What follows belongs to an exercise in optimizing a design on an open flow for small area, a short achievable clock period and few clock cycles; a production flow would make more cautious choices. At most, simulation tests tie the RTL to the original design; equivalence was not proved. The series may have gaps, and a smaller design here may also do less where the tests do not look. For run 2, only the layout was checked, not whether the RTL still works.

==> flow/design.v <==
module ALU(
    clk,
    rst_n,
    valid,
    ready,
    mode,
    in_A,
    in_B,
    out
);
    input         clk, rst_n;
    input         valid;
    input  [1:0]  mode;  
    output        ready;
    input  [31:0] in_A, in_B;
    output [63:0] out;
    parameter IDLE = 3'd0;
    parameter MUL  = 3'd1;
    parameter DIV  = 3'd2;
    parameter AND = 3'd3;
    parameter OR = 3'd4;
    parameter OUT  = 3'd5;
    reg  [ 2:0] state, state_nxt;
    reg  [ 4:0] counter, counter_nxt;
    reg  [63:0] shreg, shreg_nxt;
    reg  [31:0] alu_in, alu_in_nxt;
    reg  [32:0] alu_out;
    reg ready_reg;
    assign ready=ready_reg;
    assign out=shreg;
    always @(*) begin
        case(state)
            IDLE: begin
                ready_reg=0;
                if(valid)
                    if(mode==0)
                        state_nxt = MUL;
                    else if(mode==1)
                        state_nxt = DIV;
                    else if(mode==2)
                        state_nxt = AND;
                    else if(mode==3)
                        state_nxt = OR;
                    else
                        state_nxt = IDLE;
                else
                    state_nxt = IDLE;
            end
            MUL : begin
                if( counter < 31)
                    begin
                        state_nxt = MUL;
                        ready_reg=0;
                    end
                else
                    begin
                        state_nxt = OUT;
                        ready_reg=0;
                    end
            end
            DIV : begin
                if( counter < 31)
                    begin
                        state_nxt = DIV;
                        ready_reg=0;
                    end
                else
                    begin
                        state_nxt = OUT;
                        ready_reg=0;
                    end
            end  
            AND : begin
                state_nxt = OUT;
                ready_reg=0;
            end
            OR  : begin
                state_nxt = OUT;
                ready_reg=0;
            end
            OUT : begin
                state_nxt = IDLE;
                ready_reg=1;
            end
            default : begin
                state_nxt = IDLE;
                ready_reg=0;
            end
        endcase
    end
    always @(*) begin
        case(state)
            MUL: begin
                counter_nxt = counter + 1;
            end
            DIV: begin
                counter_nxt = counter + 1;
            end
            default: counter_nxt = 0;
        endcase 
    end
    always @(*) begin
        case(state)
            IDLE: begin
                if (valid) alu_in_nxt = in_B;
                else       alu_in_nxt = 0;
            end
            OUT : alu_in_nxt = 0;
            default: alu_in_nxt = alu_in;
        endcase
    end
    always @(*) begin
        case(state)
            MUL: begin
                alu_out = shreg[63:32]+ alu_in[31:0];
            end
            DIV : begin
                alu_out = shreg[62:31]- alu_in[31:0];
            end
            AND : begin
                alu_out = shreg[31:0] & alu_in[31:0];
            end
            OR : begin
                alu_out = shreg[31:0] | alu_in[31:0];
            end
            default:begin
                alu_out = 0;
            end
        endcase
    end
    always @(*) begin
        case(state)
            IDLE: begin
                shreg_nxt[63:32]=0;
                if (valid) shreg_nxt[31:0] = in_A;
                else       shreg_nxt[31:0] = 0;
            end
            MUL: begin
                if(shreg[0]==1) begin
                    shreg_nxt[63:31] = alu_out;
                    shreg_nxt[30:0] = shreg[31:1];
                end
                else begin
                    shreg_nxt = shreg >> 1;
                end
            end
            DIV : begin
                if(shreg[62:31] >= alu_in) begin 
                    shreg_nxt[63:32] = alu_out;
                    shreg_nxt[31:1] = shreg[30:0];
                    shreg_nxt[0]=1; 
                end
                else begin
                    shreg_nxt = shreg << 1;
                end
            end
            AND: begin
                shreg_nxt[63:32]=0;
                shreg_nxt[31:0]=alu_out[31:0];
            end
            OR: begin
                shreg_nxt[63:32]=0;
                shreg_nxt[31:0]=alu_out[31:0];
            end
            default: begin
                shreg_nxt = 0;
            end
        endcase
    end
    always @(posedge clk or negedge rst_n) begin
        if (!rst_n) begin
            state <= IDLE;
            alu_in <= 0;
            counter <= 0;
            shreg <= 0;
        end
        else begin
            state <= state_nxt;
            alu_in <= alu_in_nxt;
            counter <= counter_nxt;
            shreg <= shreg_nxt;
        end
    end
endmodule
==> flow/run.sh <==
#!/bin/bash
# synth_recipe.tcl (not shown) runs the flow's synth.tcl, then flattens the netlist and writes it again
# the make line also repeats each setting of config.mk as NAME=value (left out here)
make -C /OpenROAD-flow-scripts/flow DESIGN_CONFIG=/design/flow/config.mk WORK_HOME=/design/flow/orfs CLKGATE_MAP_FILE= SYNTH_SCRIPT=/design/flow/synth_recipe.tcl finish
==> flow/config.mk <==
export PLATFORM = sky130hd
export DESIGN_NAME = ALU
export DESIGN_NICKNAME = ALU
export VERILOG_FILES = /design/flow/design.v
export SDC_FILE = /design/flow/constraint.sdc
export NUM_CORES = 4
export LEC_CHECK = 0
export CAP_MARGIN = 20
export CORE_MARGIN = 2
export CORE_UTILIZATION = 40
export SLEW_MARGIN = 20
==> flow/constraint.sdc <==
create_clock -name core_clock -period 5.0 [get_ports {clk}]
set_input_delay 1.0000 -clock core_clock [delete_from_list [all_inputs] [get_ports {clk}]]
set_output_delay 1.0000 -clock core_clock [all_outputs]
set_load 0.01 [all_outputs]
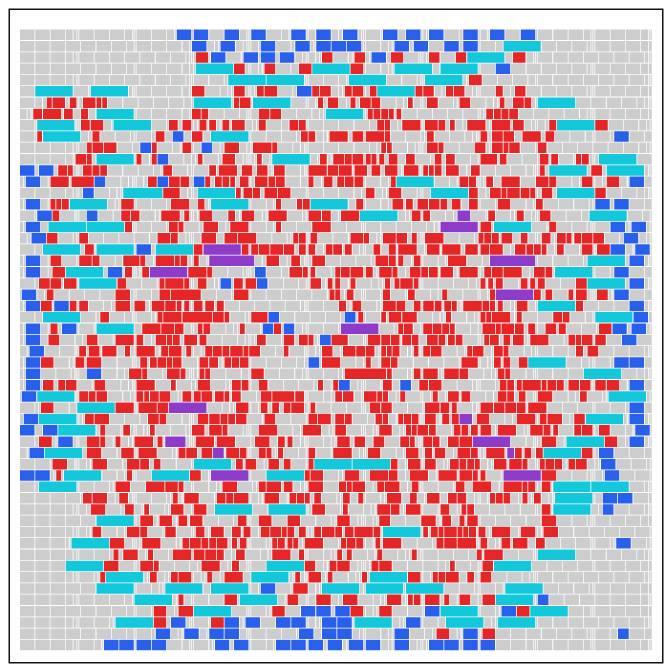
Fig. 1. Placement by cell class (run 1).
Fill, decap, tap and diode cells in grey.
| colour | class | cells |
|---|---|---|
| red | combinational and other logic | 968 |
| cyan | sequential cells | 104 |
| blue | remaining buffers and delay cells | 155 |
| purple | clock drivers and dummy loads | 16 |

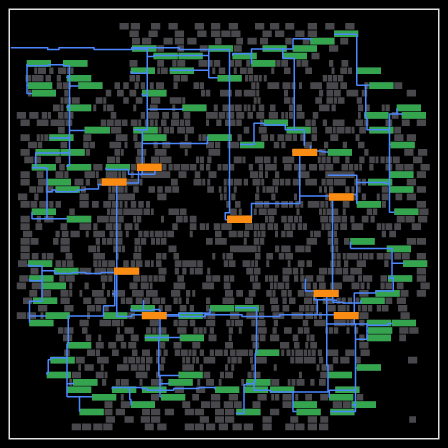
Fig. 2. Clock wires, drivers and flops (run 1).
[green] flip-flops | count: 104
[blue] clock wires | length: 1660 um
[orange] clock drivers | count: 9
routed clock nets: 10
flops lie: all over the die

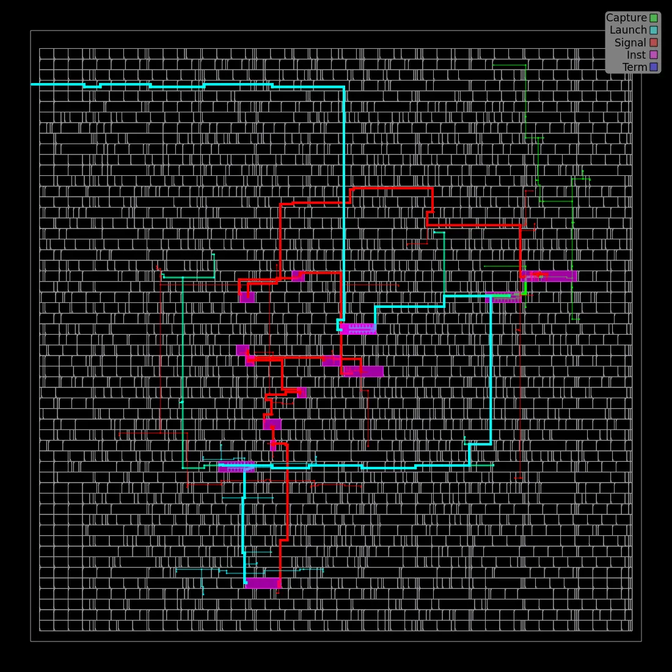
Fig. 3. Path with the least slack (run 1).
fin util: 49.7%
setup TNS: 0 ns
non-filler cells, final: 1556

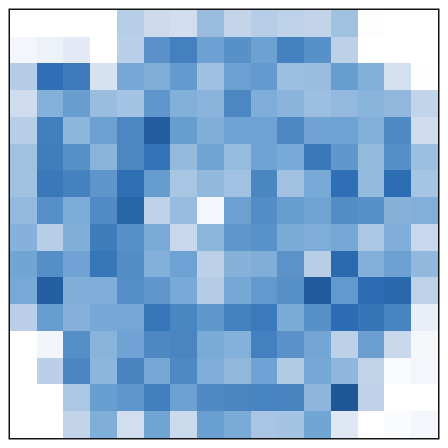
Fig. 4. Placement density heat map (run 1).
16 x 16 tiles, from white (low) to dark blue (high), 0 to 100% covered.
fullest tile: 85%
nearly empty tiles: 8.2%
tiles over 75% full: 3.9%

==> flow_metrics.env, run 1 <==
export IMPL_synth_top_area_share_pct=27.8
export IMPL_cts_root_buf="clkbuf_16"
export IMPL_status="timing/DRC/antenna clean"
export IMPL_initial_core_util_pct=41.1
export IMPL_hp_class="reg2reg"
export IMPL_drt_wl_total_mm=33.7
export IMPL_netlist_area_um2=9360
export IMPL_finalMaxSlewViolations=0
export IMPL_fin_skew_ns=0.0131
export IMPL_yosys_top_cells_area="dfrtp_1, ha_1, a21oi_1, a22oi_1, mux2i_1"
export IMPL_grt_max_degree=53
export IMPL_worstReg2RegStart="alu_in[10]"
export IMPL_endpoint_kind="flop"
export IMPL_rows=55
export IMPL_dieArea_um2=24600
export IMPL_worst_pin_slew_ns=0.905
export IMPL_syn_nets=1281
export IMPL_synthCells=1143
export IMPL_yosysSeqAreaShare_pct=27.8
export IMPL_cts_tree="done"
export IMPL_synth_edff_count=0
export IMPL_clkTransAtPathRegs_ns=0.08
export IMPL_antenna_left=0
export IMPL_antenna_found_initial=0
export IMPL_multi_input_comb_area_um2=6310
export IMPL_ios=134
export IMPL_synthArstFlopShare_pct=100
export IMPL_dr_total_vias=9660
export IMPL_clkLatencyLatePin_ns=0.37
export IMPL_arrival_ns=4.08
export IMPL_cap_violations=0
export IMPL_setup_viol=0
export IMPL_syn_area_per_cell_um2=8.19
export IMPL_start_kind="flop"
export IMPL_fill_cells=2246
export IMPL_final_hold_violation_count=0
export IMPL_register_area_um2=2600
export IMPL_die_w_um=157
export IMPL_cts_buffer_depth=2
export IMPL_grt_util_all_layers_pct=27.5
export IMPL_drc=0
export IMPL_yosysWarnings=1
export IMPL_post_dp_hpwl_mm=24.5
export IMPL_core_area_um2=22800
export IMPL_drt_initial_drc_count=906
export IMPL_fin_nets=1376
export IMPL_io_buffer_count=133
export IMPL_max_freq_mhz=264
export IMPL_worstSetupPathType="reg2reg"
export IMPL_place_area_um2=11000
Testbench counts for the RTL of run 1, summed over its fixed seeds: cycles 59,665.
==> run 1: routing by layer <==
metal	part of all wire [%]	GRT usage (%)
met4	2.4	8.87
met2	46	43.7
met5	0	0
met3	6.0	4.13
met1	46	38.3
==> run 1: critical path: stages (launching register included) <==
cell     delay, ns
dfrtp_1       0.44
inv_1         0.08
ha_1          0.45
nand4_1       0.18
or3_1         0.41
a21oi_2       0.17
nor3b_2       0.11
o41ai_4       0.45
o21ai_2       0.15
o211a_1       0.58
or4_1         0.61
nand3_1       0.08
==> run 1: worst paths after layout <==
path | endpoint | slack (ns) | cells after the start
setup / recovery | shreg[53] | 1.22 | 11
hold / removal | counter[0] | 0.46 | 1
setup reg to reg | shreg[53] | 1.22 | 11
hold reg to reg | counter[0] | 0.46 | 1
max in group asynchronous | shreg[57] | 3.47 | 2
min in group asynchronous | alu_in[14] | 0.56 | 1
==> run 1: final cells by class <==
class | count | share of cell area (%)
Sequential cell | 104 | 23.0
Clock buffer | 10 | 2.11
Multi-Input combinational cell | 919 | 55.8
Inverter | 49 | 1.63
Timing Repair Buffer | 155 | 13.2
Tap cell | 313 | 3.46
Clock inverter | 6 | 0.796
==> run 1: cells in the mapped netlist, drive strengths merged (33+ instances only) <==
cell type and count:
xnor2 33, nand3 33, nand2 83, inv 49
mux2i 34, ha 67, a21oi 129, a22oi 48
dfrtp 104, clkbuf 56, nor2 71, o21ai 63
==> run 1: metrics by stage <==
step	util, %	hold WS (ns)	setup slack, ns
floorplan	-	0.424	2.00
global placement	48.2	0.445	1.33
detailed placement	48.2	0.453	1.29
CTS	49.6	0.464	1.28
global route	49.7	0.492	1.01
finish	49.7	0.460	1.22
==> run 1: logic make-up after synthesis <==
logic type / share of synthesized area [%]
compound gates: 34.0
simple gates: 15.1
buf+inv: 5.12
flops: 27.8
fa+ha+maj: 9.39
xor+xnor: 4.77
mux: 3.76
==> run 1: sequential cells by signal (all words and copies together), names as in the netlist <==
name     flops
shreg       64
counter      5
alu_in      32
state        3
==> run 1: cell usage in the layout, fill, tap and decap left out, types with 9 or more instances in the layout <==
| cell type | synthesis | final |
|---|---|---|
| a21o_1 | 25 | 25 |
| nand4_1 | 10 | 10 |
| and2_1 | 9 | 9 |
| mux2i_1 | 34 | 34 |
| a222oi_1 | 9 | 9 |
| a211oi_1 | 11 | 11 |
| xor2_1 | 18 | 18 |
| o22ai_1 | 25 | 25 |
| o21ai_0 | 62 | 62 |
| a22oi_1 | 48 | 48 |
| or3_1 | 18 | 18 |
| xnor2_1 | 33 | 33 |
| nor2_1 | 71 | 67 |
| ha_1 | 67 | 67 |
| a21oi_1 | 128 | 128 |
| o211ai_1 | 30 | 30 |
| o21a_1 | 9 | 9 |
| clkbuf_16 | 0 | 9 |
| a22o_1 | 32 | 32 |
| nand2b_1 | 11 | 11 |
| nand3_1 | 33 | 33 |
| inv_1 | 49 | 49 |
| a31oi_1 | 21 | 21 |
| buf_4 | 3 | 23 |
| clkdlybuf4s50_1 | 0 | 132 |
| nor2b_1 | 13 | 13 |
| and3_1 | 21 | 21 |
| nand2_1 | 83 | 82 |
| dfrtp_1 | 104 | 103 |
--- run 2 (diff from run 1) ---
==> flow/design.v (replaced) <==
module ALU(
    clk,
    rst_n,
    valid,
    ready,
    mode,
    in_A,
    in_B,
    out
);
    input         clk, rst_n;
    input         valid;
    input  [1:0]  mode;  
    output        ready;
    input  [31:0] in_A, in_B;
    output [63:0] out;
    localparam S_IDLE = 3'd0;
    localparam S_PREP = 3'd1;
    localparam S_MUL  = 3'd2;
    localparam S_DIV  = 3'd3;
    localparam S_DONE = 3'd4;
    reg  [2:0]  state;
    reg         isdiv;
    reg  [4:0]  cnt;       
    reg  [63:0] X;         
    reg  [31:0] Y;         
    assign ready = (state == S_DONE);
    assign out   = X;
    function [5:0] clz32;
        input [31:0] v;
        reg   [31:0] t;
        reg          z16, z8, z4, z2, z1;
        begin
            z16 = ~|v[31:16];  t = z16 ? {v[15:0], 16'd0} : v;
            z8  = ~|t[31:24];  t = z8  ? {t[23:0],  8'd0} : t;
            z4  = ~|t[31:28];  t = z4  ? {t[27:0],  4'd0} : t;
            z2  = ~|t[31:30];  t = z2  ? {t[29:0],  2'd0} : t;
            z1  = ~t[31];
            clz32 = (v == 32'd0) ? 6'd32 : {1'b0, z16, z8, z4, z2, z1};
        end
    endfunction
    wire [31:0] A = X[31:0];
    wire [31:0] B = Y;
    wire [5:0]  za = clz32(A);
    wire [5:0]  zb = clz32(B);
    wire        a_short = (za >= zb);           
    wire [31:0] M  = a_short ? A : B;           
    wire [31:0] C  = a_short ? B : A;           
    wire [5:0]  zm = a_short ? za : zb;
    wire [4:0]  dsh = zb[4:0] - za[4:0];        
    wire [4:0]  sh  = isdiv ? dsh : zm[4:0];
    wire [31:0] sin = isdiv ? B : M;
    wire [31:0] shl = sin << sh;
    wire [63:0] madd = {X[62:0], 1'b0} + (X[63] ? {32'd0, Y} : 64'd0);
    wire [32:0] dsub = {1'b0, X[63:32]} - {1'b0, Y};
    wire        q    = ~dsub[32];
    always @(posedge clk or negedge rst_n) begin
        if (!rst_n) begin
            state <= S_IDLE;
        end else begin
            case (state)
                S_IDLE: if (valid) state <= mode[1] ? S_DONE : S_PREP;
                S_PREP: begin
                    if (isdiv) begin
                        if (zb[5] || za > zb) state <= S_DONE;
                        else                  state <= S_DIV;
                    end else begin
                        if (zm[5] || zm[4:0] == 5'd31) state <= S_DONE;
                        else                           state <= S_MUL;
                    end
                end
                S_MUL:  if (cnt == 5'd0) state <= S_DONE;
                S_DIV:  if (cnt == 5'd0) state <= S_DONE;
                default: state <= S_IDLE;
            endcase
        end
    end
    always @(posedge clk) begin
        case (state)
            S_IDLE: begin
                isdiv <= mode[0];
                Y     <= in_B;
                X     <= {32'd0, (mode == 2'd2) ? (in_A & in_B) :
                                 (mode == 2'd3) ? (in_A | in_B) : in_A};
            end
            S_PREP: begin
                if (isdiv) begin
                    cnt <= dsh;
                    Y   <= shl;
                    if (zb[5]) X <= {A, 32'hFFFF_FFFF};
                    else       X <= {A, 32'd0};
                end else begin
                    cnt <= 5'd30 - zm[4:0];
                    Y   <= C;
                    if (zm[5]) X <= 64'd0;
                    else       X <= {shl[30:0], 1'b0, C};
                end
            end
            S_MUL: begin
                cnt <= cnt - 5'd1;
                X   <= madd;
            end
            S_DIV: begin
                cnt <= cnt - 5'd1;
                Y   <= Y >> 1;
                X   <= {q ? dsub[31:0] : X[63:32], X[30:0], q};
            end
            default: ;
        endcase
    end
endmodule
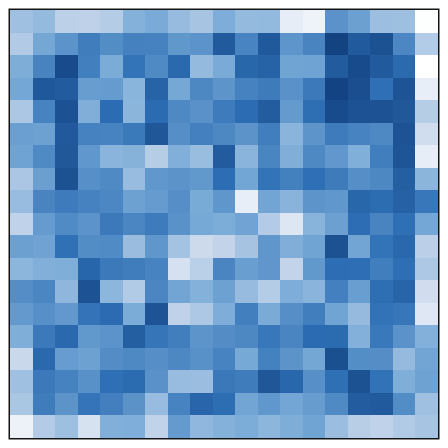
Fig. 5. Placement density heat map (run 2).
19 x 19 tiles, from white (low) to dark blue (high), 0 to 100% covered.
mean over tiles: 58%
tiles over 75% full: 18%
emptiest ninth of the die: middle
nearly empty tiles: 0.60%
fullest tile: 92%
fin util: 62.9%
starting density of the core: 40.7%

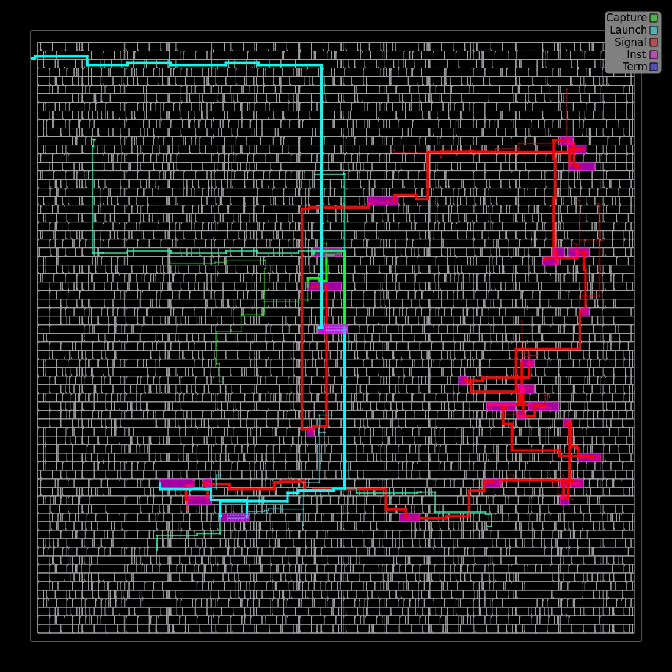
Fig. 6. Path with the least slack (run 2).
Tmin final: 5.80 ns
setup TNS: -37.29 ns

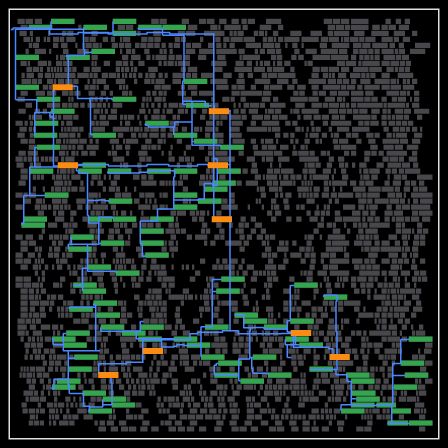
Fig. 7. Clock wires, drivers and flops (run 2).
[orange] clock drivers | count: 9
[blue] clock wires | length: 1830 um
[green] flip-flops | count: 105
flops lie: all over the die
skew final: 0.0134 ns

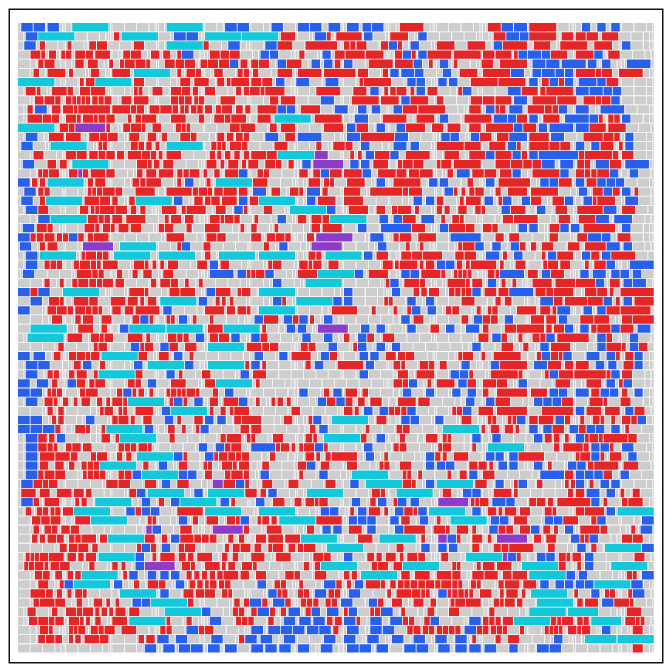
Fig. 8. Placement by cell class (run 2).
Fill, decap, tap and diode cells in grey.
| colour | class | cells |
|---|---|---|
| red | combinational and other logic | 1651 |
| blue | remaining buffers and delay cells | 653 |
| cyan | sequential cells | 105 |
| purple | clock drivers and dummy loads | 16 |

==> flow_metrics.env, run 2 <==
export IMPL_status="complete, but fails checks"
export IMPL_so_faults="negative setup slack"
export IMPL_antenna_cells=0
export IMPL_core_area_um2=35600
export IMPL_synthSimpleGateAreaFrac_pct=19.1
export IMPL_max_freq_mhz=172
export IMPL_synth_common_cells="a21oi_1, o21ai_0, nor2_1, nand2_1, edfxtp_1"
export IMPL_fin_crit_sh_pct=116
export IMPL_synthAdderAreaFrac_pct=7.16
export IMPL_slew_limit_headroom_pct=12.9
export IMPL_synth_largest_area_cell="edfxtp_1"
export IMPL_rsz0062_at_grt="yes"
export IMPL_synth_main_ff_cell="edfxtp_1"
export IMPL_drt_initial_drc_count=2619
export IMPL_syn_to_final_growth_pct=54.6
export IMPL_io_buffer_count=133
export IMPL_yosys_top_cells_area="edfxtp_1, ha_1, a21oi_1, o21ai_0, mux2i_1"
export IMPL_final_common_cell="buf_4"
export IMPL_syn_area_per_cell_um2=7.75
export IMPL_final_cells=2886
export IMPL_rrSetupSlack_ns=-0.80
export IMPL_dp_cells=2801
export IMPL_synth_cell_types=101
export IMPL_worstSetupPathType="reg2reg"
export IMPL_ios=134
export IMPL_yosys_register_bits=105
export IMPL_post_dp_hpwl_mm=66.3
export IMPL_antenna_left=0
export IMPL_rows=69
export IMPL_drt_wl_total_mm=86.7
export IMPL_cts_buffer_depth=2
export IMPL_worst_pin_slew_ns=1.30
export IMPL_finalMaxSlewViolations=0
export IMPL_fill_cells=3208
export IMPL_yosysWarnings=1
export IMPL_synth_top_family_by_area="compound AO/OA/AOI/OAI gates"
export IMPL_drc=0
export IMPL_dp_slack_ns=-1.41
export IMPL_synth_top_area_share_pct=21.2
export IMPL_start_kind="flop"
export IMPL_final_cell_mix="buf_4, nand2_1, nor2_1, a21oi_1, clkdlybuf4s50_1"
export IMPL_htree_num_levels=3
export IMPL_register_area_um2=3140
export IMPL_grt_max_degree=103
export IMPL_wl_per_cell_um=30.0
export IMPL_synthArstFlopShare_pct=2.86
export IMPL_cts_tree="done"
export IMPL_final_hold_violation_count=0
export IMPL_synth_compound_area_share_pct=33.7
export IMPL_hp_class="reg2reg"
export IMPL_setup_viol=69
export IMPL_endpoint_kind="flop"
export IMPL_drt_first_pass_iters=8
export IMPL_synthMuxAreaShare_pct=7.15
export IMPL_dieArea_um2=37700
export IMPL_dr_total_vias=19100
export IMPL_clkLatencyLatePin_ns=0.39
export IMPL_reg_top3="X (64), Y (32), cnt (5)"
export IMPL_cts_root_buf="clkbuf_16"
export IMPL_hold_buffers=0
export IMPL_cts_sinks=105
export IMPL_largest_reg_flops=64
export IMPL_syn_nets=2017
export IMPL_grt_util_all_layers_pct=44.1
export IMPL_synth_edff_count=102
export IMPL_grt_pass1_vias=17800
export IMPL_yosysMostFrequentCell="a21oi_1"
export IMPL_overflow=0
export IMPL_netlist_area_um2=14500
export IMPL_largest_register="X"
export IMPL_cap_violations=0
export IMPL_antenna_found_initial=3
export IMPL_arrival_ns=5.88
export IMPL_die_w_um=194
export IMPL_fin_ws_ns=-0.804
export IMPL_multi_input_comb_area_um2=12400
export IMPL_synthCells=1867
export IMPL_viasPerCell=6.61
export IMPL_yosysSeqAreaShare_pct=21.7
export IMPL_fin_nets=2570
export IMPL_clkTransAtPathRegs_ns=0.08
export IMPL_synth_xor_area_share_pct=5.75
run 2: cell types whose count changed in the layout (fill, tap and decap cells not counted), moves of 51 or more:
cell	before	now
nand2_1	82	144
buf_4	23	450
buf_6	0	51
edfxtp_1	0	102
dfrtp_1	103	2
o21ai_0	62	123
nor2_1	67	142
run 2: path summary, 6_finish.rpt:
check | to | depth (start not counted) | start
max in group asynchronous | state[0] | 1 | rst_n
worst min-delay path | cnt[0] | 1 | cnt[0]
min in group asynchronous | state[1] | 1 | rst_n
worst max register to register | Y[28] | 24 | X[22]
worst max-delay path | Y[28] | 24 | X[22]
worst min register to register | cnt[0] | 1 | cnt[0]
run 2: metrics by stage:
step	instance area [um^2]	hold slack [ns]	utilization (%)	setup TNS, ns
2_1_floorplan	14700	0.584	-	-3.65
3_3_place_gp	19600	0.654	55.1	-73.45
3_5_place_dp	19600	0.656	55.1	-74.19
4_1_cts	21200	0.670	59.7	-33.07
5_1_grt	22400	0.671	62.9	-51.69
6_report	22400	0.660	62.9	-37.29
run 2: layer usage:
| layer | wire length, um | GRT usage (%) |
|---|---|---|
| met5 | 137 | 2.17 |
| met4 | 6450 | 25.7 |
| met3 | 10500 | 9.58 |
| met2 | 37000 | 66.3 |
| met1 | 32600 | 57.9 |
run 2: final cells by class:
type                       instances  area share (%)
clock buffer                      10            1.02
clock inverter                     6           0.297
inverter                          80            1.34
multi-input combinational       1571            55.4
sequential                       105            14.0
tap                              461            2.58
timing repair buffer             653            25.4
run 2: repair_timing:
item / in CTS / in global routing
gates resized for setup: 205 / 203
gates cloned: 1 / 3
pin swaps: 52 / 66
endpoints found under the setup margin: 102 / 94
setup buffers: 44 / 27
run 2: worst max-delay path: stages (launching register included):
cell,delay [ns]
edfxtp_1,0.43
nor4_4,0.28
buf_4,0.19
nand3_4,0.10
mux2_4,0.37
buf_6,0.13
a21o_1,0.16
o211ai_1,0.23
nand2b_1,0.15
o22ai_4,0.21
ha_4,0.24
nand2b_4,0.13
a21o_1,0.19
a221oi_4,0.33
buf_6,0.18
o211ai_1,0.24
buf_4,0.26
nand3_4,0.08
mux2i_2,0.08
a311o_1,0.45
buf_6,0.17
mux2i_4,0.16
a21oi_4,0.12
a221oi_4,0.41
a31oi_1,0.20
run 2: cell families after synthesis:
group,count (synthesis)
xor gates and xnor gates,95
and+or+nand+nor,568
buffers and inverters,191
DFF,105
adders and majority gates,81
AOI/OAI and AO/OA,733
muxes,94
--- run 3 (diff from run 2) ---
==> flow/design.v (replaced) <==
module ALU(
    clk,
    rst_n,
    valid,
    ready,
    mode,
    in_A,
    in_B,
    out
);
    input         clk, rst_n;
    input         valid;
    input  [1:0]  mode;  
    output        ready;
    input  [31:0] in_A, in_B;
    output [63:0] out;
    localparam S_IDLE = 3'd0;
    localparam S_PREP = 3'd1;
    localparam S_MUL  = 3'd2;
    localparam S_DIV  = 3'd3;
    localparam S_DONE = 3'd4;
    reg  [2:0]  state;
    reg         isdiv;     
    reg         swap;      
    reg         fin;       
    reg         fill;      
    reg  [4:0]  cnt;       
    reg  [63:0] X;         
    reg  [31:0] Y;         
    assign ready = (state == S_DONE);
    assign out   = X;
    function [5:0] clz32;
        input [31:0] v;
        reg   [31:0] t;
        reg          z16, z8, z4, z2, z1;
        begin
            z16 = ~|v[31:16];  t = z16 ? {v[15:0], 16'd0} : v;
            z8  = ~|t[31:24];  t = z8  ? {t[23:0],  8'd0} : t;
            z4  = ~|t[31:28];  t = z4  ? {t[27:0],  4'd0} : t;
            z2  = ~|t[31:30];  t = z2  ? {t[29:0],  2'd0} : t;
            z1  = ~t[31];
            clz32 = (v == 32'd0) ? 6'd32 : {1'b0, z16, z8, z4, z2, z1};
        end
    endfunction
    wire [5:0]  za = clz32(in_A);
    wire [5:0]  zb = clz32(in_B);
    wire        b_short = (zb > za);            
    wire [5:0]  zm = b_short ? zb : za;         
    wire [4:0]  dsh = zb[4:0] - za[4:0];        
    wire [31:0] sin = (isdiv | swap) ? Y : X[31:0];
    wire [31:0] shl = sin << cnt;
    wire [31:0] C   = swap ? X[31:0] : Y;       
    wire [63:0] madd = {X[62:0], 1'b0} + (X[63] ? {32'd0, Y} : 64'd0);
    wire [32:0] dsub = {1'b0, X[63:32]} - {1'b0, Y};
    wire        q    = ~dsub[32];
    always @(posedge clk or negedge rst_n) begin
        if (!rst_n) begin
            state <= S_IDLE;
        end else begin
            case (state)
                S_IDLE: if (valid) state <= mode[1] ? S_DONE : S_PREP;
                S_PREP: state <= fin ? S_DONE : (isdiv ? S_DIV : S_MUL);
                S_MUL, S_DIV: if (&cnt) state <= S_DONE;
                default: state <= S_IDLE;
            endcase
        end
    end
    always @(posedge clk) begin
        case (state)
            S_PREP: begin
                if (isdiv) begin
                    cnt <= ~cnt;
                    Y   <= shl;
                    X   <= {X[63:32], {32{fill}}};
                end else begin
                    cnt <= cnt + 5'd1;
                    Y   <= C;
                    X   <= {shl[30:0], 1'b0, fill ? 32'd0 : C};
                end
            end
            S_MUL: begin
                cnt <= cnt + 5'd1;
                X   <= madd;
            end
            S_DIV: begin
                cnt <= cnt + 5'd1;
                Y   <= Y >> 1;
                X   <= {q ? dsub[31:0] : X[63:32], X[30:0], q};
            end
            default: begin  
                isdiv <= mode[0];
                swap  <= b_short;
                if (mode[0]) begin
                    cnt  <= dsh;
                    fin  <= (za > zb) | zb[5];
                    fill <= zb[5];
                end else begin
                    cnt  <= zm[4:0];
                    fin  <= (zm >= 6'd31);
                    fill <= zm[5];
                end
                Y <= in_B;
                X <= {mode[1] ? 32'd0 : in_A,
                      (mode == 2'd2) ? (in_A & in_B) :
                      (mode == 2'd3) ? (in_A | in_B) : in_A};
            end
        endcase
    end
endmodule
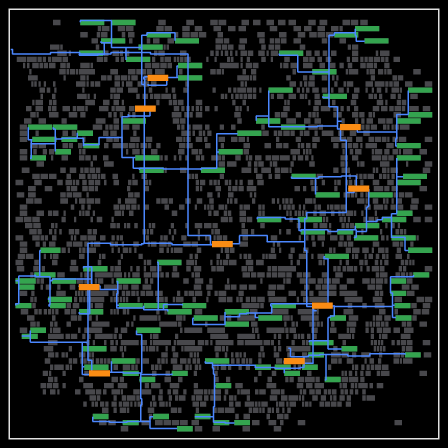
Fig. 9. Clock wires, drivers and flops (run 3).
[blue] clock wires | length: 2050 um
[orange] clock drivers | count: 9
[green] flip-flops | count: 108
flops lie: all over the die
routed clock nets: 10

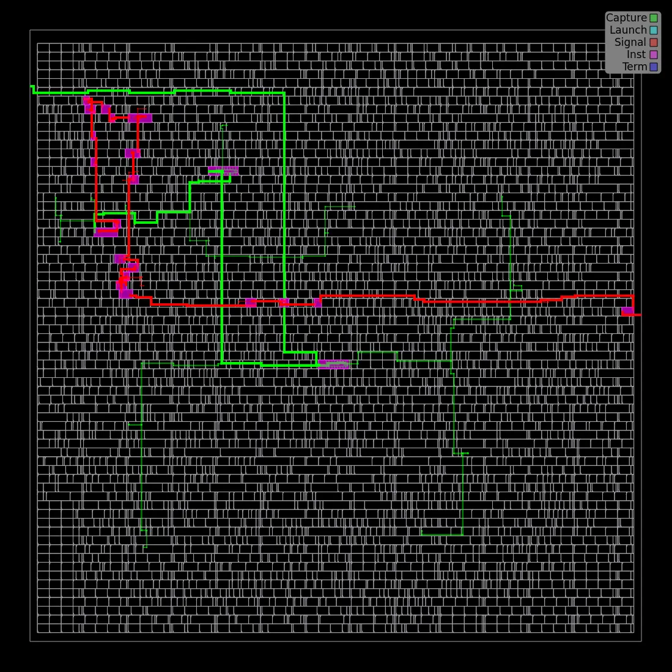
Fig. 10. Path with the least slack (run 3).
Tmin final: 4.65 ns
setup TNS: 0 ns
Worst Slack Setup Final: 0.354 ns

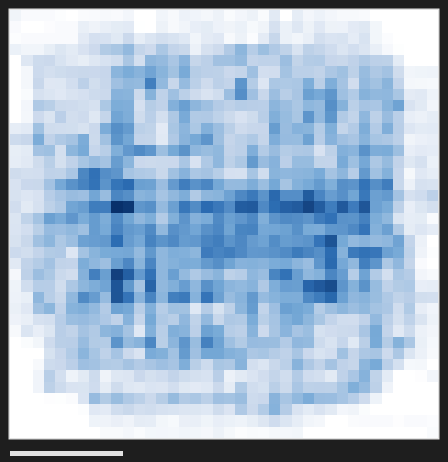
Fig. 11. Signal metal coverage by tile (run 3).
Scale bar: 50 um. 38 x 38 tiles, from white (low) to dark blue (high), scaled to the fullest tile. Values are wire area over tile area, all layers added.
tiles over half the peak: 18%
densest ninth of the die: middle
fullest tile: 0.98
nearly empty tiles: 8.0%

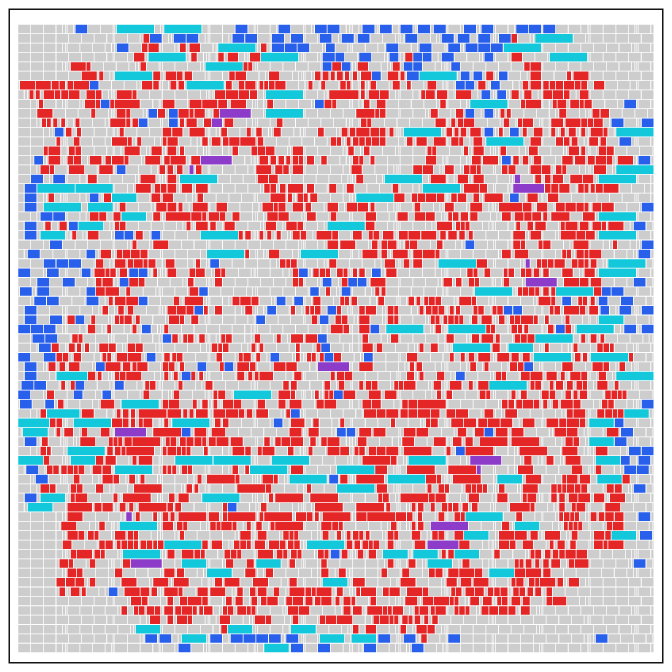
Fig. 12. Placement by cell class (run 3).
Fill, decap, tap and diode cells in grey.
| colour | class | cells |
|---|---|---|
| purple | clock drivers and dummy loads | 16 |
| cyan | sequential cells | 108 |
| blue | remaining buffers and delay cells | 240 |
| red | combinational and other logic | 1568 |
Layout Cell Area excl Fill: 16300 um^2
fin util: 48.4%
sequential cell area share: 17.6%
row cnt: 67

==> flow_metrics.env, run 3 <==
export IMPL_max_freq_mhz=215
export IMPL_overflow=0
export IMPL_final_cells=2381
export IMPL_slew_limit_headroom_pct=26.7
export IMPL_cts_sinks=108
export IMPL_synth_main_ff_cell="edfxtp_1"
export IMPL_worst_pin_slew_ns=1.10
export IMPL_cts_tree="done"
export IMPL_ios=134
export IMPL_drc=0
export IMPL_place_area_um2=16000
export IMPL_arrival_ns=4.97
export IMPL_clkTransAtPathRegs_ns=0.08
export IMPL_syn_nets=1932
export IMPL_synth_common_cells="o21ai_0, a21oi_1, nand2_1, nor2_1, clkbuf_1"
export IMPL_fin_skew_ns=0.0149
export IMPL_dr_total_vias=15600
export IMPL_viasPerCell=6.57
export IMPL_grt_util_all_layers_pct=35.2
export IMPL_drt_first_pass_iters=7
export IMPL_initial_core_util_pct=40.8
export IMPL_yosysMostFrequentCell="o21ai_0"
export IMPL_final_cell_mix="o21ai_0, a21oi_1, nand2_1"
export IMPL_status="timing/DRC/antenna clean"
export IMPL_synth_largest_area_cell="edfxtp_1"
export IMPL_synthArstFlopShare_pct=2.78
export IMPL_post_dp_hpwl_mm=50.5
export IMPL_post_cts_buffers=0
export IMPL_synth_top_area_share_pct=14.9
export IMPL_drt_initial_drc_count=2110
export IMPL_synth_edff_count=68
export IMPL_final_hold_violation_count=0
export IMPL_drt_wl_total_mm=63.9
export IMPL_start_kind="primary input"
export IMPL_hp_class="reg2reg"
export IMPL_die_w_um=189
export IMPL_yosys_register_bits=108
export IMPL_cts_root_buf="clkbuf_16"
export IMPL_post_cts_resized=0
export IMPL_io_buffer_count=133
export IMPL_largest_register="X"
export IMPL_netlist_area_um2=13700
export IMPL_syn_area_per_cell_um2=7.68
export IMPL_hold_buffers=0
export IMPL_htree_num_levels=3
export IMPL_antenna_found_initial=1
export IMPL_fin_nets=2075
Testbench counts for the RTL of run 3, summed over its fixed seeds: cycles 20,171.
## run 3: cell types whose count changed after synthesis, sizes merged, moves of 15 or more
cell,change
dfxtp,+37
edfxtp,-34
nor3,-30
mux4,+26
nand2,+24
o211ai,-22
o21ai,+21
a221oi,+19
nor2,-17
o31ai,-17
a22oi,-15
## run 3: final timing paths
kind / endpoint / start / slack, ns / cells past startpoint
worst min register to register: state[1] / fin / 0.65 / 2
worst max register to register: X[24] / X[63] / 0.44 / 12
worst min-delay path: state[1] / fin / 0.65 / 2
max in group asynchronous: state[1] / rst_n / 4.05 / 1
min in group asynchronous: state[2] / rst_n / 0.79 / 1
worst max-delay path: cnt[4] / in_B[23] / 0.35 / 19
## run 3: final cells by class
| cell class | count | area (um^2) |
|---|---|---|
| Antenna cell | 1 | 2.50 |
| Clock buffer | 10 | 229 |
| Clock inverter | 6 | 56.3 |
| Fill cell | 3398 | 17300 |
| Inverter | 79 | 297 |
| Multi-Input combinational cell | 1489 | 10100 |
| Sequential cell | 108 | 2860 |
| Tap cell | 448 | 561 |
| Timing Repair Buffer | 240 | 2130 |
## run 3: cells by family after synthesis
family / synth area share [%]
xor gates and xnor gates: 5.05
adders and majority gates: 7.38
AOI/OAI and AO/OA: 31.3
and+or+nand+nor: 19.3
muxes: 10.6
DFF: 20.9
buffers and inverters: 5.46
## run 3: metrics by stage
| step | setup WS, ns | hold WS (ns) |
|---|---|---|
| floorplan | 0.802 | 0.527 |
| global placement | 0.130 | 0.645 |
| detailed placement | 0.0498 | 0.635 |
| CTS | 0.455 | 0.652 |
| global route | 0.151 | 0.665 |
| finish | 0.354 | 0.646 |
## run 3: per-layer routing
layer | global-route usage (%) | routed length (um) | up-vias
met5 | 0 | 0 | -
met1 | 46.5 | 26000 | 7448
li1 | - | - | 7044
met3 | 6.54 | 6130 | 159
met4 | 19.6 | 3850 | 0
met2 | 54.1 | 27900 | 987
## run 3: critical path, stage by stage
cell and delay [ns]:
clkdlybuf4s50_1 0.55, nor4_1 0.37, buf_4 0.17, and4_1 0.26, mux2_2 0.38, o21ai_0 0.24
o221ai_1 0.18, nand4b_1 0.11, o311ai_1 0.15, buf_4 0.17, ha_1 0.20, fa_1 0.38
inv_1 0.07, a21o_1 0.11, a21oi_1 0.07, xor2_1 0.15, nand2_1 0.07, o21ai_0 0.13
o22ai_1 0.19
--- run 4 (diff from run 3) ---
==> flow/design.v (replaced) <==
module ALU(
    clk,
    rst_n,
    valid,
    ready,
    mode,
    in_A,
    in_B,
    out
);
    input         clk, rst_n;
    input         valid;
    input  [1:0]  mode;  
    output        ready;
    input  [31:0] in_A, in_B;
    output [63:0] out;
    localparam S_IDLE = 3'd0;
    localparam S_PREP = 3'd1;
    localparam S_MUL  = 3'd2;
    localparam S_DIV  = 3'd3;
    localparam S_DONE = 3'd4;
    reg  [2:0]  state;
    reg         isdiv;     
    reg  [5:0]  za;        
    reg  [5:0]  zb;        
    reg  [4:0]  cnt;       
    reg  [63:0] X;         
    reg  [31:0] Y;         
    assign ready = (state == S_DONE);
    assign out   = X;
    function [5:0] clz32;
        input [31:0] v;
        reg   [3:0]  nib;
        reg   [1:0]  pos;
        integer      k;
        begin
            clz32 = 6'd32;
            for (k = 0; k < 8; k = k + 1) begin
                nib = v[4*k +: 4];
                pos = nib[3] ? 2'd0 : nib[2] ? 2'd1 : nib[1] ? 2'd2 : 2'd3;
                if (|nib) clz32 = {1'b0, 3'd7 - k[2:0], pos};
            end
        end
    endfunction
    wire        swap = (zb > za);               
    wire [5:0]  zm   = swap ? zb : za;          
    wire [4:0]  dsh  = zb[4:0] - za[4:0];       
    wire        fin  = isdiv ? ((za > zb) | zb[5]) : (zm >= 6'd31);
    wire        fill = isdiv ? zb[5] : zm[5];   
    wire [31:0] sin  = (isdiv | swap) ? Y : X[31:0];
    wire [31:0] shl  = sin << (isdiv ? dsh : zm[4:0]);
    wire [31:0] C    = swap ? X[31:0] : Y;      
    function [32:0] add32;
        input [31:0] a, b;
        input        ci;
        reg   [31:0] g, p, gn, pn;
        integer      l, i, j;
        begin
            p = a ^ b;
            g = a & b;
            g[0] = g[0] | (p[0] & ci);
            for (l = 0; l < 5; l = l + 1) begin
                gn = g; pn = p;
                for (i = 0; i < 32; i = i + 1)
                    if ((i >> l) & 1) begin
                        j = ((i >> l) << l) - 1;
                        gn[i] = g[i] | (p[i] & g[j]);
                        pn[i] = p[i] & p[j];
                    end
                g = gn; p = pn;
            end
            add32 = {g[31], a ^ b ^ {g[30:0], ci}};
        end
    endfunction
    function [31:0] inc32;
        input [31:0] a;
        input        ci;
        reg   [31:0] p, pn;
        integer      l, i, j;
        begin
            p = a;
            for (l = 0; l < 5; l = l + 1) begin
                pn = p;
                for (i = 0; i < 32; i = i + 1)
                    if ((i >> l) & 1) begin
                        j = ((i >> l) << l) - 1;
                        pn[i] = p[i] & p[j];
                    end
                p = pn;
            end
            inc32 = a ^ ({p[30:0], 1'b1} & {32{ci}});
        end
    endfunction
    wire [32:0] madd = add32({X[30:0], 1'b0}, Y & {32{X[63]}}, 1'b0);
    wire [31:0] mhi  = inc32(X[62:31], madd[32]);
    wire [31:0] mlo  = madd[31:0];
    wire [32:0] dadd = add32(X[63:32], ~Y, 1'b1);
    wire [31:0] dsub = dadd[31:0];
    wire        q    = dadd[32];                
    always @(posedge clk or negedge rst_n) begin
        if (!rst_n) begin
            state <= S_IDLE;
        end else begin
            case (state)
                S_IDLE: if (valid) state <= mode[1] ? S_DONE : S_PREP;
                S_PREP: state <= fin ? S_DONE : (isdiv ? S_DIV : S_MUL);
                S_MUL, S_DIV: if (&cnt) state <= S_DONE;
                default: state <= S_IDLE;
            endcase
        end
    end
    always @(posedge clk) begin
        case (state)
            S_PREP: begin
                if (isdiv) begin
                    cnt <= ~dsh;
                    Y   <= shl;
                    X   <= {X[63:32], {32{fill}}};
                end else begin
                    cnt <= zm[4:0] + 5'd1;
                    Y   <= C;
                    X   <= {shl[30:0], 1'b0, fill ? 32'd0 : C};
                end
            end
            S_MUL: begin
                cnt <= cnt + 5'd1;
                X   <= {mhi, mlo};
            end
            S_DIV: begin
                cnt <= cnt + 5'd1;
                Y   <= Y >> 1;
                X   <= {q ? dsub : X[63:32], X[30:0], q};
            end
            default: begin  
                isdiv <= mode[0];
                za    <= clz32(in_A);
                zb    <= clz32(in_B);
                Y <= in_B;
                X <= {mode[1] ? 32'd0 : in_A,
                      (mode == 2'd2) ? (in_A & in_B) :
                      (mode == 2'd3) ? (in_A | in_B) : in_A};
            end
        endcase
    end
endmodule
--- a/flow/config.mk
+++ b/flow/config.mk
@@ -8,4 +8,5 @@
 export CAP_MARGIN = 20
 export CORE_MARGIN = 2
 export CORE_UTILIZATION = 40
+export SETUP_SLACK_MARGIN = 2.2
 export SLEW_MARGIN = 20
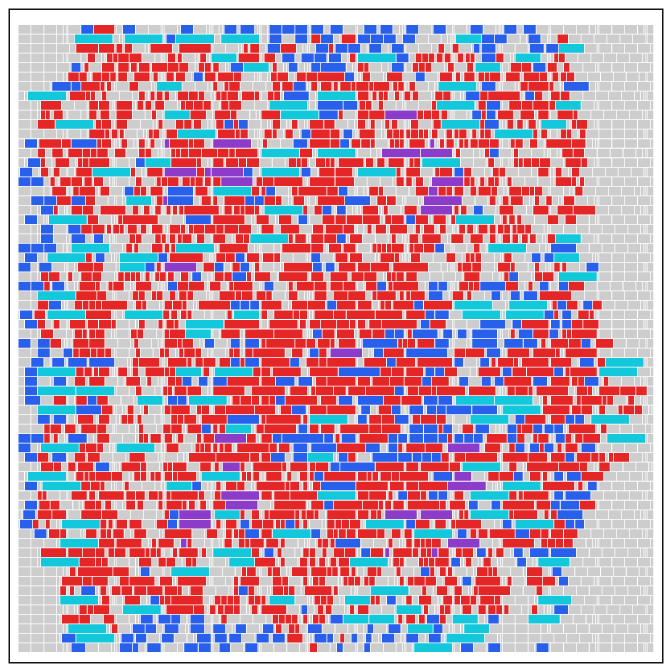
Fig. 13. Placement by cell class (run 4).
Fill, decap, tap and diode cells in grey.
| colour | class | cells |
|---|---|---|
| cyan | sequential cells | 117 |
| red | combinational and other logic | 1479 |
| blue | remaining buffers and delay cells | 405 |
| purple | clock drivers and dummy loads | 32 |
sequential cell area share: 15.3%
row cnt: 66
Core Region: 32600 um^2
fin util: 63.5%

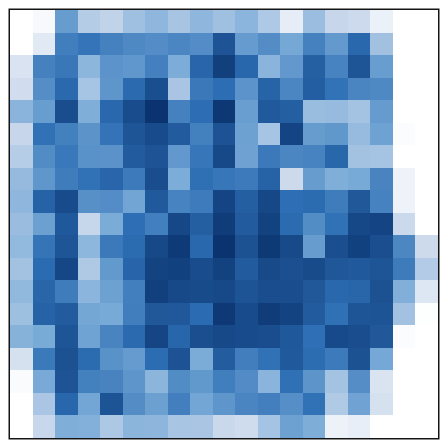
Fig. 14. Placement density heat map (run 4).
19 x 19 tiles, from white (low) to dark blue (high), 0 to 100% covered.
emptiest ninth of the die: top right
nearly empty tiles: 9.1%
densest ninth of the die: middle

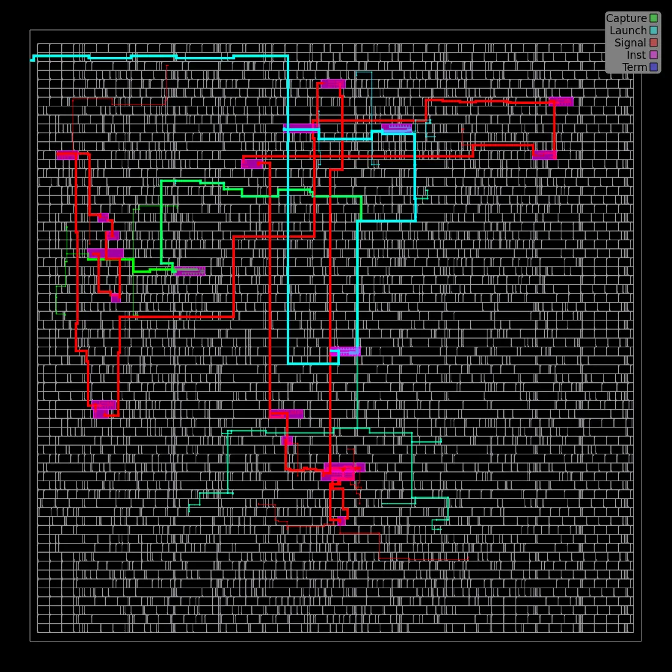
Fig. 15. Path with the least slack (run 4).
Worst Slack Setup Final: 0.888 ns
Tmin final: 4.11 ns
non-filler cells, final: 2476

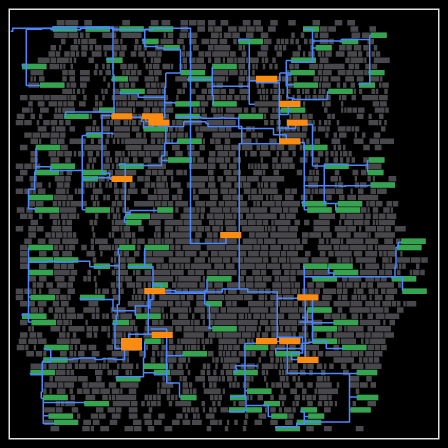
Fig. 16. Clock wires, drivers and flops (run 4).
[green] flip-flops | count: 117
[orange] clock drivers | count: 17
[blue] clock wires | length: 2430 um
flops lie: all over the die
routed clock nets: 18

==> flow_metrics.env, run 4 <==
export IMPL_worstSetupPathType="reg2reg"
export IMPL_io_buffer_count=133
export IMPL_rsz0062_at_grt="yes"
export IMPL_hp_start="cnt[0]"
export IMPL_slew_limit_headroom_pct=24.3
export IMPL_final_hold_violation_count=0
export IMPL_crit_path_start="X[63]"
export IMPL_synth_largest_area_cell="edfxtp_1"
export IMPL_yosys_top_cells_area="edfxtp_1, mux2i_1, ha_1, a21oi_1, dfxtp_1"
export IMPL_worst_pin_slew_ns=1.14
export IMPL_synthArstFlopShare_pct=2.56
export IMPL_antenna_found_initial=3
export IMPL_wl_per_cell_um=28.2
export IMPL_reg2reg_depth=16
export IMPL_grt_util_all_layers_pct=38.0
export IMPL_synth_top_area_share_pct=18.5
export IMPL_viasPerCell=6.70
export IMPL_yosysWarnings=1
export IMPL_arrival_ns=4.29
export IMPL_largest_register="X"
export IMPL_grt_max_degree=33
export IMPL_drc=0
export IMPL_netlist_area_um2=13300
export IMPL_yosysMostFrequentCell="a21oi_1"
export IMPL_htree_num_levels=4
export IMPL_cts_root_buf="clkbuf_16"
export IMPL_yosys_register_bits=117
export IMPL_final_cell_mix="buf_4, a21oi_1, nand2_1"
export IMPL_synth_edff_count=82
export IMPL_fin_nets=2175
export IMPL_ios=134
export IMPL_fin_setup_tns_ns=0
export IMPL_synthCells=1695
export IMPL_endpoint_kind="flop"
export IMPL_drt_first_pass_iters=9
export IMPL_dieArea_um2=34700
export IMPL_syn_to_final_growth_pct=55.6
export IMPL_drt_wl_total_mm=69.8
export IMPL_yosysSeqAreaShare_pct=23.9
export IMPL_largest_reg_flops=64
export IMPL_post_dp_hpwl_mm=46.3
export IMPL_status="timing/DRC/antenna clean"
export IMPL_initial_core_util_pct=40.8
export IMPL_cts_sinks=117
export IMPL_numCtsBuffers=17
export IMPL_overflow=0
export IMPL_gp_congestion=0.988
export IMPL_hold_path_depth=1
export IMPL_syn_area_per_cell_um2=7.85
export IMPL_cap_violations=0
export IMPL_dp_slack_ns=0.0651
export IMPL_drt_initial_drc_count=2392
export IMPL_crit_required_ns=5.17
export IMPL_dieHeight_um=186
export IMPL_die_w_um=186
export IMPL_worstReg2RegStart="X[63]"
export IMPL_start_kind="flop"
export IMPL_synth_main_ff_cell="edfxtp_1"
export IMPL_final_common_cell="buf_4"
export IMPL_cts_buffer_depth=2
export IMPL_synth_cell_types=76
export IMPL_dr_total_vias=16600
export IMPL_crit_fanout=6
export IMPL_grt_pass1_vias=16000
export IMPL_antenna_left=0
export IMPL_clkLatencyLatePin_ns=0.45
export IMPL_grt_pass1_wl_mm=100
export IMPL_max_freq_mhz=243
export IMPL_finalMaxSlewViolations=0
export IMPL_synth_common_cells="a21oi_1, nor2_1, nand2_1, o21ai_0, mux2i_1"
export IMPL_setup_viol=0
export IMPL_cts_tree="done"
export IMPL_hp_class="reg2reg"
export IMPL_fin_crit_sh_pct=82.2
export IMPL_syn_nets=1850
export IMPL_fin_skew_ns=0.0134
export IMPL_reg_top3="X (64), Y (32)"
export IMPL_clkTransAtPathRegs_ns=0.06
export IMPL_drive_gt1_share_pct=33.8
Testbench counts for the RTL of run 4, summed over its fixed seeds: cycles 20,171.
-- run 4: metal layers --
metal  track usage [%]  routed length, um
met5                 0                 12
met4              22.6               4720
met3              11.5               9260
met2              57.4              30100
met1              47.8              25700
-- run 4: what timing repair did --
item | 4_1_cts | 5_1_grt
pin swaps | 136 | 87
resized for setup | 411 | 151
buffers inserted | 133 | 74
setup endpoints to repair | 146 | 145
gates cloned | 9 | 1
hold buffers | 0 | 0
-- run 4: worst paths after layout --
path	endpoint	slack [ns]
max	X[50]	0.89
min	cnt[0]	0.67
max reg2reg	X[50]	0.89
min reg2reg	cnt[0]	0.67
max in group asynchronous	state[1]	4.11
min in group asynchronous	state[0]	0.74
-- run 4: area by class of cell --
cell class / count / area [um^2]
diodes: 1 / 2.50
repair buffers: 405 / 4080
well taps: 442 / 553
flip-flops and latches: 117 / 3180
multi-input cells: 1387 / 11900
clock buffers: 22 / 464
fillers: 2633 / 11900
clock inverters: 10 / 176
inverters: 92 / 345
-- run 4: cells by family after synthesis --
group	Yosys count	synth area share, %
multiplexers	118	9.17
flip-flops	117	23.9
AND/OR/NAND/NOR	496	17.4
buffers and inverters	194	6.12
adder cells (fa/ha/maj)	86	8.65
AO/OA/AOI/OAI	597	29.1
XOR/XNOR	87	5.73
-- run 4: stage by stage --
stage | utilization, % | hold WS (ns) | std cells | area, um^2
2_1_floorplan | - | 0.581 | 1695 | 13900
3_3_place_gp | 48.1 | 0.664 | 2225 | 15700
3_5_place_dp | 48.1 | 0.652 | 2225 | 15700
4_1_cts | 59.3 | 0.661 | 2399 | 19400
5_1_grt | 63.5 | 0.715 | 2475 | 20700
6_report | 63.5 | 0.665 | 2476 | 20700
-- run 4: critical path, cell delays in order, from the launching register on --
cell and delay, ns:
edfxtp_1 0.47, buf_12 0.19, buf_16 0.13, and2_1 0.17, ha_4 0.29, o21a_1 0.18, o21ai_2 0.08, nand4bb_4 0.28
a211o_4 0.41, a211oi_4 0.30, buf_12 0.17, o2111a_2 0.21, buf_12 0.13, nand3_4 0.12, xnor2_1 0.16, a222oi_1 0.37
o31ai_1 0.15
--- run 5 (diff from run 4) ---
--- a/flow/config.mk
+++ b/flow/config.mk
@@ -5,8 +5,8 @@
 export SDC_FILE = /design/flow/constraint.sdc
 export NUM_CORES = 4
 export LEC_CHECK = 0
+export ABC_AREA = 1
 export CAP_MARGIN = 20
 export CORE_MARGIN = 2
 export CORE_UTILIZATION = 40
-export SETUP_SLACK_MARGIN = 2.2
 export SLEW_MARGIN = 20
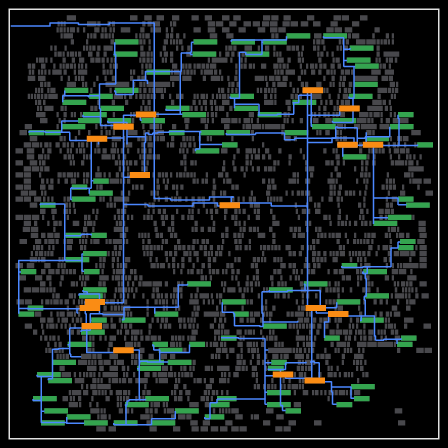
Fig. 17. Clock wires, drivers and flops (run 5).
[green] flip-flops | count: 117
[orange] clock drivers | count: 17
[blue] clock wires | length: 2400 um
flops lie: all over the die
routed clock nets: 18

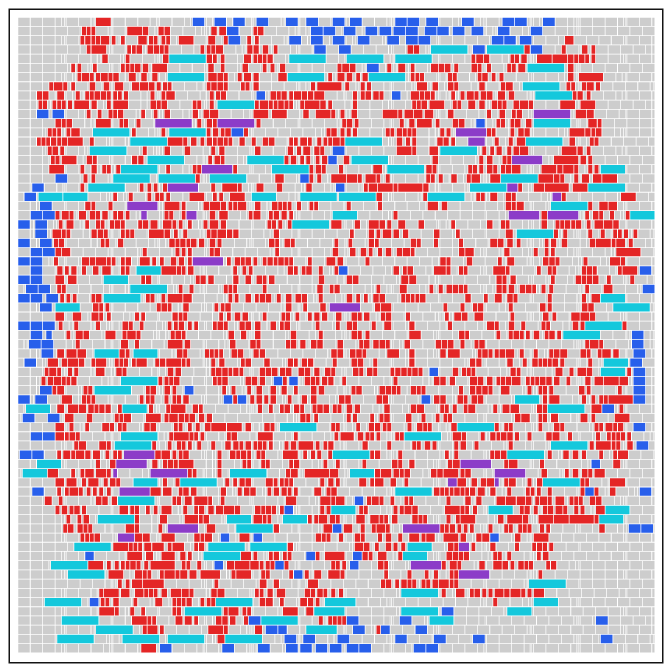
Fig. 18. Placement by cell class (run 5).
Fill, decap, tap and diode cells in grey.
| colour | class | cells |
|---|---|---|
| red | combinational and other logic | 2099 |
| purple | clock drivers and dummy loads | 32 |
| cyan | sequential cells | 117 |
| blue | remaining buffers and delay cells | 166 |

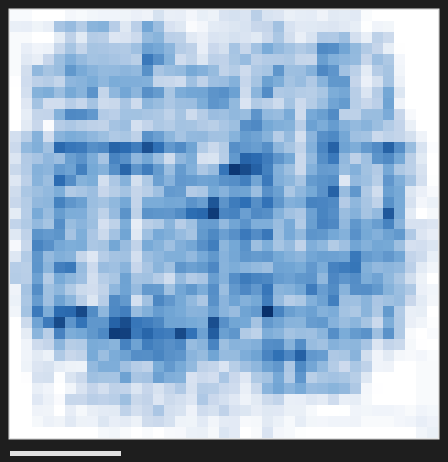
Fig. 19. Signal metal coverage by tile (run 5).
Scale bar: 50 um. 39 x 39 tiles, from white (low) to dark blue (high), scaled to the fullest tile. Values are wire area over tile area, all layers added.
densest ninth of the die: middle
nearly empty tiles: 7.7%
tiles over half the peak: 26%
mean over tiles: 0.30
emptiest ninth of the die: bottom right

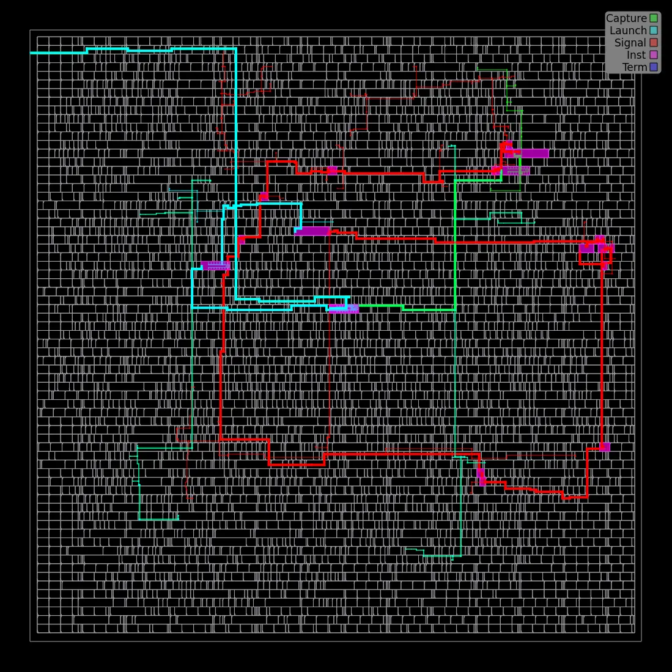
Fig. 20. Path with the least slack (run 5).
fin util: 46.8%
Tmin final: 4.21 ns
non-filler cells, final: 2875
Worst Slack Setup Final: 0.786 ns

==> flow_metrics.env, run 5 <==
export IMPL_cts_buffer_depth=2
export IMPL_drt_first_pass_iters=6
export IMPL_cp_common_cell="nand2_1"
export IMPL_cp_cell_sequence="nand2_1 > inv_1 > ha_1 > nand2_1 > nor2_1 > a211oi_1 > o21ai_2 > nand3_1 > nand2_2 > nand3_1 > nand2_2 > buf_4 > nand2_1 > nand2_1 > a21oi_1 > o211ai_1"
export IMPL_clkTransAtPathRegs_ns=0.06
export IMPL_antenna_left=0
export IMPL_critPathSlowestCell="edfxtp_1"
export IMPL_ios=134
export IMPL_htree_num_levels=4
export IMPL_r2r_end="X[38]"
export IMPL_antenna_cells=0
export IMPL_rsz0062_at_grt="no"
export IMPL_initial_core_util_pct=40.3
export IMPL_dieArea_um2=37100
export IMPL_status="timing/DRC/antenna clean"
export IMPL_crit_required_ns=5.19
export IMPL_crit_family="simple AND/OR/NAND/NOR gates"
export IMPL_drt_wl_total_mm=64.8
export IMPL_worstSetupPathType="reg2reg"
export IMPL_syn_nets=2476
export IMPL_wl_per_cell_um=22.5
export IMPL_worstSetupEndpoint="X[38]"
export IMPL_rrSetupSlack_ns=0.79
export IMPL_cts_sinks=117
export IMPL_cap_violations=0
export IMPL_post_dp_hpwl_mm=49.3
export IMPL_grt_pass1_wl_mm=97.3
export IMPL_post_cts_resized=0
export IMPL_drt_initial_drc_count=1924
export IMPL_crit_path_start="X[63]"
export IMPL_yosys_register_bits=117
export IMPL_final_common_cell="nand2_1"
export IMPL_rows=69
export IMPL_worstReg2RegStart="X[63]"
export IMPL_reg_top3="X (64), Y (32)"
export IMPL_hold_buffers=0
export IMPL_clkLatencyLatePin_ns=0.45
export IMPL_cts_root_buf="clkbuf_16"
export IMPL_viasPerCell=5.90
export IMPL_drive_gt1_share_pct=4.89
export IMPL_slew_limit_headroom_pct=32.0
export IMPL_reg2reg_depth=16
export IMPL_synth_common_cells="nand2_1, nand3_1, inv_1, o21ai_0, nor2_1"
export IMPL_grt_util_all_layers_pct=35.4
export IMPL_worst_pin_slew_ns=1.02
export IMPL_final_cell_mix="nand2_1, nand3_1, inv_1"
export IMPL_synth_main_ff_cell="edfxtp_1"
export IMPL_die_w_um=193
export IMPL_yosys_top_cells_area="nand2_1, edfxtp_1, nand3_1, inv_1, ha_1"
export IMPL_grt_pass1_vias=15900
export IMPL_syn_to_final_growth_pct=16.2
export IMPL_crit_fanout=29
export IMPL_critical_path_depth=16
export IMPL_final_hold_violation_count=0
export IMPL_synthCells=2321
export IMPL_dieHeight_um=193
export IMPL_synth_edff_count=82
export IMPL_numCtsBuffers=17
export IMPL_cts_tree="done"
export IMPL_grt_max_degree=71
export IMPL_crit_buf_inv=2
export IMPL_post_cts_buffers=0
export IMPL_finalMaxSlewViolations=0
export IMPL_largest_reg_flops=64
export IMPL_fin_skew_ns=0.0130
export IMPL_fin_nets=2556
export IMPL_yosysSeqAreaShare_pct=22.3
export IMPL_core_area_um2=35300
export IMPL_io_buffer_count=133
export IMPL_setup_viol=0
export IMPL_yosysMostFrequentCell="nand2_1"
export IMPL_netlist_area_um2=14200
export IMPL_largest_register="X"
export IMPL_synth_top_area_share_pct=17.8
export IMPL_syn_area_per_cell_um2=6.13
export IMPL_slowest_delay_ns=0.92
export IMPL_fin_crit_sh_pct=84.3
export IMPL_arrival_ns=4.40
export IMPL_yosysWarnings=1
export IMPL_hp_class="reg2reg"
export IMPL_start_kind="flop"
export IMPL_endpoint_kind="flop"
export IMPL_synthArstFlopShare_pct=2.56
## run 5: stage by stage
step / cell area, um^2 / hold WS [ns] / utilization (%) / setup WS (ns) / std cells
final: 16500 / 0.566 / 46.8 / 0.786 / 2875
after global routing: 16500 / 0.607 / 46.8 / 0.548 / 2875
after CTS: 16500 / 0.570 / 46.8 / 0.889 / 2874
after detailed placement: 15900 / 0.555 / 44.9 / 0.920 / 2842
after global placement: 15900 / 0.547 / 44.9 / 1.06 / 2842
after floorplan: 14200 / 0.497 / - / 1.82 / 2321
## run 5: layer usage
| layer | vias to the layer above | global-route usage [%] | part of all wire, % |
|---|---|---|---|
| met1 | 7911 | 46.3 | 41 |
| met2 | 891 | 55.2 | 44 |
| li1 | 7991 | - | - |
| met5 | - | 0.137 | 0 |
| met3 | 157 | 4.78 | 8.5 |
| met4 | 0 | 21.9 | 6.5 |
## run 5: final cells by class
| cell class | count | area [um^2] |
|---|---|---|
| well taps | 461 | 577 |
| flip-flops and latches | 117 | 3180 |
| clock inverters | 13 | 204 |
| inverters | 313 | 1170 |
| repair buffers | 166 | 1580 |
| multi-input cells | 1786 | 9360 |
| clock buffers | 19 | 453 |
| fillers | 3770 | 18800 |
## run 5: logic make-up after synthesis
| group | share of synthesized area, % |
|---|---|
| AO/OA/AOI/OAI | 18.3 |
| XOR/XNOR | 0.554 |
| adder cells (fa/ha/maj) | 8.10 |
| buffers and inverters | 11.9 |
| flip-flops | 22.3 |
| multiplexers | 0.0792 |
| AND/OR/NAND/NOR | 38.7 |
## run 5: how the worst min path moves through the flow
stage	slack (ns)	end	startpoint	depth (start not counted)
detailed placement	0.56	state[0]	state[0]	2
CTS	0.57	state[0]	state[0]	2
finish	0.57	state[0]	state[0]	2
global route	0.61	state[0]	state[0]	2
global placement	0.55	state[0]	state[0]	2
floorplan	0.50	state[0]	state[0]	2
## run 5: worst min-delay path, delay by kind of cell (launching register included)
kind | cells | cell delay (ns)
flip-flops | 1 | 0.40
AND/OR/NAND/NOR | 1 | 0.06
AO/OA/AOI/OAI | 1 | 0.06
--- run 6 (diff from run 5) ---
--- a/flow/config.mk
+++ b/flow/config.mk
@@ -9,4 +9,5 @@
 export CAP_MARGIN = 20
 export CORE_MARGIN = 2
 export CORE_UTILIZATION = 40
+export SETUP_SLACK_MARGIN = 1.4
 export SLEW_MARGIN = 20
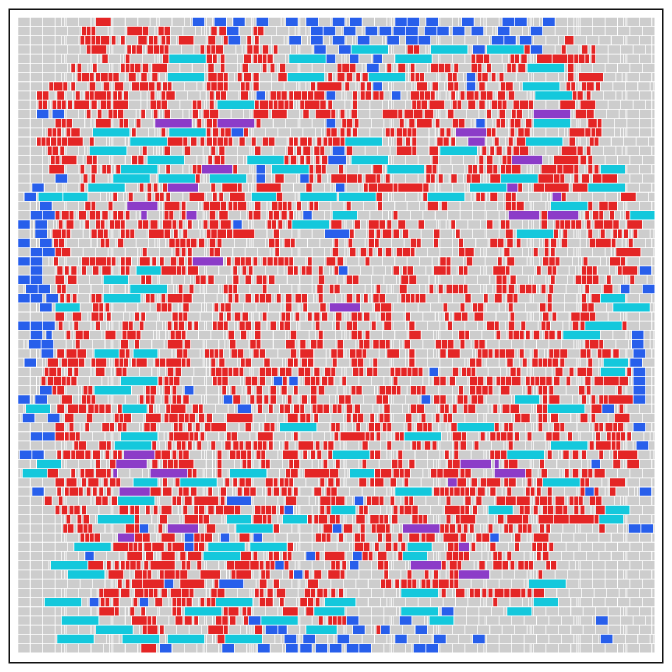
Fig. 21. Placement by cell class (run 6).
Fill, decap, tap and diode cells in grey.
| colour | class | cells |
|---|---|---|
| blue | remaining buffers and delay cells | 186 |
| purple | clock drivers and dummy loads | 32 |
| cyan | sequential cells | 117 |
| red | combinational and other logic | 2101 |

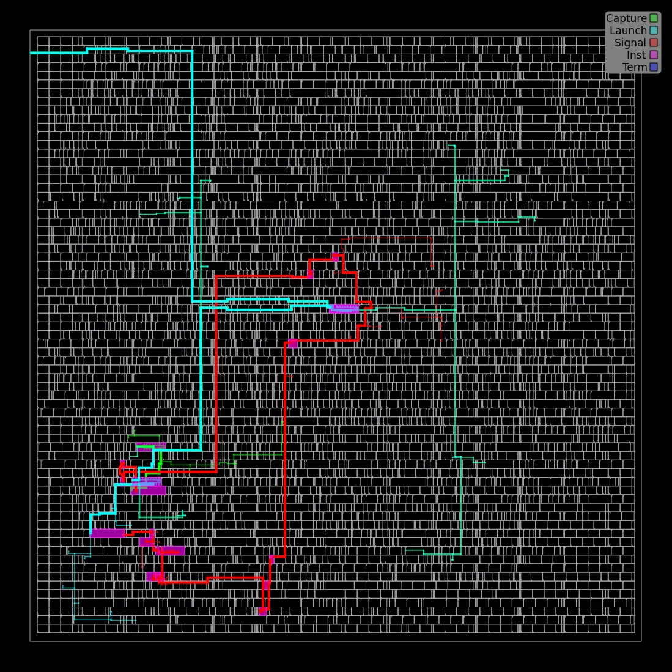
Fig. 22. Path with the least slack (run 6).
Tmin final: 3.45 ns
Worst Slack Setup Final: 1.55 ns
non-filler cells, final: 2897

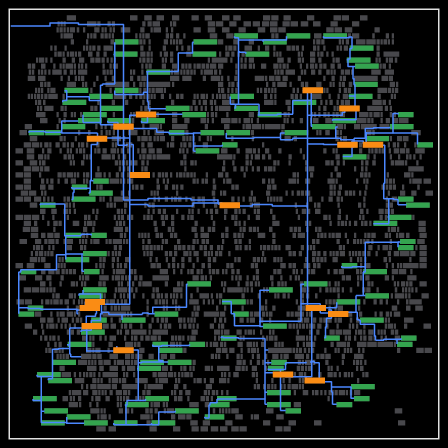
Fig. 23. Clock wires, drivers and flops (run 6).
[blue] clock wires | length: 2390 um
[orange] clock drivers | count: 17
[green] flip-flops | count: 117
flops lie: all over the die
Clk Latency, worst-skew pair: 0.45 ns
skew final: 0.0135 ns

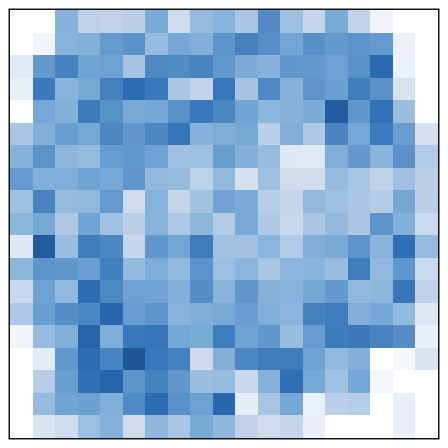
Fig. 24. Placement density heat map (run 6).
19 x 19 tiles, from white (low) to dark blue (high), 0 to 100% covered.
fullest tile: 85%
mean over tiles: 44%
emptiest ninth of the die: bottom right
tiles over 75% full: 3.3%
nearly empty tiles: 6.4%
fin util: 47.8%
starting density of the core: 40.3%
Core Region: 35300 um^2

==> flow_metrics.env, run 6 <==
export IMPL_start_kind="flop"
export IMPL_final_cell_mix="nand2_1, nand3_1, inv_1"
export IMPL_synth_edff_count=82
export IMPL_grt_use_met3_pct=4.76
export IMPL_slew_limit_headroom_pct=30.7
export IMPL_crit_fanout=20
export IMPL_setup_viol=0
export IMPL_worstSetupPathType="reg2reg"
export IMPL_antenna_left=0
export IMPL_drt_wl_total_mm=65.5
export IMPL_gr_usage_met1_pct=46.5
export IMPL_synth_common_cells="nand2_1, nand3_1, inv_1, o21ai_0, nor2_1"
export IMPL_drt_initial_drc_count=1850
export IMPL_hp_class="reg2reg"
export IMPL_wl_per_cell_um=22.6
export IMPL_fin_crit_sh_pct=69.1
export IMPL_cts_sinks=117
export IMPL_cts_tree="done"
export IMPL_finalMaxSlewViolations=0
export IMPL_worst_pin_slew_ns=1.04
export IMPL_synthCells=2321
export IMPL_die_w_um=193
export IMPL_dp_slack_ns=0.920
export IMPL_final_hold_violation_count=0
export IMPL_grt_pass1_vias=15900
export IMPL_numCtsBuffers=17
export IMPL_busiest_layer="met2"
export IMPL_met2_usage_pct=55.0
export IMPL_dieHeight_um=193
export IMPL_synthArstFlopShare_pct=2.56
export IMPL_ios=134
export IMPL_crit_required_ns=5.20
export IMPL_final_common_cell="nand2_1"
export IMPL_yosysSeqAreaShare_pct=22.3
export IMPL_io_buffer_count=133
export IMPL_antenna_cells=0
export IMPL_cts_root_buf="clkbuf_16"
export IMPL_endpoint_kind="flop"
export IMPL_netlist_area_um2=14200
export IMPL_status="timing/DRC/antenna clean"
export IMPL_clkTransAtPathRegs_ns=0.06
export IMPL_hold_buffers=0
export IMPL_dieArea_um2=37100
export IMPL_viasPerCell=5.93
## run 6: worst paths after layout
kind                       startpoint        to  slack [ns]  cells past startpoint
hold reg to reg              state[0]  state[0]        0.56                      2
setup reg to reg                zb[0]     Y[20]        1.55                     15
setup / recovery                zb[0]     Y[20]        1.55                     15
min in group asynchronous       rst_n  state[1]        0.74                      1
max in group asynchronous       rst_n  state[0]        4.12                      1
hold / removal               state[0]  state[0]        0.56                      2
## run 6: kinds of logic after synthesis
logic type      share of synthesized area (%)
simple gates                             38.7
compound gates                           18.3
buf+inv                                  11.9
flops                                    22.3
fa+ha+maj                                8.10
xor+xnor                                0.554
mux                                    0.0792
## run 6: stage by stage
stage | cells | area, um^2
floorplan | 2321 | 14200
global placement | 2842 | 15900
detailed placement | 2842 | 15900
CTS | 2877 | 16600
global route | 2897 | 16900
finish | 2897 | 16900
## run 6: final cells by class
cell class	count	area, um^2
Multi-Input combinational cell	1788	9500
Clock inverter	13	204
Fill cell	3742	18400
Clock buffer	19	453
Tap cell	461	577
Sequential cell	117	3180
Timing Repair Buffer	186	1780
Inverter	313	1180
## run 6: layer usage
layer | wire [um] | part of all wire [%] | vias to the layer above
met5 | 0 | 0 | -
li1 | - | - | 8050
met1 | 26900 | 41 | 8037
met3 | 5290 | 8.1 | 163
met4 | 4440 | 6.8 | 0
met2 | 28900 | 44 | 916
## run 6: critical path, cell delays in order, from the launching register on
cell	delay, ns
edfxtp_1	0.41
inv_1	0.09
ha_1	0.17
inv_1	0.06
fa_1	0.36
inv_1	0.09
nor2_1	0.05
a211oi_1	0.38
or2_2	0.19
nand3_1	0.08
nand2_1	0.25
clkinvlp_4	0.38
nand3_1	0.24
nand3_1	0.24
nand2_1	0.14
nand2_1	0.06
## run 6: repair_timing
action                                  CTS  global route
endpoints found under the setup margin   57            86
buffers inserted                          2            18
pin swaps                                 1             4
gates cloned                              1             1
resized for setup                         8            24
--- run 7 (diff from run 6) ---
--- a/flow/config.mk
+++ b/flow/config.mk
@@ -9,5 +9,5 @@
 export CAP_MARGIN = 20
 export CORE_MARGIN = 2
 export CORE_UTILIZATION = 40
-export SETUP_SLACK_MARGIN = 1.4
+export SETUP_SLACK_MARGIN = 0.8
 export SLEW_MARGIN = 20
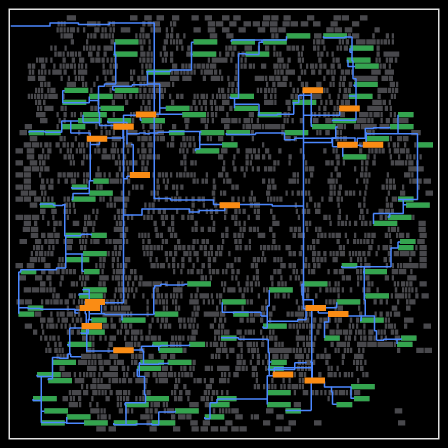
Fig. 25. Clock wires, drivers and flops (run 7).
[orange] clock drivers | count: 17
[green] flip-flops | count: 117
[blue] clock wires | length: 2410 um
flops lie: all over the die
skew final: 0.0134 ns
Clk Latency, worst-skew pair: 0.46 ns

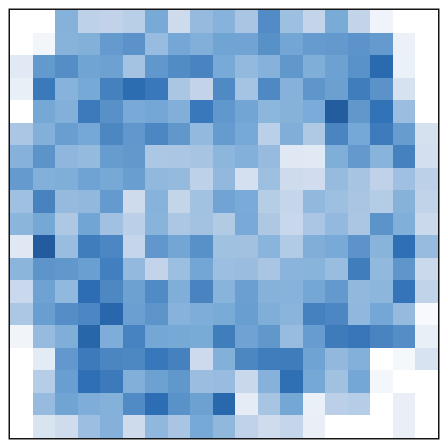
Fig. 26. Placement density heat map (run 7).
19 x 19 tiles, from white (low) to dark blue (high), 0 to 100% covered.
tiles over 75% full: 2.5%
fullest tile: 82%
mean over tiles: 43%
nearly empty tiles: 6.4%
emptiest ninth of the die: bottom right
fin util: 46.8%

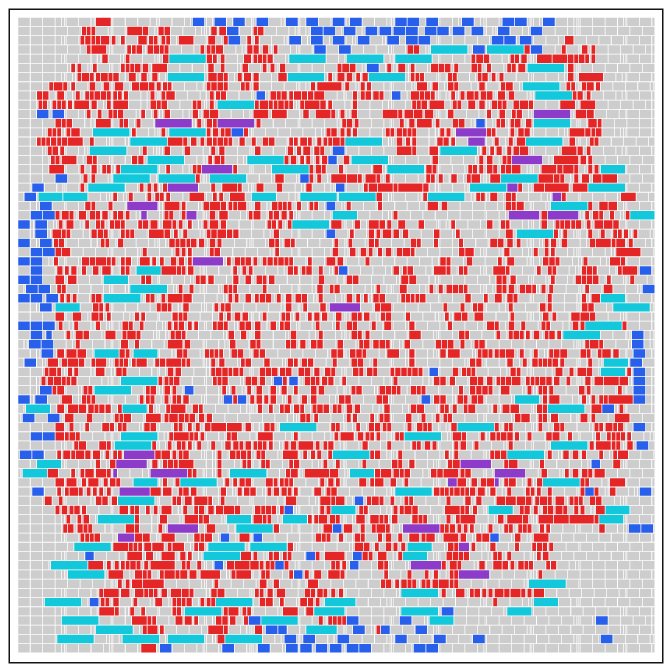
Fig. 27. Placement by cell class (run 7).
Fill, decap, tap and diode cells in grey.
| colour | class | cells |
|---|---|---|
| blue | remaining buffers and delay cells | 168 |
| red | combinational and other logic | 2099 |
| purple | clock drivers and dummy loads | 32 |
| cyan | sequential cells | 117 |

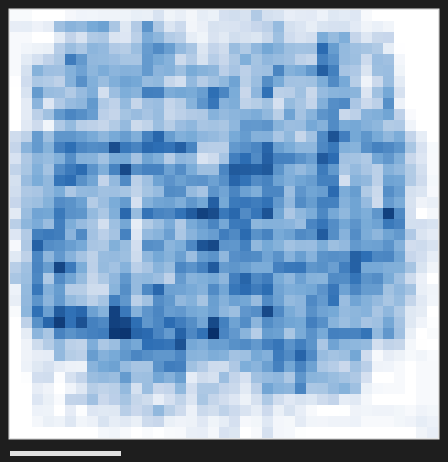
Fig. 28. Signal metal coverage by tile (run 7).
Scale bar: 50 um. 39 x 39 tiles, from white (low) to dark blue (high), scaled to the fullest tile. Values are wire area over tile area, all layers added.
tiles over half the peak: 32%
densest ninth of the die: middle
nearly empty tiles: 7.1%

==> flow_metrics.env, run 7 <==
export IMPL_synth_top_area_share_pct=17.8
export IMPL_cts_tree="done"
export IMPL_overflow=0
export IMPL_viasPerCell=5.89
export IMPL_grt_pass1_wl_mm=97.3
export IMPL_reg_top3="X (64), Y (32)"
export IMPL_slew_limit_headroom_pct=33.0
export IMPL_die_w_um=193
export IMPL_dr_total_vias=16900
export IMPL_clkTransAtPathRegs_ns=0.06
export IMPL_antenna_cells=0
export IMPL_arrival_ns=3.96
export IMPL_gp_congestion=1.00
export IMPL_hold_buffers=0
export IMPL_yosys_top_cells_area="nand2_1, edfxtp_1, nand3_1, inv_1, ha_1"
export IMPL_dieHeight_um=193
export IMPL_post_dp_hpwl_mm=49.3
export IMPL_min_period_ns=3.77
export IMPL_cts_sinks=117
export IMPL_hp_class="reg2reg"
export IMPL_reg2reg_depth=17
export IMPL_worst_pin_slew_ns=1.00
export IMPL_synth_cell_types=56
export IMPL_synthCells=2321
export IMPL_fin_nets=2558
export IMPL_setup_viol=0
export IMPL_yosysMostFrequentCell="nand2_1"
export IMPL_drive_gt1_share_pct=4.97
export IMPL_netlist_area_um2=14200
export IMPL_crit_required_ns=5.19
export IMPL_syn_to_final_growth_pct=16.3
export IMPL_antenna_found_initial=0
export IMPL_fin_ws_ns=1.23
export IMPL_fin_crit_sh_pct=75.3
export IMPL_drt_first_pass_iters=6
export IMPL_drc=0
export IMPL_rows=69
export IMPL_synth_common_cells="nand2_1, nand3_1, inv_1, o21ai_0, nor2_1"
export IMPL_worstSetupPathType="reg2reg"
export IMPL_largest_reg_flops=64
export IMPL_dieArea_um2=37100
export IMPL_grt_max_degree=71
export IMPL_rsz0062_at_grt="no"
export IMPL_endpoint_kind="flop"
export IMPL_final_cell_mix="nand2_1, nand3_1, inv_1"
export IMPL_syn_area_per_cell_um2=6.13
export IMPL_grt_pass1_vias=15900
export IMPL_yosys_register_bits=117
export IMPL_cap_violations=0
export IMPL_core_area_um2=35300
export IMPL_numCtsBuffers=17
export IMPL_antenna_left=0
export IMPL_final_common_cell="nand2_1"
export IMPL_cts_buffer_depth=2
export IMPL_grt_util_all_layers_pct=35.4
export IMPL_hold_path_depth=2
export IMPL_fin_setup_tns_ns=0
export IMPL_crit_fanout=29
export IMPL_status="timing/DRC/antenna clean"
export IMPL_yosysSeqAreaShare_pct=22.3
export IMPL_ios=134
export IMPL_cts_root_buf="clkbuf_16"
export IMPL_final_hold_violation_count=0
export IMPL_start_kind="flop"
export IMPL_finalMaxSlewViolations=0
export IMPL_multi_input_comb_area_um2=9360
export IMPL_dp_slack_ns=0.920
export IMPL_synth_largest_area_cell="nand2_1"
export IMPL_htree_num_levels=4
export IMPL_max_freq_mhz=266
export IMPL_synth_main_ff_cell="edfxtp_1"
export IMPL_synth_edff_count=82
export IMPL_yosysWarnings=1
export IMPL_wl_per_cell_um=22.5
export IMPL_fill_cells=3772
export IMPL_synthArstFlopShare_pct=2.56
export IMPL_io_buffer_count=133
export IMPL_post_cts_resized=0
export IMPL_syn_nets=2476
export IMPL_drt_initial_drc_count=1779
export IMPL_post_cts_buffers=0
export IMPL_initial_core_util_pct=40.3
export IMPL_register_area_um2=3180
export IMPL_drt_wl_total_mm=64.8
export IMPL_largest_register="X"
==> run 7: cell types whose count changed in the layout (fill, tap and decap cells not counted), sizes merged <==
cell	previous run	this run
clkinvlp	3	2
inv	308	309
buf	52	34
nand2	685	683
==> run 7: final timing paths <==
kind                                from       end  slack [ns]
worst max-delay path               X[63]     X[40]        1.23
worst min-delay path            state[0]  state[0]        0.56
worst max register to register     X[63]     X[40]        1.23
worst min register to register  state[0]  state[0]        0.56
max in group asynchronous          rst_n  state[0]        4.12
min in group asynchronous          rst_n  state[1]        0.73
==> run 7: per-layer routing <==
layer  track usage (%)  share of wire (%)  up-vias
met4              21.9                6.4        0
met2              55.2                 44      866
met3              4.78                7.8      149
met5             0.137                  0        -
met1              46.3                 42     7918
li1                  -                  -     8001
==> run 7: final cells by class <==
type	instances	area share, %
clock buffers	19	2.74
clock inverters	13	1.23
inverters	313	7.10
multi-input cells	1786	56.6
flip-flops and latches	117	19.2
well taps	461	3.49
repair buffers	168	9.62
==> run 7: logic make-up (layout without fill, tap and decap cells) <==
group                      after synthesis  in the layout  synth area share (%)
muxes                                    1              1                0.0792
and+or+nand+nor                       1259           1259                  38.7
adders and majority gates               86             86                  8.10
AOI/OAI and AO/OA                      431            431                  18.3
buffers and inverters                  418            513                  11.9
DFF                                    117            117                  22.3
xor gates and xnor gates                 9              9                 0.554
==> run 7: worst max-delay path, stage by stage, from the launching register on <==
cell	delay, ns
edfxtp_1	0.39
buf_4	0.22
buf_4	0.20
nand2_1	0.07
inv_1	0.04
ha_1	0.33
a21o_1	0.15
a21oi_1	0.07
o21bai_1	0.24
a21oi_1	0.12
nand2_2	0.25
nand3_1	0.19
nand2_2	0.41
buf_4	0.38
nand3_1	0.15
nand2_1	0.09
o21a_1	0.11
nand3_1	0.06
==> run 7: per-stage QoR <==
stage,util [%],cells,cell area (um^2),hold WS (ns)
floorplan,-,2321,14200,0.497
global placement,44.9,2842,15900,0.547
detailed placement,44.9,2842,15900,0.555
CTS,46.8,2874,16500,0.570
global route,46.8,2877,16500,0.607
finish,46.8,2877,16500,0.565
--- run 8 (diff from run 7) ---
==> flow/flow/run.sh (new file) <==
#!/bin/bash
# The standard layout, with each input and output port buffered by the
# platform's smallest buffer instead of the delay buffer buffer_ports picks.
set -euo pipefail
export BUFFER_PORTS_ARGS="-buffer_cell sky130_fd_sc_hd__buf_1"
bash standard.sh > layout.log 2>&1
==> flow/standard.sh (new file) <==
#!/bin/bash
# synth_recipe.tcl (not shown) runs the flow's synth.tcl, then flattens the netlist and writes it again
# the make line also repeats each setting of config.mk as NAME=value (left out here)
make -C /OpenROAD-flow-scripts/flow DESIGN_CONFIG=/design/flow/config.mk WORK_HOME=/design/flow/orfs CLKGATE_MAP_FILE= SYNTH_SCRIPT=/design/flow/synth_recipe.tcl "${@:-finish}"
--- a/flow/config.mk
+++ b/flow/config.mk
@@ -9,5 +9,4 @@
 export CAP_MARGIN = 20
 export CORE_MARGIN = 2
 export CORE_UTILIZATION = 40
-export SETUP_SLACK_MARGIN = 0.8
 export SLEW_MARGIN = 20
removed: flow/run.sh
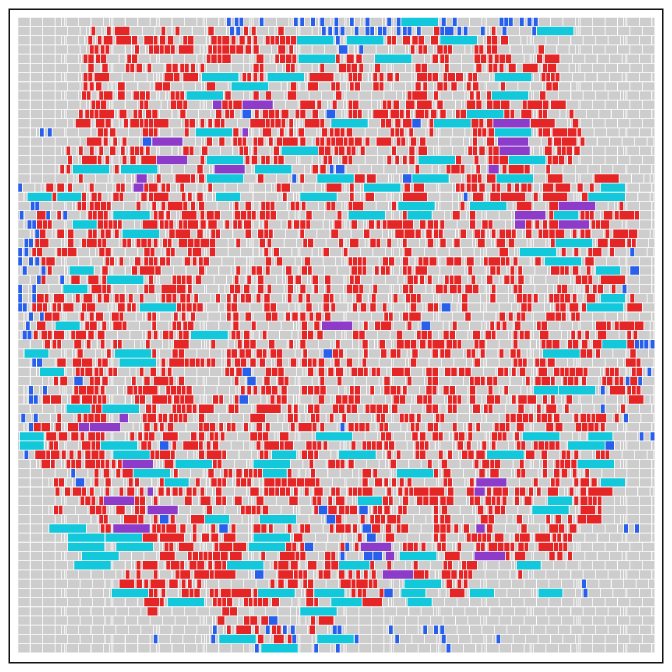
Fig. 29. Placement by cell class (run 8).
Fill, decap, tap and diode cells in grey.
| colour | class | cells |
|---|---|---|
| red | combinational and other logic | 2099 |
| blue | remaining buffers and delay cells | 165 |
| purple | clock drivers and dummy loads | 32 |
| cyan | sequential cells | 117 |

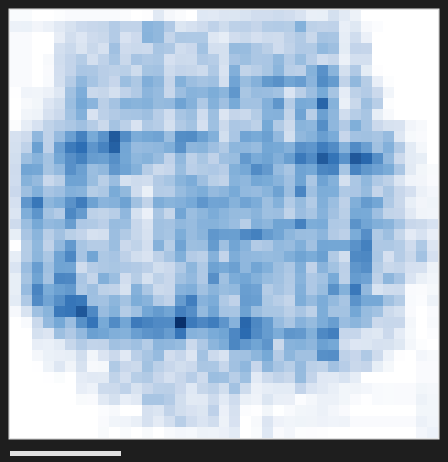
Fig. 30. Signal metal coverage by tile (run 8).
Scale bar: 50 um. 39 x 39 tiles, from white (low) to dark blue (high), scaled to the fullest tile. Values are wire area over tile area, all layers added.
fullest tile: 0.99
tiles over half the peak: 15%
emptiest ninth of the die: bottom right
mean over tiles: 0.29
final wirelength: 63.0 mm
via count: 17000
Global Route Usage Sum: 34.1%

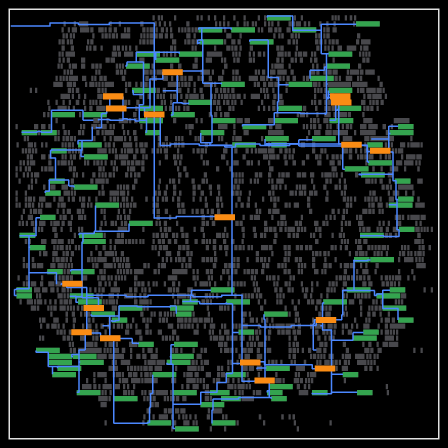
Fig. 31. Clock wires, drivers and flops (run 8).
[green] flip-flops | count: 117
[blue] clock wires | length: 2390 um
[orange] clock drivers | count: 17
routed clock nets: 18
skew final: 0.0137 ns

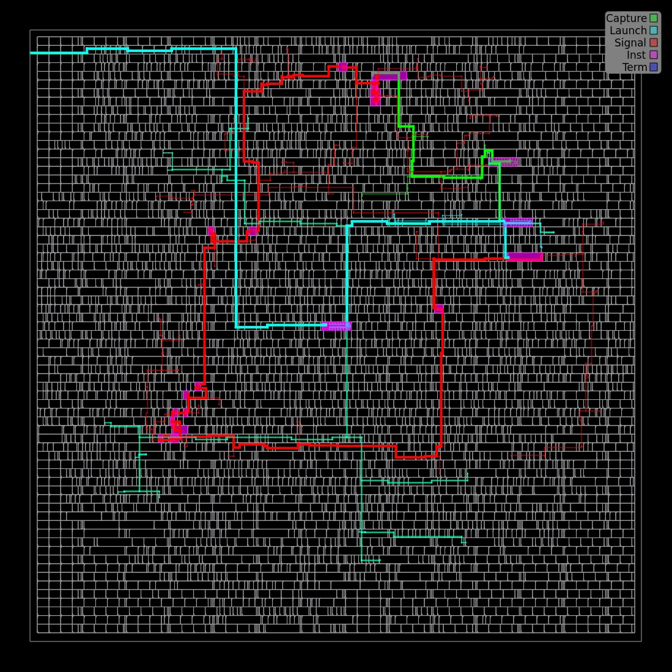
Fig. 32. Path with the least slack (run 8).
non-filler cells, final: 2874
fin util: 44.3%
Worst Slack Setup Final: 0.797 ns

==> flow_metrics.env, run 8 <==
export IMPL_status="timing/DRC/antenna clean"
export IMPL_fin_crit_sh_pct=84.1
export IMPL_synth_edff_count=82
export IMPL_cp_cell_sequence="buf_4 > buf_4 > nand2_1 > inv_1 > ha_1 > nand2_1 > inv_1 > nand3_1 > o21ai_0 > a21oi_1 > nand2_2 > buf_4 > nand3_1 > nand2_1 > nor2_1 > nor2_1 > nand3_1"
export IMPL_viasPerCell=5.90
export IMPL_grt_max_degree=71
export IMPL_slowest_delay_ns=0.64
export IMPL_cts_sinks=117
export IMPL_cts_buffer_depth=2
export IMPL_antenna_left=0
export IMPL_post_cts_resized=0
export IMPL_slew_limit_headroom_pct=30.2
export IMPL_io_buffer_count=133
export IMPL_final_hold_violation_count=0
export IMPL_wl_per_cell_um=21.9
export IMPL_reg2reg_depth=17
export IMPL_netlist_area_um2=14200
export IMPL_yosys_top_cells_area="nand2_1, edfxtp_1, nand3_1, inv_1, ha_1"
export IMPL_crit_required_ns=5.21
export IMPL_finalMaxSlewViolations=0
export IMPL_crit_buf_inv=5
export IMPL_crit_path_start="X[63]"
export IMPL_max_freq_mhz=238
export IMPL_register_area_um2=3180
export IMPL_synth_top_area_share_pct=17.8
export IMPL_hp_class="in2async"
export IMPL_min_period_ns=4.20
export IMPL_syn_area_per_cell_um2=6.13
export IMPL_clkLatencyLatePin_ns=0.46
export IMPL_post_cts_buffers=0
export IMPL_hold_buffers=0
export IMPL_drt_initial_drc_count=1860
export IMPL_cts_root_buf="clkbuf_16"
export IMPL_drive_gt1_share_pct=5.01
export IMPL_fill_cells=3865
export IMPL_cts_tree="done"
export IMPL_grt_pass1_vias=15600
export IMPL_rsz0062_at_grt="no"
export IMPL_overflow=0
export IMPL_setup_viol=0
export IMPL_yosysWarnings=1
export IMPL_worstSetupEndpoint="X[47]"
export IMPL_fin_setup_tns_ns=0
export IMPL_yosysSeqAreaShare_pct=22.3
export IMPL_clkTransAtPathRegs_ns=0.07
export IMPL_synth_cell_types=56
export IMPL_dieHeight_um=193
export IMPL_r2r_end="X[47]"
export IMPL_drt_first_pass_iters=6
export IMPL_ios=134
export IMPL_syn_to_final_growth_pct=10.0
export IMPL_antenna_found_initial=0
export IMPL_largest_register="X"
export IMPL_endpoint_kind="flop"
export IMPL_worstSetupPathType="reg2reg"
export IMPL_post_dp_hpwl_mm=48.6
export IMPL_initial_core_util_pct=40.3
export IMPL_worstReg2RegStart="X[63]"
export IMPL_critPathSlowestCell="edfxtp_1"
export IMPL_worst_pin_slew_ns=1.04
export IMPL_synth_common_cells="nand2_1, nand3_1, inv_1, o21ai_0, nor2_1"
export IMPL_gp_congestion=1.02
export IMPL_largest_reg_flops=64
export IMPL_final_common_cell="nand2_1"
export IMPL_grt_pass1_wl_mm=94.3
export IMPL_critical_path_depth=17
export IMPL_core_area_um2=35300
export IMPL_crit_family="simple AND/OR/NAND/NOR gates"
export IMPL_yosys_register_bits=117
run 8: cell counts after synthesis:
Identical to the previous run, type by type.
run 8: worst min path at each step:
stage               startpoint        to  slack (ns)  depth (start not counted)
global placement      state[0]  state[0]        0.54                          2
CTS                      rst_n  state[2]        0.33                          1
floorplan             state[0]  state[0]        0.50                          2
detailed placement    state[0]  state[0]        0.54                          2
finish                   rst_n  state[2]        0.34                          1
global route             rst_n  state[2]        0.34                          1
run 8: through the flow:
step,cells,hold slack [ns],worst slack (ns)
finish,2874,0.336,0.797
global route,2874,0.338,0.517
CTS,2874,0.330,0.899
detailed placement,2842,0.544,0.891
global placement,2842,0.538,1.00
floorplan,2321,0.497,1.82
run 8: layout make-up:
class	count	area share [%]
flip-flops and latches	117	20.3
repair buffers	165	4.73
inverters	313	7.51
well taps	461	3.69
multi-input cells	1786	59.9
clock inverters	15	1.17
clock buffers	17	2.72
run 8: logic make-up (layout without fill, tap and decap cells):
kind of cell	after synthesis	after routing	synth area share, %
AOI/OAI and AO/OA	431	431	18.3
xor gates and xnor gates	9	9	0.554
adders and majority gates	86	86	8.10
buffers and inverters	418	510	11.9
DFF	117	117	22.3
muxes	1	1	0.0792
and+or+nand+nor	1259	1259	38.7
run 8: per-layer routing:
layer	track usage [%]	part of all wire [%]	vias to the layer above
li1	-	-	7985
met3	6.06	8.7	160
met2	52.4	43	912
met1	44.4	41	7913
met5	0	0	-
met4	21.2	6.7	0
--- run 9 (diff from run 8) ---
--- a/flow/design.v
+++ b/flow/design.v
@@ -21,8 +21,9 @@
     localparam S_DONE = 3'd4;
     reg  [2:0]  state;
     reg         isdiv;     
-    reg  [5:0]  za;        
-    reg  [5:0]  zb;        
+    reg         swap;      
+    reg         fin;       
+    reg         fill;      
     reg  [4:0]  cnt;       
     reg  [63:0] X;         
     reg  [31:0] Y;         
@@ -42,13 +43,13 @@
             end
         end
     endfunction
-    wire        swap = (zb > za);               
-    wire [5:0]  zm   = swap ? zb : za;          
+    wire [5:0]  za   = clz32(in_A);
+    wire [5:0]  zb   = clz32(in_B);
+    wire        bsh  = (zb > za);               
+    wire [5:0]  zm   = bsh ? zb : za;           
     wire [4:0]  dsh  = zb[4:0] - za[4:0];       
-    wire        fin  = isdiv ? ((za > zb) | zb[5]) : (zm >= 6'd31);
-    wire        fill = isdiv ? zb[5] : zm[5];   
     wire [31:0] sin  = (isdiv | swap) ? Y : X[31:0];
-    wire [31:0] shl  = sin << (isdiv ? dsh : zm[4:0]);
+    wire [31:0] shl  = sin << cnt;
     wire [31:0] C    = swap ? X[31:0] : Y;      
     function [32:0] add32;
         input [31:0] a, b;
@@ -113,11 +114,11 @@
         case (state)
             S_PREP: begin
                 if (isdiv) begin
-                    cnt <= ~dsh;
+                    cnt <= ~cnt;
                     Y   <= shl;
                     X   <= {X[63:32], {32{fill}}};
                 end else begin
-                    cnt <= zm[4:0] + 5'd1;
+                    cnt <= cnt + 5'd1;
                     Y   <= C;
                     X   <= {shl[30:0], 1'b0, fill ? 32'd0 : C};
                 end
@@ -133,8 +134,16 @@
             end
             default: begin  
                 isdiv <= mode[0];
-                za    <= clz32(in_A);
-                zb    <= clz32(in_B);
+                swap  <= bsh;
+                if (mode[0]) begin
+                    cnt  <= dsh;
+                    fin  <= (za > zb) | zb[5];
+                    fill <= zb[5];
+                end else begin
+                    cnt  <= zm[4:0];
+                    fin  <= (zm >= 6'd31);
+                    fill <= zm[5];
+                end
                 Y <= in_B;
                 X <= {mode[1] ? 32'd0 : in_A,
                       (mode == 2'd2) ? (in_A & in_B) :
--- a/flow/config.mk
+++ b/flow/config.mk
@@ -9,4 +9,5 @@
 export CAP_MARGIN = 20
 export CORE_MARGIN = 2
 export CORE_UTILIZATION = 40
+export SETUP_SLACK_MARGIN = 2.0
 export SLEW_MARGIN = 20
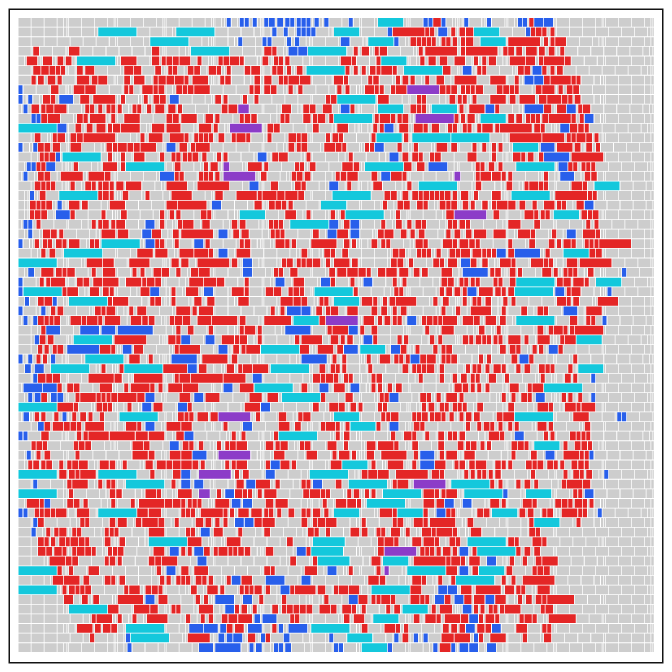
Fig. 33. Placement by cell class (run 9).
Fill, decap, tap and diode cells in grey.
| colour | class | cells |
|---|---|---|
| purple | clock drivers and dummy loads | 16 |
| cyan | sequential cells | 108 |
| blue | remaining buffers and delay cells | 284 |
| red | combinational and other logic | 1871 |
sequential cell area share: 17.3%
Core Region: 32300 um^2
Layout Cell Area excl Fill: 16600 um^2
fin util: 51.3%

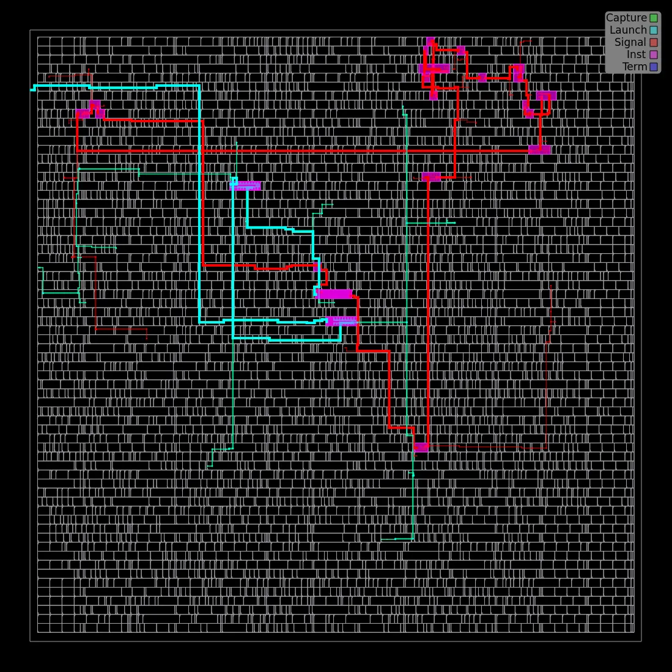
Fig. 34. Path with the least slack (run 9).
Worst Slack Setup Final: 1.81 ns
non-filler cells, final: 2721
Tmin final: 3.19 ns

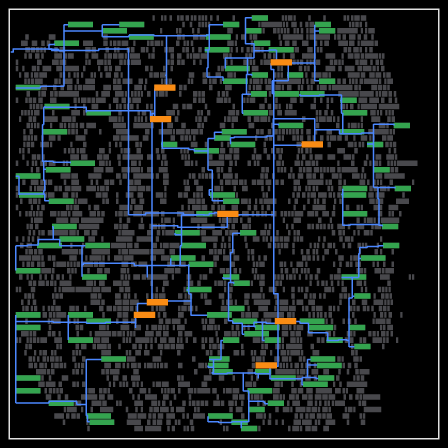
Fig. 35. Clock wires, drivers and flops (run 9).
[orange] clock drivers | count: 9
[green] flip-flops | count: 108
[blue] clock wires | length: 2010 um
flops lie: all over the die
routed clock nets: 10
Clk Latency, worst-skew pair: 0.39 ns

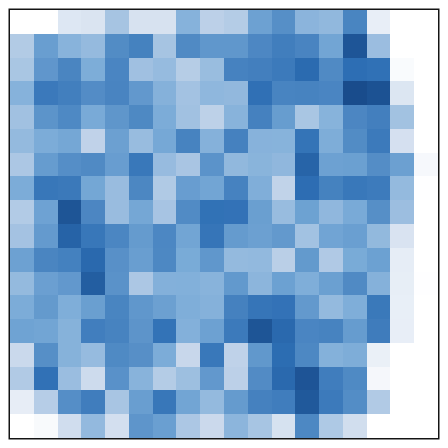
Fig. 36. Placement density heat map (run 9).
18 x 18 tiles, from white (low) to dark blue (high), 0 to 100% covered.
emptiest ninth of the die: bottom right
mean over tiles: 47%
tiles over 75% full: 5.2%
nearly empty tiles: 8.3%
fullest tile: 89%
starting density of the core: 40.3%

==> flow_metrics.env, run 9 <==
export IMPL_top_layer_used="met5"
export IMPL_r2r_end="X[63]"
export IMPL_rsz0062_at_grt="yes"
export IMPL_slowest_delay_ns=0.51
export IMPL_syn_area_per_cell_um2=6.27
export IMPL_dieArea_um2=34000
export IMPL_drc=0
export IMPL_final_cell_mix="nand2_1, inv_1, nand3_1"
export IMPL_dr_total_vias=15900
export IMPL_critPathSlowestCell="edfxtp_1"
export IMPL_antenna_cells=0
export IMPL_critical_path_depth=19
export IMPL_worstSetupEndpoint="X[63]"
export IMPL_io_buffer_count=133
export IMPL_syn_to_final_growth_pct=27.3
export IMPL_antenna_found_initial=2
export IMPL_worstSetupPathType="reg2reg"
export IMPL_dieHeight_um=184
export IMPL_fin_nets=2426
export IMPL_setup_viol=0
export IMPL_synth_top_area_share_pct=17.4
export IMPL_reg_top3="X (64), Y (32), cnt (5)"
export IMPL_crit_fanout=10
export IMPL_largest_reg_flops=64
export IMPL_cts_sinks=108
export IMPL_yosys_top_cells_area="nand2_1, edfxtp_1, inv_1, ha_1, nand3_1"
export IMPL_ios=134
export IMPL_post_dp_hpwl_mm=45.2
export IMPL_synthArstFlopShare_pct=2.78
export IMPL_max_freq_mhz=314
export IMPL_cp_common_cell="nand2_2"
export IMPL_htree_num_levels=3
export IMPL_final_common_cell="nand2_1"
export IMPL_cap_violations=0
export IMPL_arrival_ns=3.31
export IMPL_grt_max_degree=60
export IMPL_synth_largest_area_cell="nand2_1"
export IMPL_wirelength_met1_mm=25.6
export IMPL_wl_per_cell_um=22.5
export IMPL_crit_family="simple AND/OR/NAND/NOR gates"
export IMPL_finalMaxSlewViolations=0
export IMPL_cts_buffer_depth=2
export IMPL_fin_skew_ns=0.0123
export IMPL_reg2reg_depth=19
export IMPL_fin_crit_sh_pct=63.8
export IMPL_grt_pass1_vias=14700
export IMPL_yosys_register_bits=108
export IMPL_synth_cell_types=62
export IMPL_yosysWarnings=1
export IMPL_clkTransAtPathRegs_ns=0.09
export IMPL_worst_pin_slew_ns=0.912
export IMPL_largest_register="X"
export IMPL_antenna_left=0
export IMPL_synth_edff_count=68
export IMPL_grt_pass1_wl_mm=89.4
export IMPL_status="timing/DRC/antenna clean"
export IMPL_rrSetupSlack_ns=1.81
export IMPL_hp_class="in2async"
export IMPL_dr_wl_met3_mm=6.84
export IMPL_gp_congestion=0.977
export IMPL_worstReg2RegStart="X[63]"
export IMPL_drt_initial_drc_count=1882
export IMPL_yosysMostFrequentCell="nand2_1"
export IMPL_rows=66
export IMPL_drive_gt1_share_pct=21.6
export IMPL_fin_setup_tns_ns=0
export IMPL_dp_slack_ns=1.07
export IMPL_drt_first_pass_iters=6
export IMPL_overflow=0
export IMPL_crit_buf_inv=4
export IMPL_wl_met2_mm=26.7
export IMPL_drt_wl_total_mm=61.2
export IMPL_cts_tree="done"
export IMPL_die_w_um=184
export IMPL_netlist_area_um2=13000
export IMPL_slew_limit_headroom_pct=39.1
export IMPL_cts_root_buf="clkbuf_16"
export IMPL_crit_path_start="X[63]"
export IMPL_viasPerCell=5.86
export IMPL_crit_required_ns=5.12
export IMPL_grt_util_all_layers_pct=35.4
export IMPL_final_hold_violation_count=0
export IMPL_numCtsBuffers=9
export IMPL_yosysSeqAreaShare_pct=22.0
export IMPL_start_kind="flop"
export IMPL_cp_cell_sequence="buf_6 > buf_8 > nand2_2 > inv_2 > ha_4 > nand2_2 > nand2_2 > nand2_2 > nand2_2 > a21oi_2 > o21bai_1 > nand3_1 > nand2_2 > a21oi_4 > nand3_4 > buf_6 > a21oi_2 > nand3b_1 > nand4_1"
export IMPL_endpoint_kind="flop"
export IMPL_synth_common_cells="nand2_1, inv_1, nand3_1, o21ai_0, a21oi_1"
Testbench counts for the RTL of run 9, summed over its fixed seeds: cycles 20,171.
==> run 9: cell types whose count changed in the layout (fill, tap and decap cells not counted), moves of 29 or more <==
cell	previous run	this run
buf_4	32	129
nand2_1	673	539
inv_2	5	38
inv_1	304	229
nor2_1	132	76
buf_1	132	103
nand3_1	321	143
nand2_2	6	59
o21ai_1	23	65
==> run 9: repair_timing <==
action	in CTS	in global routing
cloned	6	2
pin swaps	57	103
setup buffers	66	46
resized for setup	156	223
endpoints found under the setup margin	94	101
hold buffers	0	0
==> run 9: logic make-up after synthesis <==
family	after synthesis	synth area share, %
muxes	8	0.615
xor gates and xnor gates	12	0.865
AOI/OAI and AO/OA	505	24.0
and+or+nand+nor	978	32.2
DFF	108	22.0
adders and majority gates	83	8.56
buffers and inverters	381	11.8
==> run 9: worst min path at each step <==
stage | startpoint | endpoint | slack (ns)
after CTS | rst_n | state[1] | 0.42
after global placement | state[0] | state[0] | 0.56
after global routing | rst_n | state[2] | 0.44
final | rst_n | state[1] | 0.42
after detailed placement | fin | state[1] | 0.55
after floorplan | fin | state[1] | 0.46
==> run 9: final cells by class <==
type | count | area [um^2]
Clock inverter | 5 | 57.6
Inverter | 280 | 1080
Fill cell | 3330 | 15700
Clock buffer | 11 | 254
Timing Repair Buffer | 284 | 1950
Multi-Input combinational cell | 1591 | 9810
Sequential cell | 108 | 2860
Tap cell | 442 | 553
==> run 9: stage by stage <==
step	std cells	hold WS (ns)
2_1_floorplan	2075	0.464
3_3_place_gp	2585	0.556
3_5_place_dp	2585	0.550
4_1_cts	2673	0.424
5_1_grt	2721	0.437
6_report	2721	0.424
==> run 9: metal layers <==
layer | track usage [%] | up-vias
met4 | 12.9 | 4
met5 | 0 | -
met1 | 49.7 | 7430
met3 | 7.69 | 138
met2 | 52.8 | 879
li1 | - | 7489
--- run 10 (diff from run 9) ---
--- a/flow/config.mk
+++ b/flow/config.mk
@@ -8,6 +8,6 @@
 export ABC_AREA = 1
 export CAP_MARGIN = 20
 export CORE_MARGIN = 2
-export CORE_UTILIZATION = 40
-export SETUP_SLACK_MARGIN = 2.0
+export CORE_UTILIZATION = 55
+export SETUP_SLACK_MARGIN = 1.8
 export SLEW_MARGIN = 20
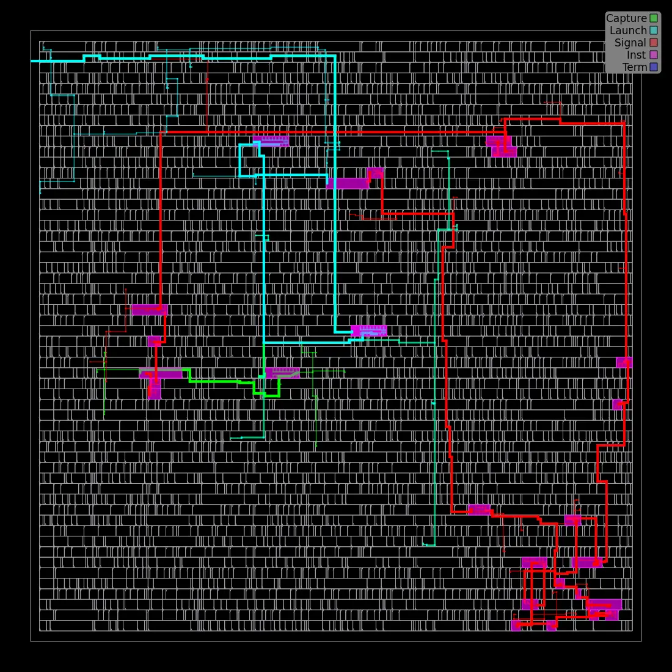
Fig. 37. Path with the least slack (run 10).
Worst Slack Setup Final: 1.74 ns
fin util: 66.5%

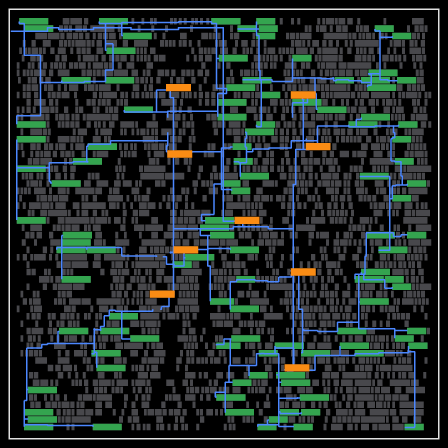
Fig. 38. Clock wires, drivers and flops (run 10).
[blue] clock wires | length: 1930 um
[green] flip-flops | count: 108
[orange] clock drivers | count: 9
flops lie: all over the die
routed clock nets: 10
skew final: 0.0242 ns

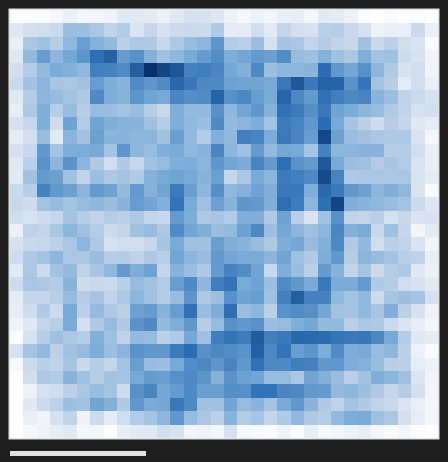
Fig. 39. Signal metal coverage by tile (run 10).
Scale bar: 50 um. 32 x 32 tiles, from white (low) to dark blue (high), scaled to the fullest tile. Values are wire area over tile area, all layers added.
fullest tile: 1.1
nearly empty tiles: 1.5%
mean over tiles: 0.42
final wirelength: 57.5 mm
Global Route Usage Sum: 42.6%

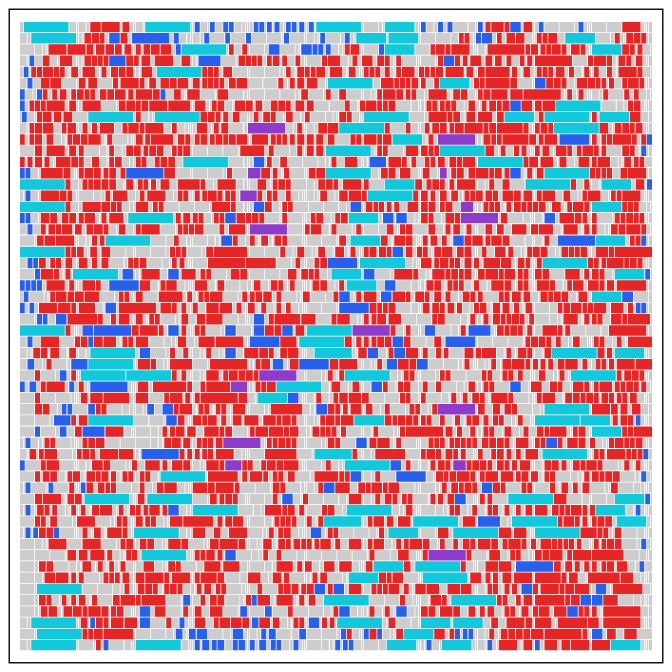
Fig. 40. Placement by cell class (run 10).
Fill, decap, tap and diode cells in grey.
| colour | class | cells |
|---|---|---|
| cyan | sequential cells | 108 |
| blue | remaining buffers and delay cells | 227 |
| purple | clock drivers and dummy loads | 16 |
| red | combinational and other logic | 1872 |
row cnt: 56
Layout Cell Area excl Fill: 15500 um^2
Core Region: 23300 um^2

==> flow_metrics.env, run 10 <==
export IMPL_final_cells=2542
export IMPL_overflow=0
export IMPL_htree_num_levels=3
export IMPL_antenna_cells=0
export IMPL_viasPerCell=6.35
export IMPL_crit_required_ns=5.11
export IMPL_endpoint_kind="flop"
export IMPL_cts_sinks=108
export IMPL_fin_setup_tns_ns=0
export IMPL_antenna_found_initial=3
export IMPL_dp_cells=2455
export IMPL_fin_nets=2370
export IMPL_final_hold_violation_count=0
export IMPL_synthCells=2075
export IMPL_clkTransAtPathRegs_ns=0.10
export IMPL_drt_first_pass_iters=6
export IMPL_largest_register="X"
export IMPL_antenna_left=0
export IMPL_final_cell_mix="nand2_1, inv_1, nand3_1"
export IMPL_drive_gt1_share_pct=15.2
export IMPL_grt_pass1_wl_mm=78.6
export IMPL_drc=0
export IMPL_largest_reg_flops=64
export IMPL_io_buffer_count=133
export IMPL_synth_edff_count=68
export IMPL_status="timing/DRC/antenna clean"
export IMPL_grt_max_degree=60
export IMPL_yosysMostFrequentCell="nand2_1"
export IMPL_rsz0062_at_grt="yes"
export IMPL_post_dp_hpwl_mm=41.0
export IMPL_grt_pass1_vias=13700
export IMPL_holdWs_ns=0.447
export IMPL_synth_largest_area_cell="nand2_1"
export IMPL_setup_viol=0
export IMPL_fin_crit_sh_pct=65.2
export IMPL_synth_cell_types=62
export IMPL_die_w_um=158
export IMPL_yosys_register_bits=108
export IMPL_dieHeight_um=158
export IMPL_initial_core_util_pct=55.8
export IMPL_cts_tree="done"
export IMPL_dr_total_vias=16200
export IMPL_worst_pin_slew_ns=1.08
export IMPL_dieArea_um2=24900
export IMPL_start_kind="flop"
export IMPL_dp_slack_ns=1.21
export IMPL_arrival_ns=3.37
export IMPL_gp_congestion=1.02
export IMPL_reg_top3="X (64), Y (32), cnt (5)"
export IMPL_crit_fanout=8
export IMPL_max_freq_mhz=307
export IMPL_synth_top_area_share_pct=17.4
export IMPL_numCtsBuffers=9
export IMPL_netlist_area_um2=13000
export IMPL_cts_buffer_depth=2
export IMPL_yosysWarnings=1
export IMPL_drt_initial_drc_count=2317
export IMPL_place_area_um2=13700
export IMPL_finalMaxSlewViolations=0
export IMPL_clkLatencyLatePin_ns=0.39
export IMPL_syn_area_per_cell_um2=6.27
export IMPL_synthArstFlopShare_pct=2.78
export IMPL_yosysSeqAreaShare_pct=22.0
export IMPL_wl_per_cell_um=22.6
export IMPL_hp_class="in2async"
export IMPL_cap_violations=0
export IMPL_min_period_ns=3.26
export IMPL_worstSetupPathType="reg2reg"
export IMPL_final_common_cell="nand2_1"
export IMPL_syn_to_final_growth_pct=19.3
export IMPL_hold_buffers=0
export IMPL_synth_main_ff_cell="edfxtp_1"
export IMPL_slew_limit_headroom_pct=27.8
export IMPL_syn_nets=2227
export IMPL_ios=134
export IMPL_synth_common_cells="nand2_1, inv_1, nand3_1, o21ai_0, a21oi_1"
export IMPL_yosys_top_cells_area="nand2_1, edfxtp_1, inv_1, ha_1, nand3_1"
export IMPL_cts_root_buf="clkbuf_16"
-- run 10: changes by cell type in the layout (fill, tap and decap cells not counted), moves of 9 or more --
cell	delta
nand2_1	+30
buf_4	-55
inv_1	+15
buf_6	-15
o21ai_2	-9
inv_2	-12
a21oi_1	+9
nor2_1	+10
nand2_2	-24
o21ai_0	+12
-- run 10: what timing repair did --
action,4_1_cts,5_1_grt
pin swaps,5,62
setup endpoints to repair,76,98
resized for setup,23,211
gates cloned,2,13
buffers inserted,7,49
-- run 10: per-layer routing --
metal / share of wire, % / vias to the layer above / global-route usage (%)
met2: 42 / 1187 / 63.0
li1: - / 7377 / -
met5: 0.14 / - / 2.28
met1: 38 / 7365 / 55.8
met3: 16 / 219 / 16.8
met4: 4.4 / 4 / 15.7
-- run 10: final timing paths --
| path | start | endpoint | slack (ns) | depth (start not counted) |
|---|---|---|---|---|
| max | X[63] | X[33] | 1.74 | 21 |
| min | rst_n | state[0] | 0.45 | 1 |
| max reg2reg | X[63] | X[33] | 1.74 | 21 |
| min reg2reg | fin | state[1] | 0.55 | 1 |
| max in group asynchronous | rst_n | state[1] | 4.32 | 1 |
| min in group core_clock | fin | state[1] | 0.55 | 1 |
-- run 10: final cells by class --
cell class | count | area (um^2)
clock inverters | 7 | 65.1
multi-input cells | 1591 | 9390
well taps | 319 | 399
repair inverters | 1 | 7.51
repair buffers | 227 | 1510
flip-flops and latches | 108 | 2860
clock buffers | 9 | 225
inverters | 280 | 1070
fillers | 2195 | 7810
-- run 10: kinds of logic after synthesis --
kind of cell	count (synthesis)	synth area share, %
fa+ha+maj	83	8.56
mux	8	0.615
flops	108	22.0
xor+xnor	12	0.865
compound gates	505	24.0
simple gates	978	32.2
buf+inv	381	11.8
-- run 10: worst max-delay path, stage by stage, from the launching register on --
cell and delay, ns:
edfxtp_1 0.39, buf_6 0.17, buf_8 0.14, nand2_2 0.05
inv_2 0.04, ha_4 0.22, a21oi_2 0.14, nand2_2 0.08
nand2_2 0.06, nand2_2 0.08, nand3_4 0.09, nand2_4 0.07
nand2_4 0.08, o211ai_4 0.09, nand2_2 0.10, nand2_4 0.11
nand3_4 0.09, nand3_4 0.26, ha_4 0.27, xor2_1 0.14
a22oi_1 0.16, o221ai_1 0.13
--- run 11 (diff from run 10) ---
--- a/flow/config.mk
+++ b/flow/config.mk
@@ -9,5 +9,5 @@
 export CAP_MARGIN = 20
 export CORE_MARGIN = 2
 export CORE_UTILIZATION = 55
-export SETUP_SLACK_MARGIN = 1.8
+export SETUP_SLACK_MARGIN = 1.6
 export SLEW_MARGIN = 20
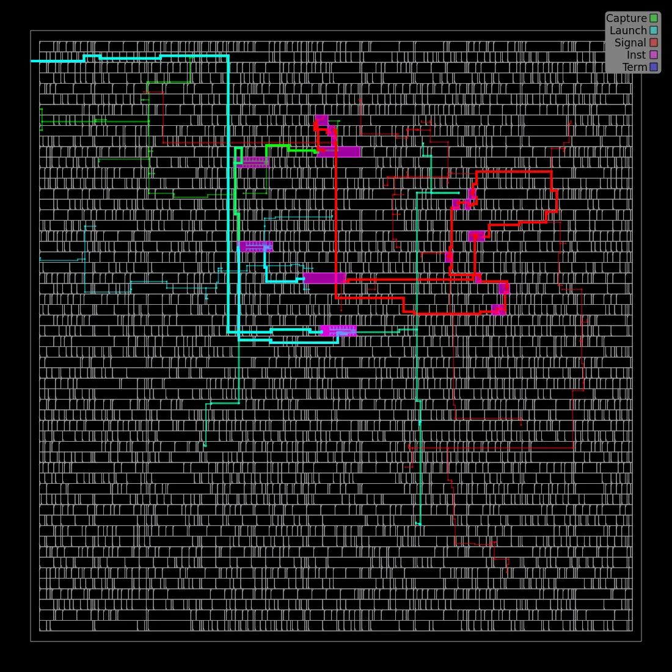
Fig. 41. Path with the least slack (run 11).
fin util: 62.2%
Worst Slack Setup Final: 1.67 ns
non-filler cells, final: 2500
Tmin final: 3.33 ns

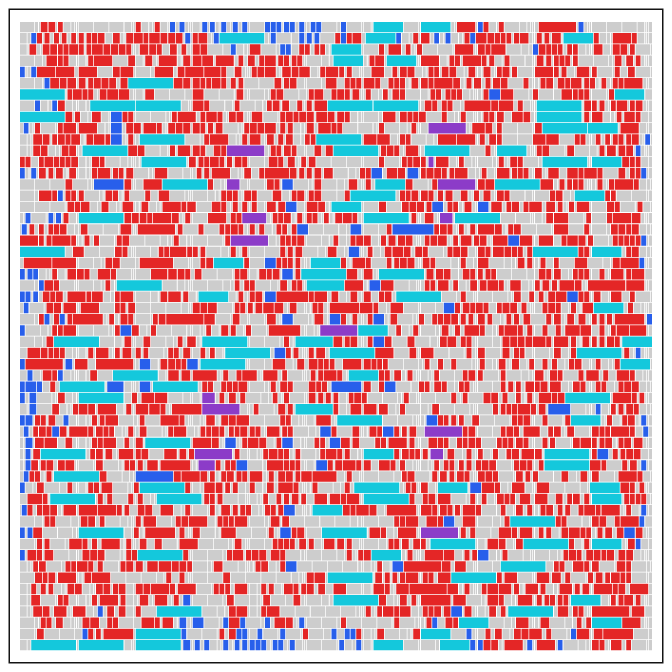
Fig. 42. Placement by cell class (run 11).
Fill, decap, tap and diode cells in grey.
| colour | class | cells |
|---|---|---|
| purple | clock drivers and dummy loads | 16 |
| red | combinational and other logic | 1868 |
| cyan | sequential cells | 108 |
| blue | remaining buffers and delay cells | 188 |
sequential cell area share: 19.7%
Layout Cell Area excl Fill: 14500 um^2

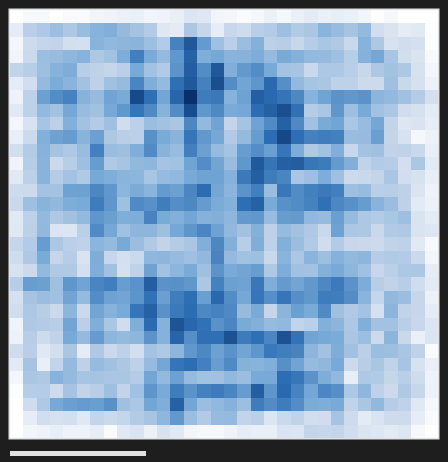
Fig. 43. Signal metal coverage by tile (run 11).
Scale bar: 50 um. 32 x 32 tiles, from white (low) to dark blue (high), scaled to the fullest tile. Values are wire area over tile area, all layers added.
nearly empty tiles: 1.3%
fullest tile: 0.99
tiles over half the peak: 29%
mean over tiles: 0.40
Global Route Usage Sum: 42.7%
final wirelength: 55.5 mm
via count: 15900
wire per inst: 22.2 um

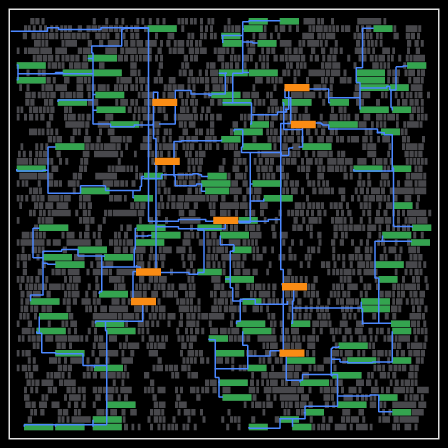
Fig. 44. Clock wires, drivers and flops (run 11).
[blue] clock wires | length: 1900 um
[green] flip-flops | count: 108
[orange] clock drivers | count: 9
flops lie: all over the die
routed clock nets: 10

==> flow_metrics.env, run 11 <==
export IMPL_status="timing/DRC/antenna clean"
export IMPL_yosysMostFrequentCell="nand2_1"
export IMPL_die_w_um=158
export IMPL_crit_required_ns=5.09
export IMPL_io_buffer_count=133
export IMPL_worst_pin_slew_ns=1.18
export IMPL_arrival_ns=3.41
export IMPL_viasPerCell=6.35
export IMPL_worstSetupPathType="reg2reg"
export IMPL_synthCells=2075
export IMPL_drt_first_pass_iters=6
export IMPL_cts_tree="done"
export IMPL_cts_sinks=108
export IMPL_fin_skew_ns=0.0154
export IMPL_fill_cells=2366
export IMPL_cts_root_buf="clkbuf_16"
export IMPL_start_kind="flop"
export IMPL_synthArstFlopShare_pct=2.78
export IMPL_syn_to_final_growth_pct=11.6
export IMPL_final_common_cell="nand2_1"
export IMPL_dieHeight_um=158
export IMPL_yosys_top_cells_area="nand2_1, edfxtp_1, inv_1, ha_1, nand3_1"
export IMPL_hp_class="in2async"
export IMPL_cts_buffer_depth=2
export IMPL_initial_core_util_pct=55.8
export IMPL_reg_top3="X (64), Y (32), cnt (5)"
export IMPL_max_freq_mhz=301
export IMPL_wirelength_met1_mm=21.9
export IMPL_syn_area_per_cell_um2=6.27
export IMPL_drc=0
export IMPL_finalMaxSlewViolations=0
export IMPL_yosysWarnings=1
export IMPL_netlist_area_um2=13000
export IMPL_dr_wl_met3_mm=8.40
export IMPL_hold_buffers=0
export IMPL_final_hold_violation_count=0
export IMPL_rows=56
export IMPL_htree_num_levels=3
export IMPL_fin_setup_tns_ns=0
export IMPL_yosys_register_bits=108
export IMPL_core_area_um2=23300
export IMPL_ios=134
export IMPL_grt_max_degree=60
export IMPL_wl_met2_mm=23.3
export IMPL_gp_congestion=1.00
export IMPL_synth_main_ff_cell="edfxtp_1"
export IMPL_slew_limit_headroom_pct=21.4
export IMPL_synth_edff_count=68
export IMPL_fin_nets=2327
export IMPL_synth_top_area_share_pct=17.4
export IMPL_drt_initial_drc_count=2147
export IMPL_synth_common_cells="nand2_1, inv_1, nand3_1, o21ai_0, a21oi_1"
export IMPL_syn_nets=2227
export IMPL_grt_pass1_wl_mm=79.6
export IMPL_largest_register="X"
run 11: cell counts after synthesis:
No cell type changed its count.
run 11: path summary, 6_finish.rpt:
path / cells after the start / startpoint / to / slack (ns)
worst min register to register: 1 / fin / state[1] / 0.53
worst max-delay path: 12 / isdiv / Y[27] / 1.67
min in group core_clock: 1 / fin / state[1] / 0.53
worst min-delay path: 1 / rst_n / state[2] / 0.49
worst max register to register: 12 / isdiv / Y[27] / 1.67
max in group asynchronous: 1 / rst_n / state[0] / 4.27
run 11: layout make-up:
cell class	instances	area [um^2]	area share, %
timing repair buffer	188	1000	6.89
clock buffer	9	225	1.55
tap	319	399	2.75
sequential	108	2860	19.7
inverter	280	1050	7.27
clock inverter	7	66.3	0.457
antenna	1	2.50	0.0172
multi-input combinational	1588	8910	61.4
run 11: cell families (layout without fill, tap and decap cells):
family / Yosys count / count (layout) / share of synthesized area [%]
adders and majority gates: 83 / 83 / 8.56
DFF: 108 / 108 / 22.0
and+or+nand+nor: 978 / 980 / 32.2
muxes: 8 / 8 / 0.615
other: 0 / 1 / 0
xor gates and xnor gates: 12 / 12 / 0.865
buffers and inverters: 381 / 484 / 11.8
AOI/OAI and AO/OA: 505 / 505 / 24.0
run 11: layer usage:
metal  vias to the layer above  track usage [%]
li1                       7287                -
met1                      7336             57.3
met2                      1083             63.5
met3                       166             15.7
met4                         0             14.0
met5                         -                0
run 11: critical path, stage by stage, from the launching register on:
cell      delay, ns
edfxtp_1       0.63
nor2_4         0.74
o21ai_0        0.22
nand2_1        0.10
o21ai_1        0.09
o21ai_1        0.23
nand2_1        0.09
o211ai_1       0.12
nand3_1        0.09
o21ai_1        0.40
nand2_1        0.11
nand3_1        0.10
o221ai_1       0.11
run 11: timing repair:
item,CTS,global route
setup endpoints to repair,68,76
setup buffers,5,18
pin swaps,2,22
resized for setup,8,71
cloned,0,3
run 11: through the flow:
step / worst slack (ns) / area (um^2) / instances / hold WS, ns
floorplan: 1.78 / 13000 / 2075 / 0.464
global placement: 1.02 / 13700 / 2456 / 0.505
detailed placement: 0.992 / 13700 / 2456 / 0.501
CTS: 1.60 / 14000 / 2477 / 0.484
global route: 1.60 / 14500 / 2499 / 0.490
finish: 1.67 / 14500 / 2500 / 0.486

==> what the ideal ports hide <==
In the flow no input, the clock included, has a driving cell. The finished layouts below were timed again as built, in two steps.
Step 1: set_driving_cell puts a clkbuf_16 on clk and a buf_2 on each other input, an assumption about the parent block.
Step 2 moves the port delays by t, midway between the first and last clock arrival at a register: inputs arrive t later, outputs are due t later. That takes back most of the time a late clock gives input paths.
Three values: no drivers, after step 1, after step 2; two values: the first two.
run	t, ns	setup WS [ns]	hold WS [ns]	worst register clock-pin slew, ns
run 1	0.410	1.218 / 1.218 / 1.218	0.460 / 0.460 / 0.460	0.08 / 0.08
run 2	0.443	-0.804 / -0.804 / -0.804	0.660 / 0.660 / 0.660	0.09 / 0.09
run 3	0.444	0.354 / 0.387 / -0.056	0.646 / 0.646 / 0.646	0.08 / 0.08
run 4	0.497	0.888 / 0.888 / 0.888	0.665 / 0.665 / 0.665	0.07 / 0.07
run 5	0.506	0.786 / 0.786 / 0.786	0.566 / 0.566 / 0.566	0.07 / 0.07
run 6	0.502	1.546 / 1.546 / 1.232	0.561 / 0.561 / 0.561	0.07 / 0.07
run 7	0.508	1.234 / 1.234 / 1.219	0.565 / 0.565 / 0.565	0.07 / 0.07
run 8	0.512	0.797 / 0.797 / 0.797	0.336 / 0.305 / 0.565	0.07 / 0.07
run 9	0.437	1.811 / 1.811 / 1.450	0.424 / 0.393 / 0.573	0.09 / 0.09
run 10	0.429	1.739 / 1.739 / 1.432	0.447 / 0.417 / 0.548	0.10 / 0.10
run 11	0.425	1.673 / 1.673 / 1.306	0.486 / 0.461 / 0.530	0.10 / 0.10
Met with ideal ports but missed after step 2: setup timing in run 3. For run 3, which loses most, drivers alone change the setup slack by +0.033 ns; drivers and shift together by -0.410 ns.
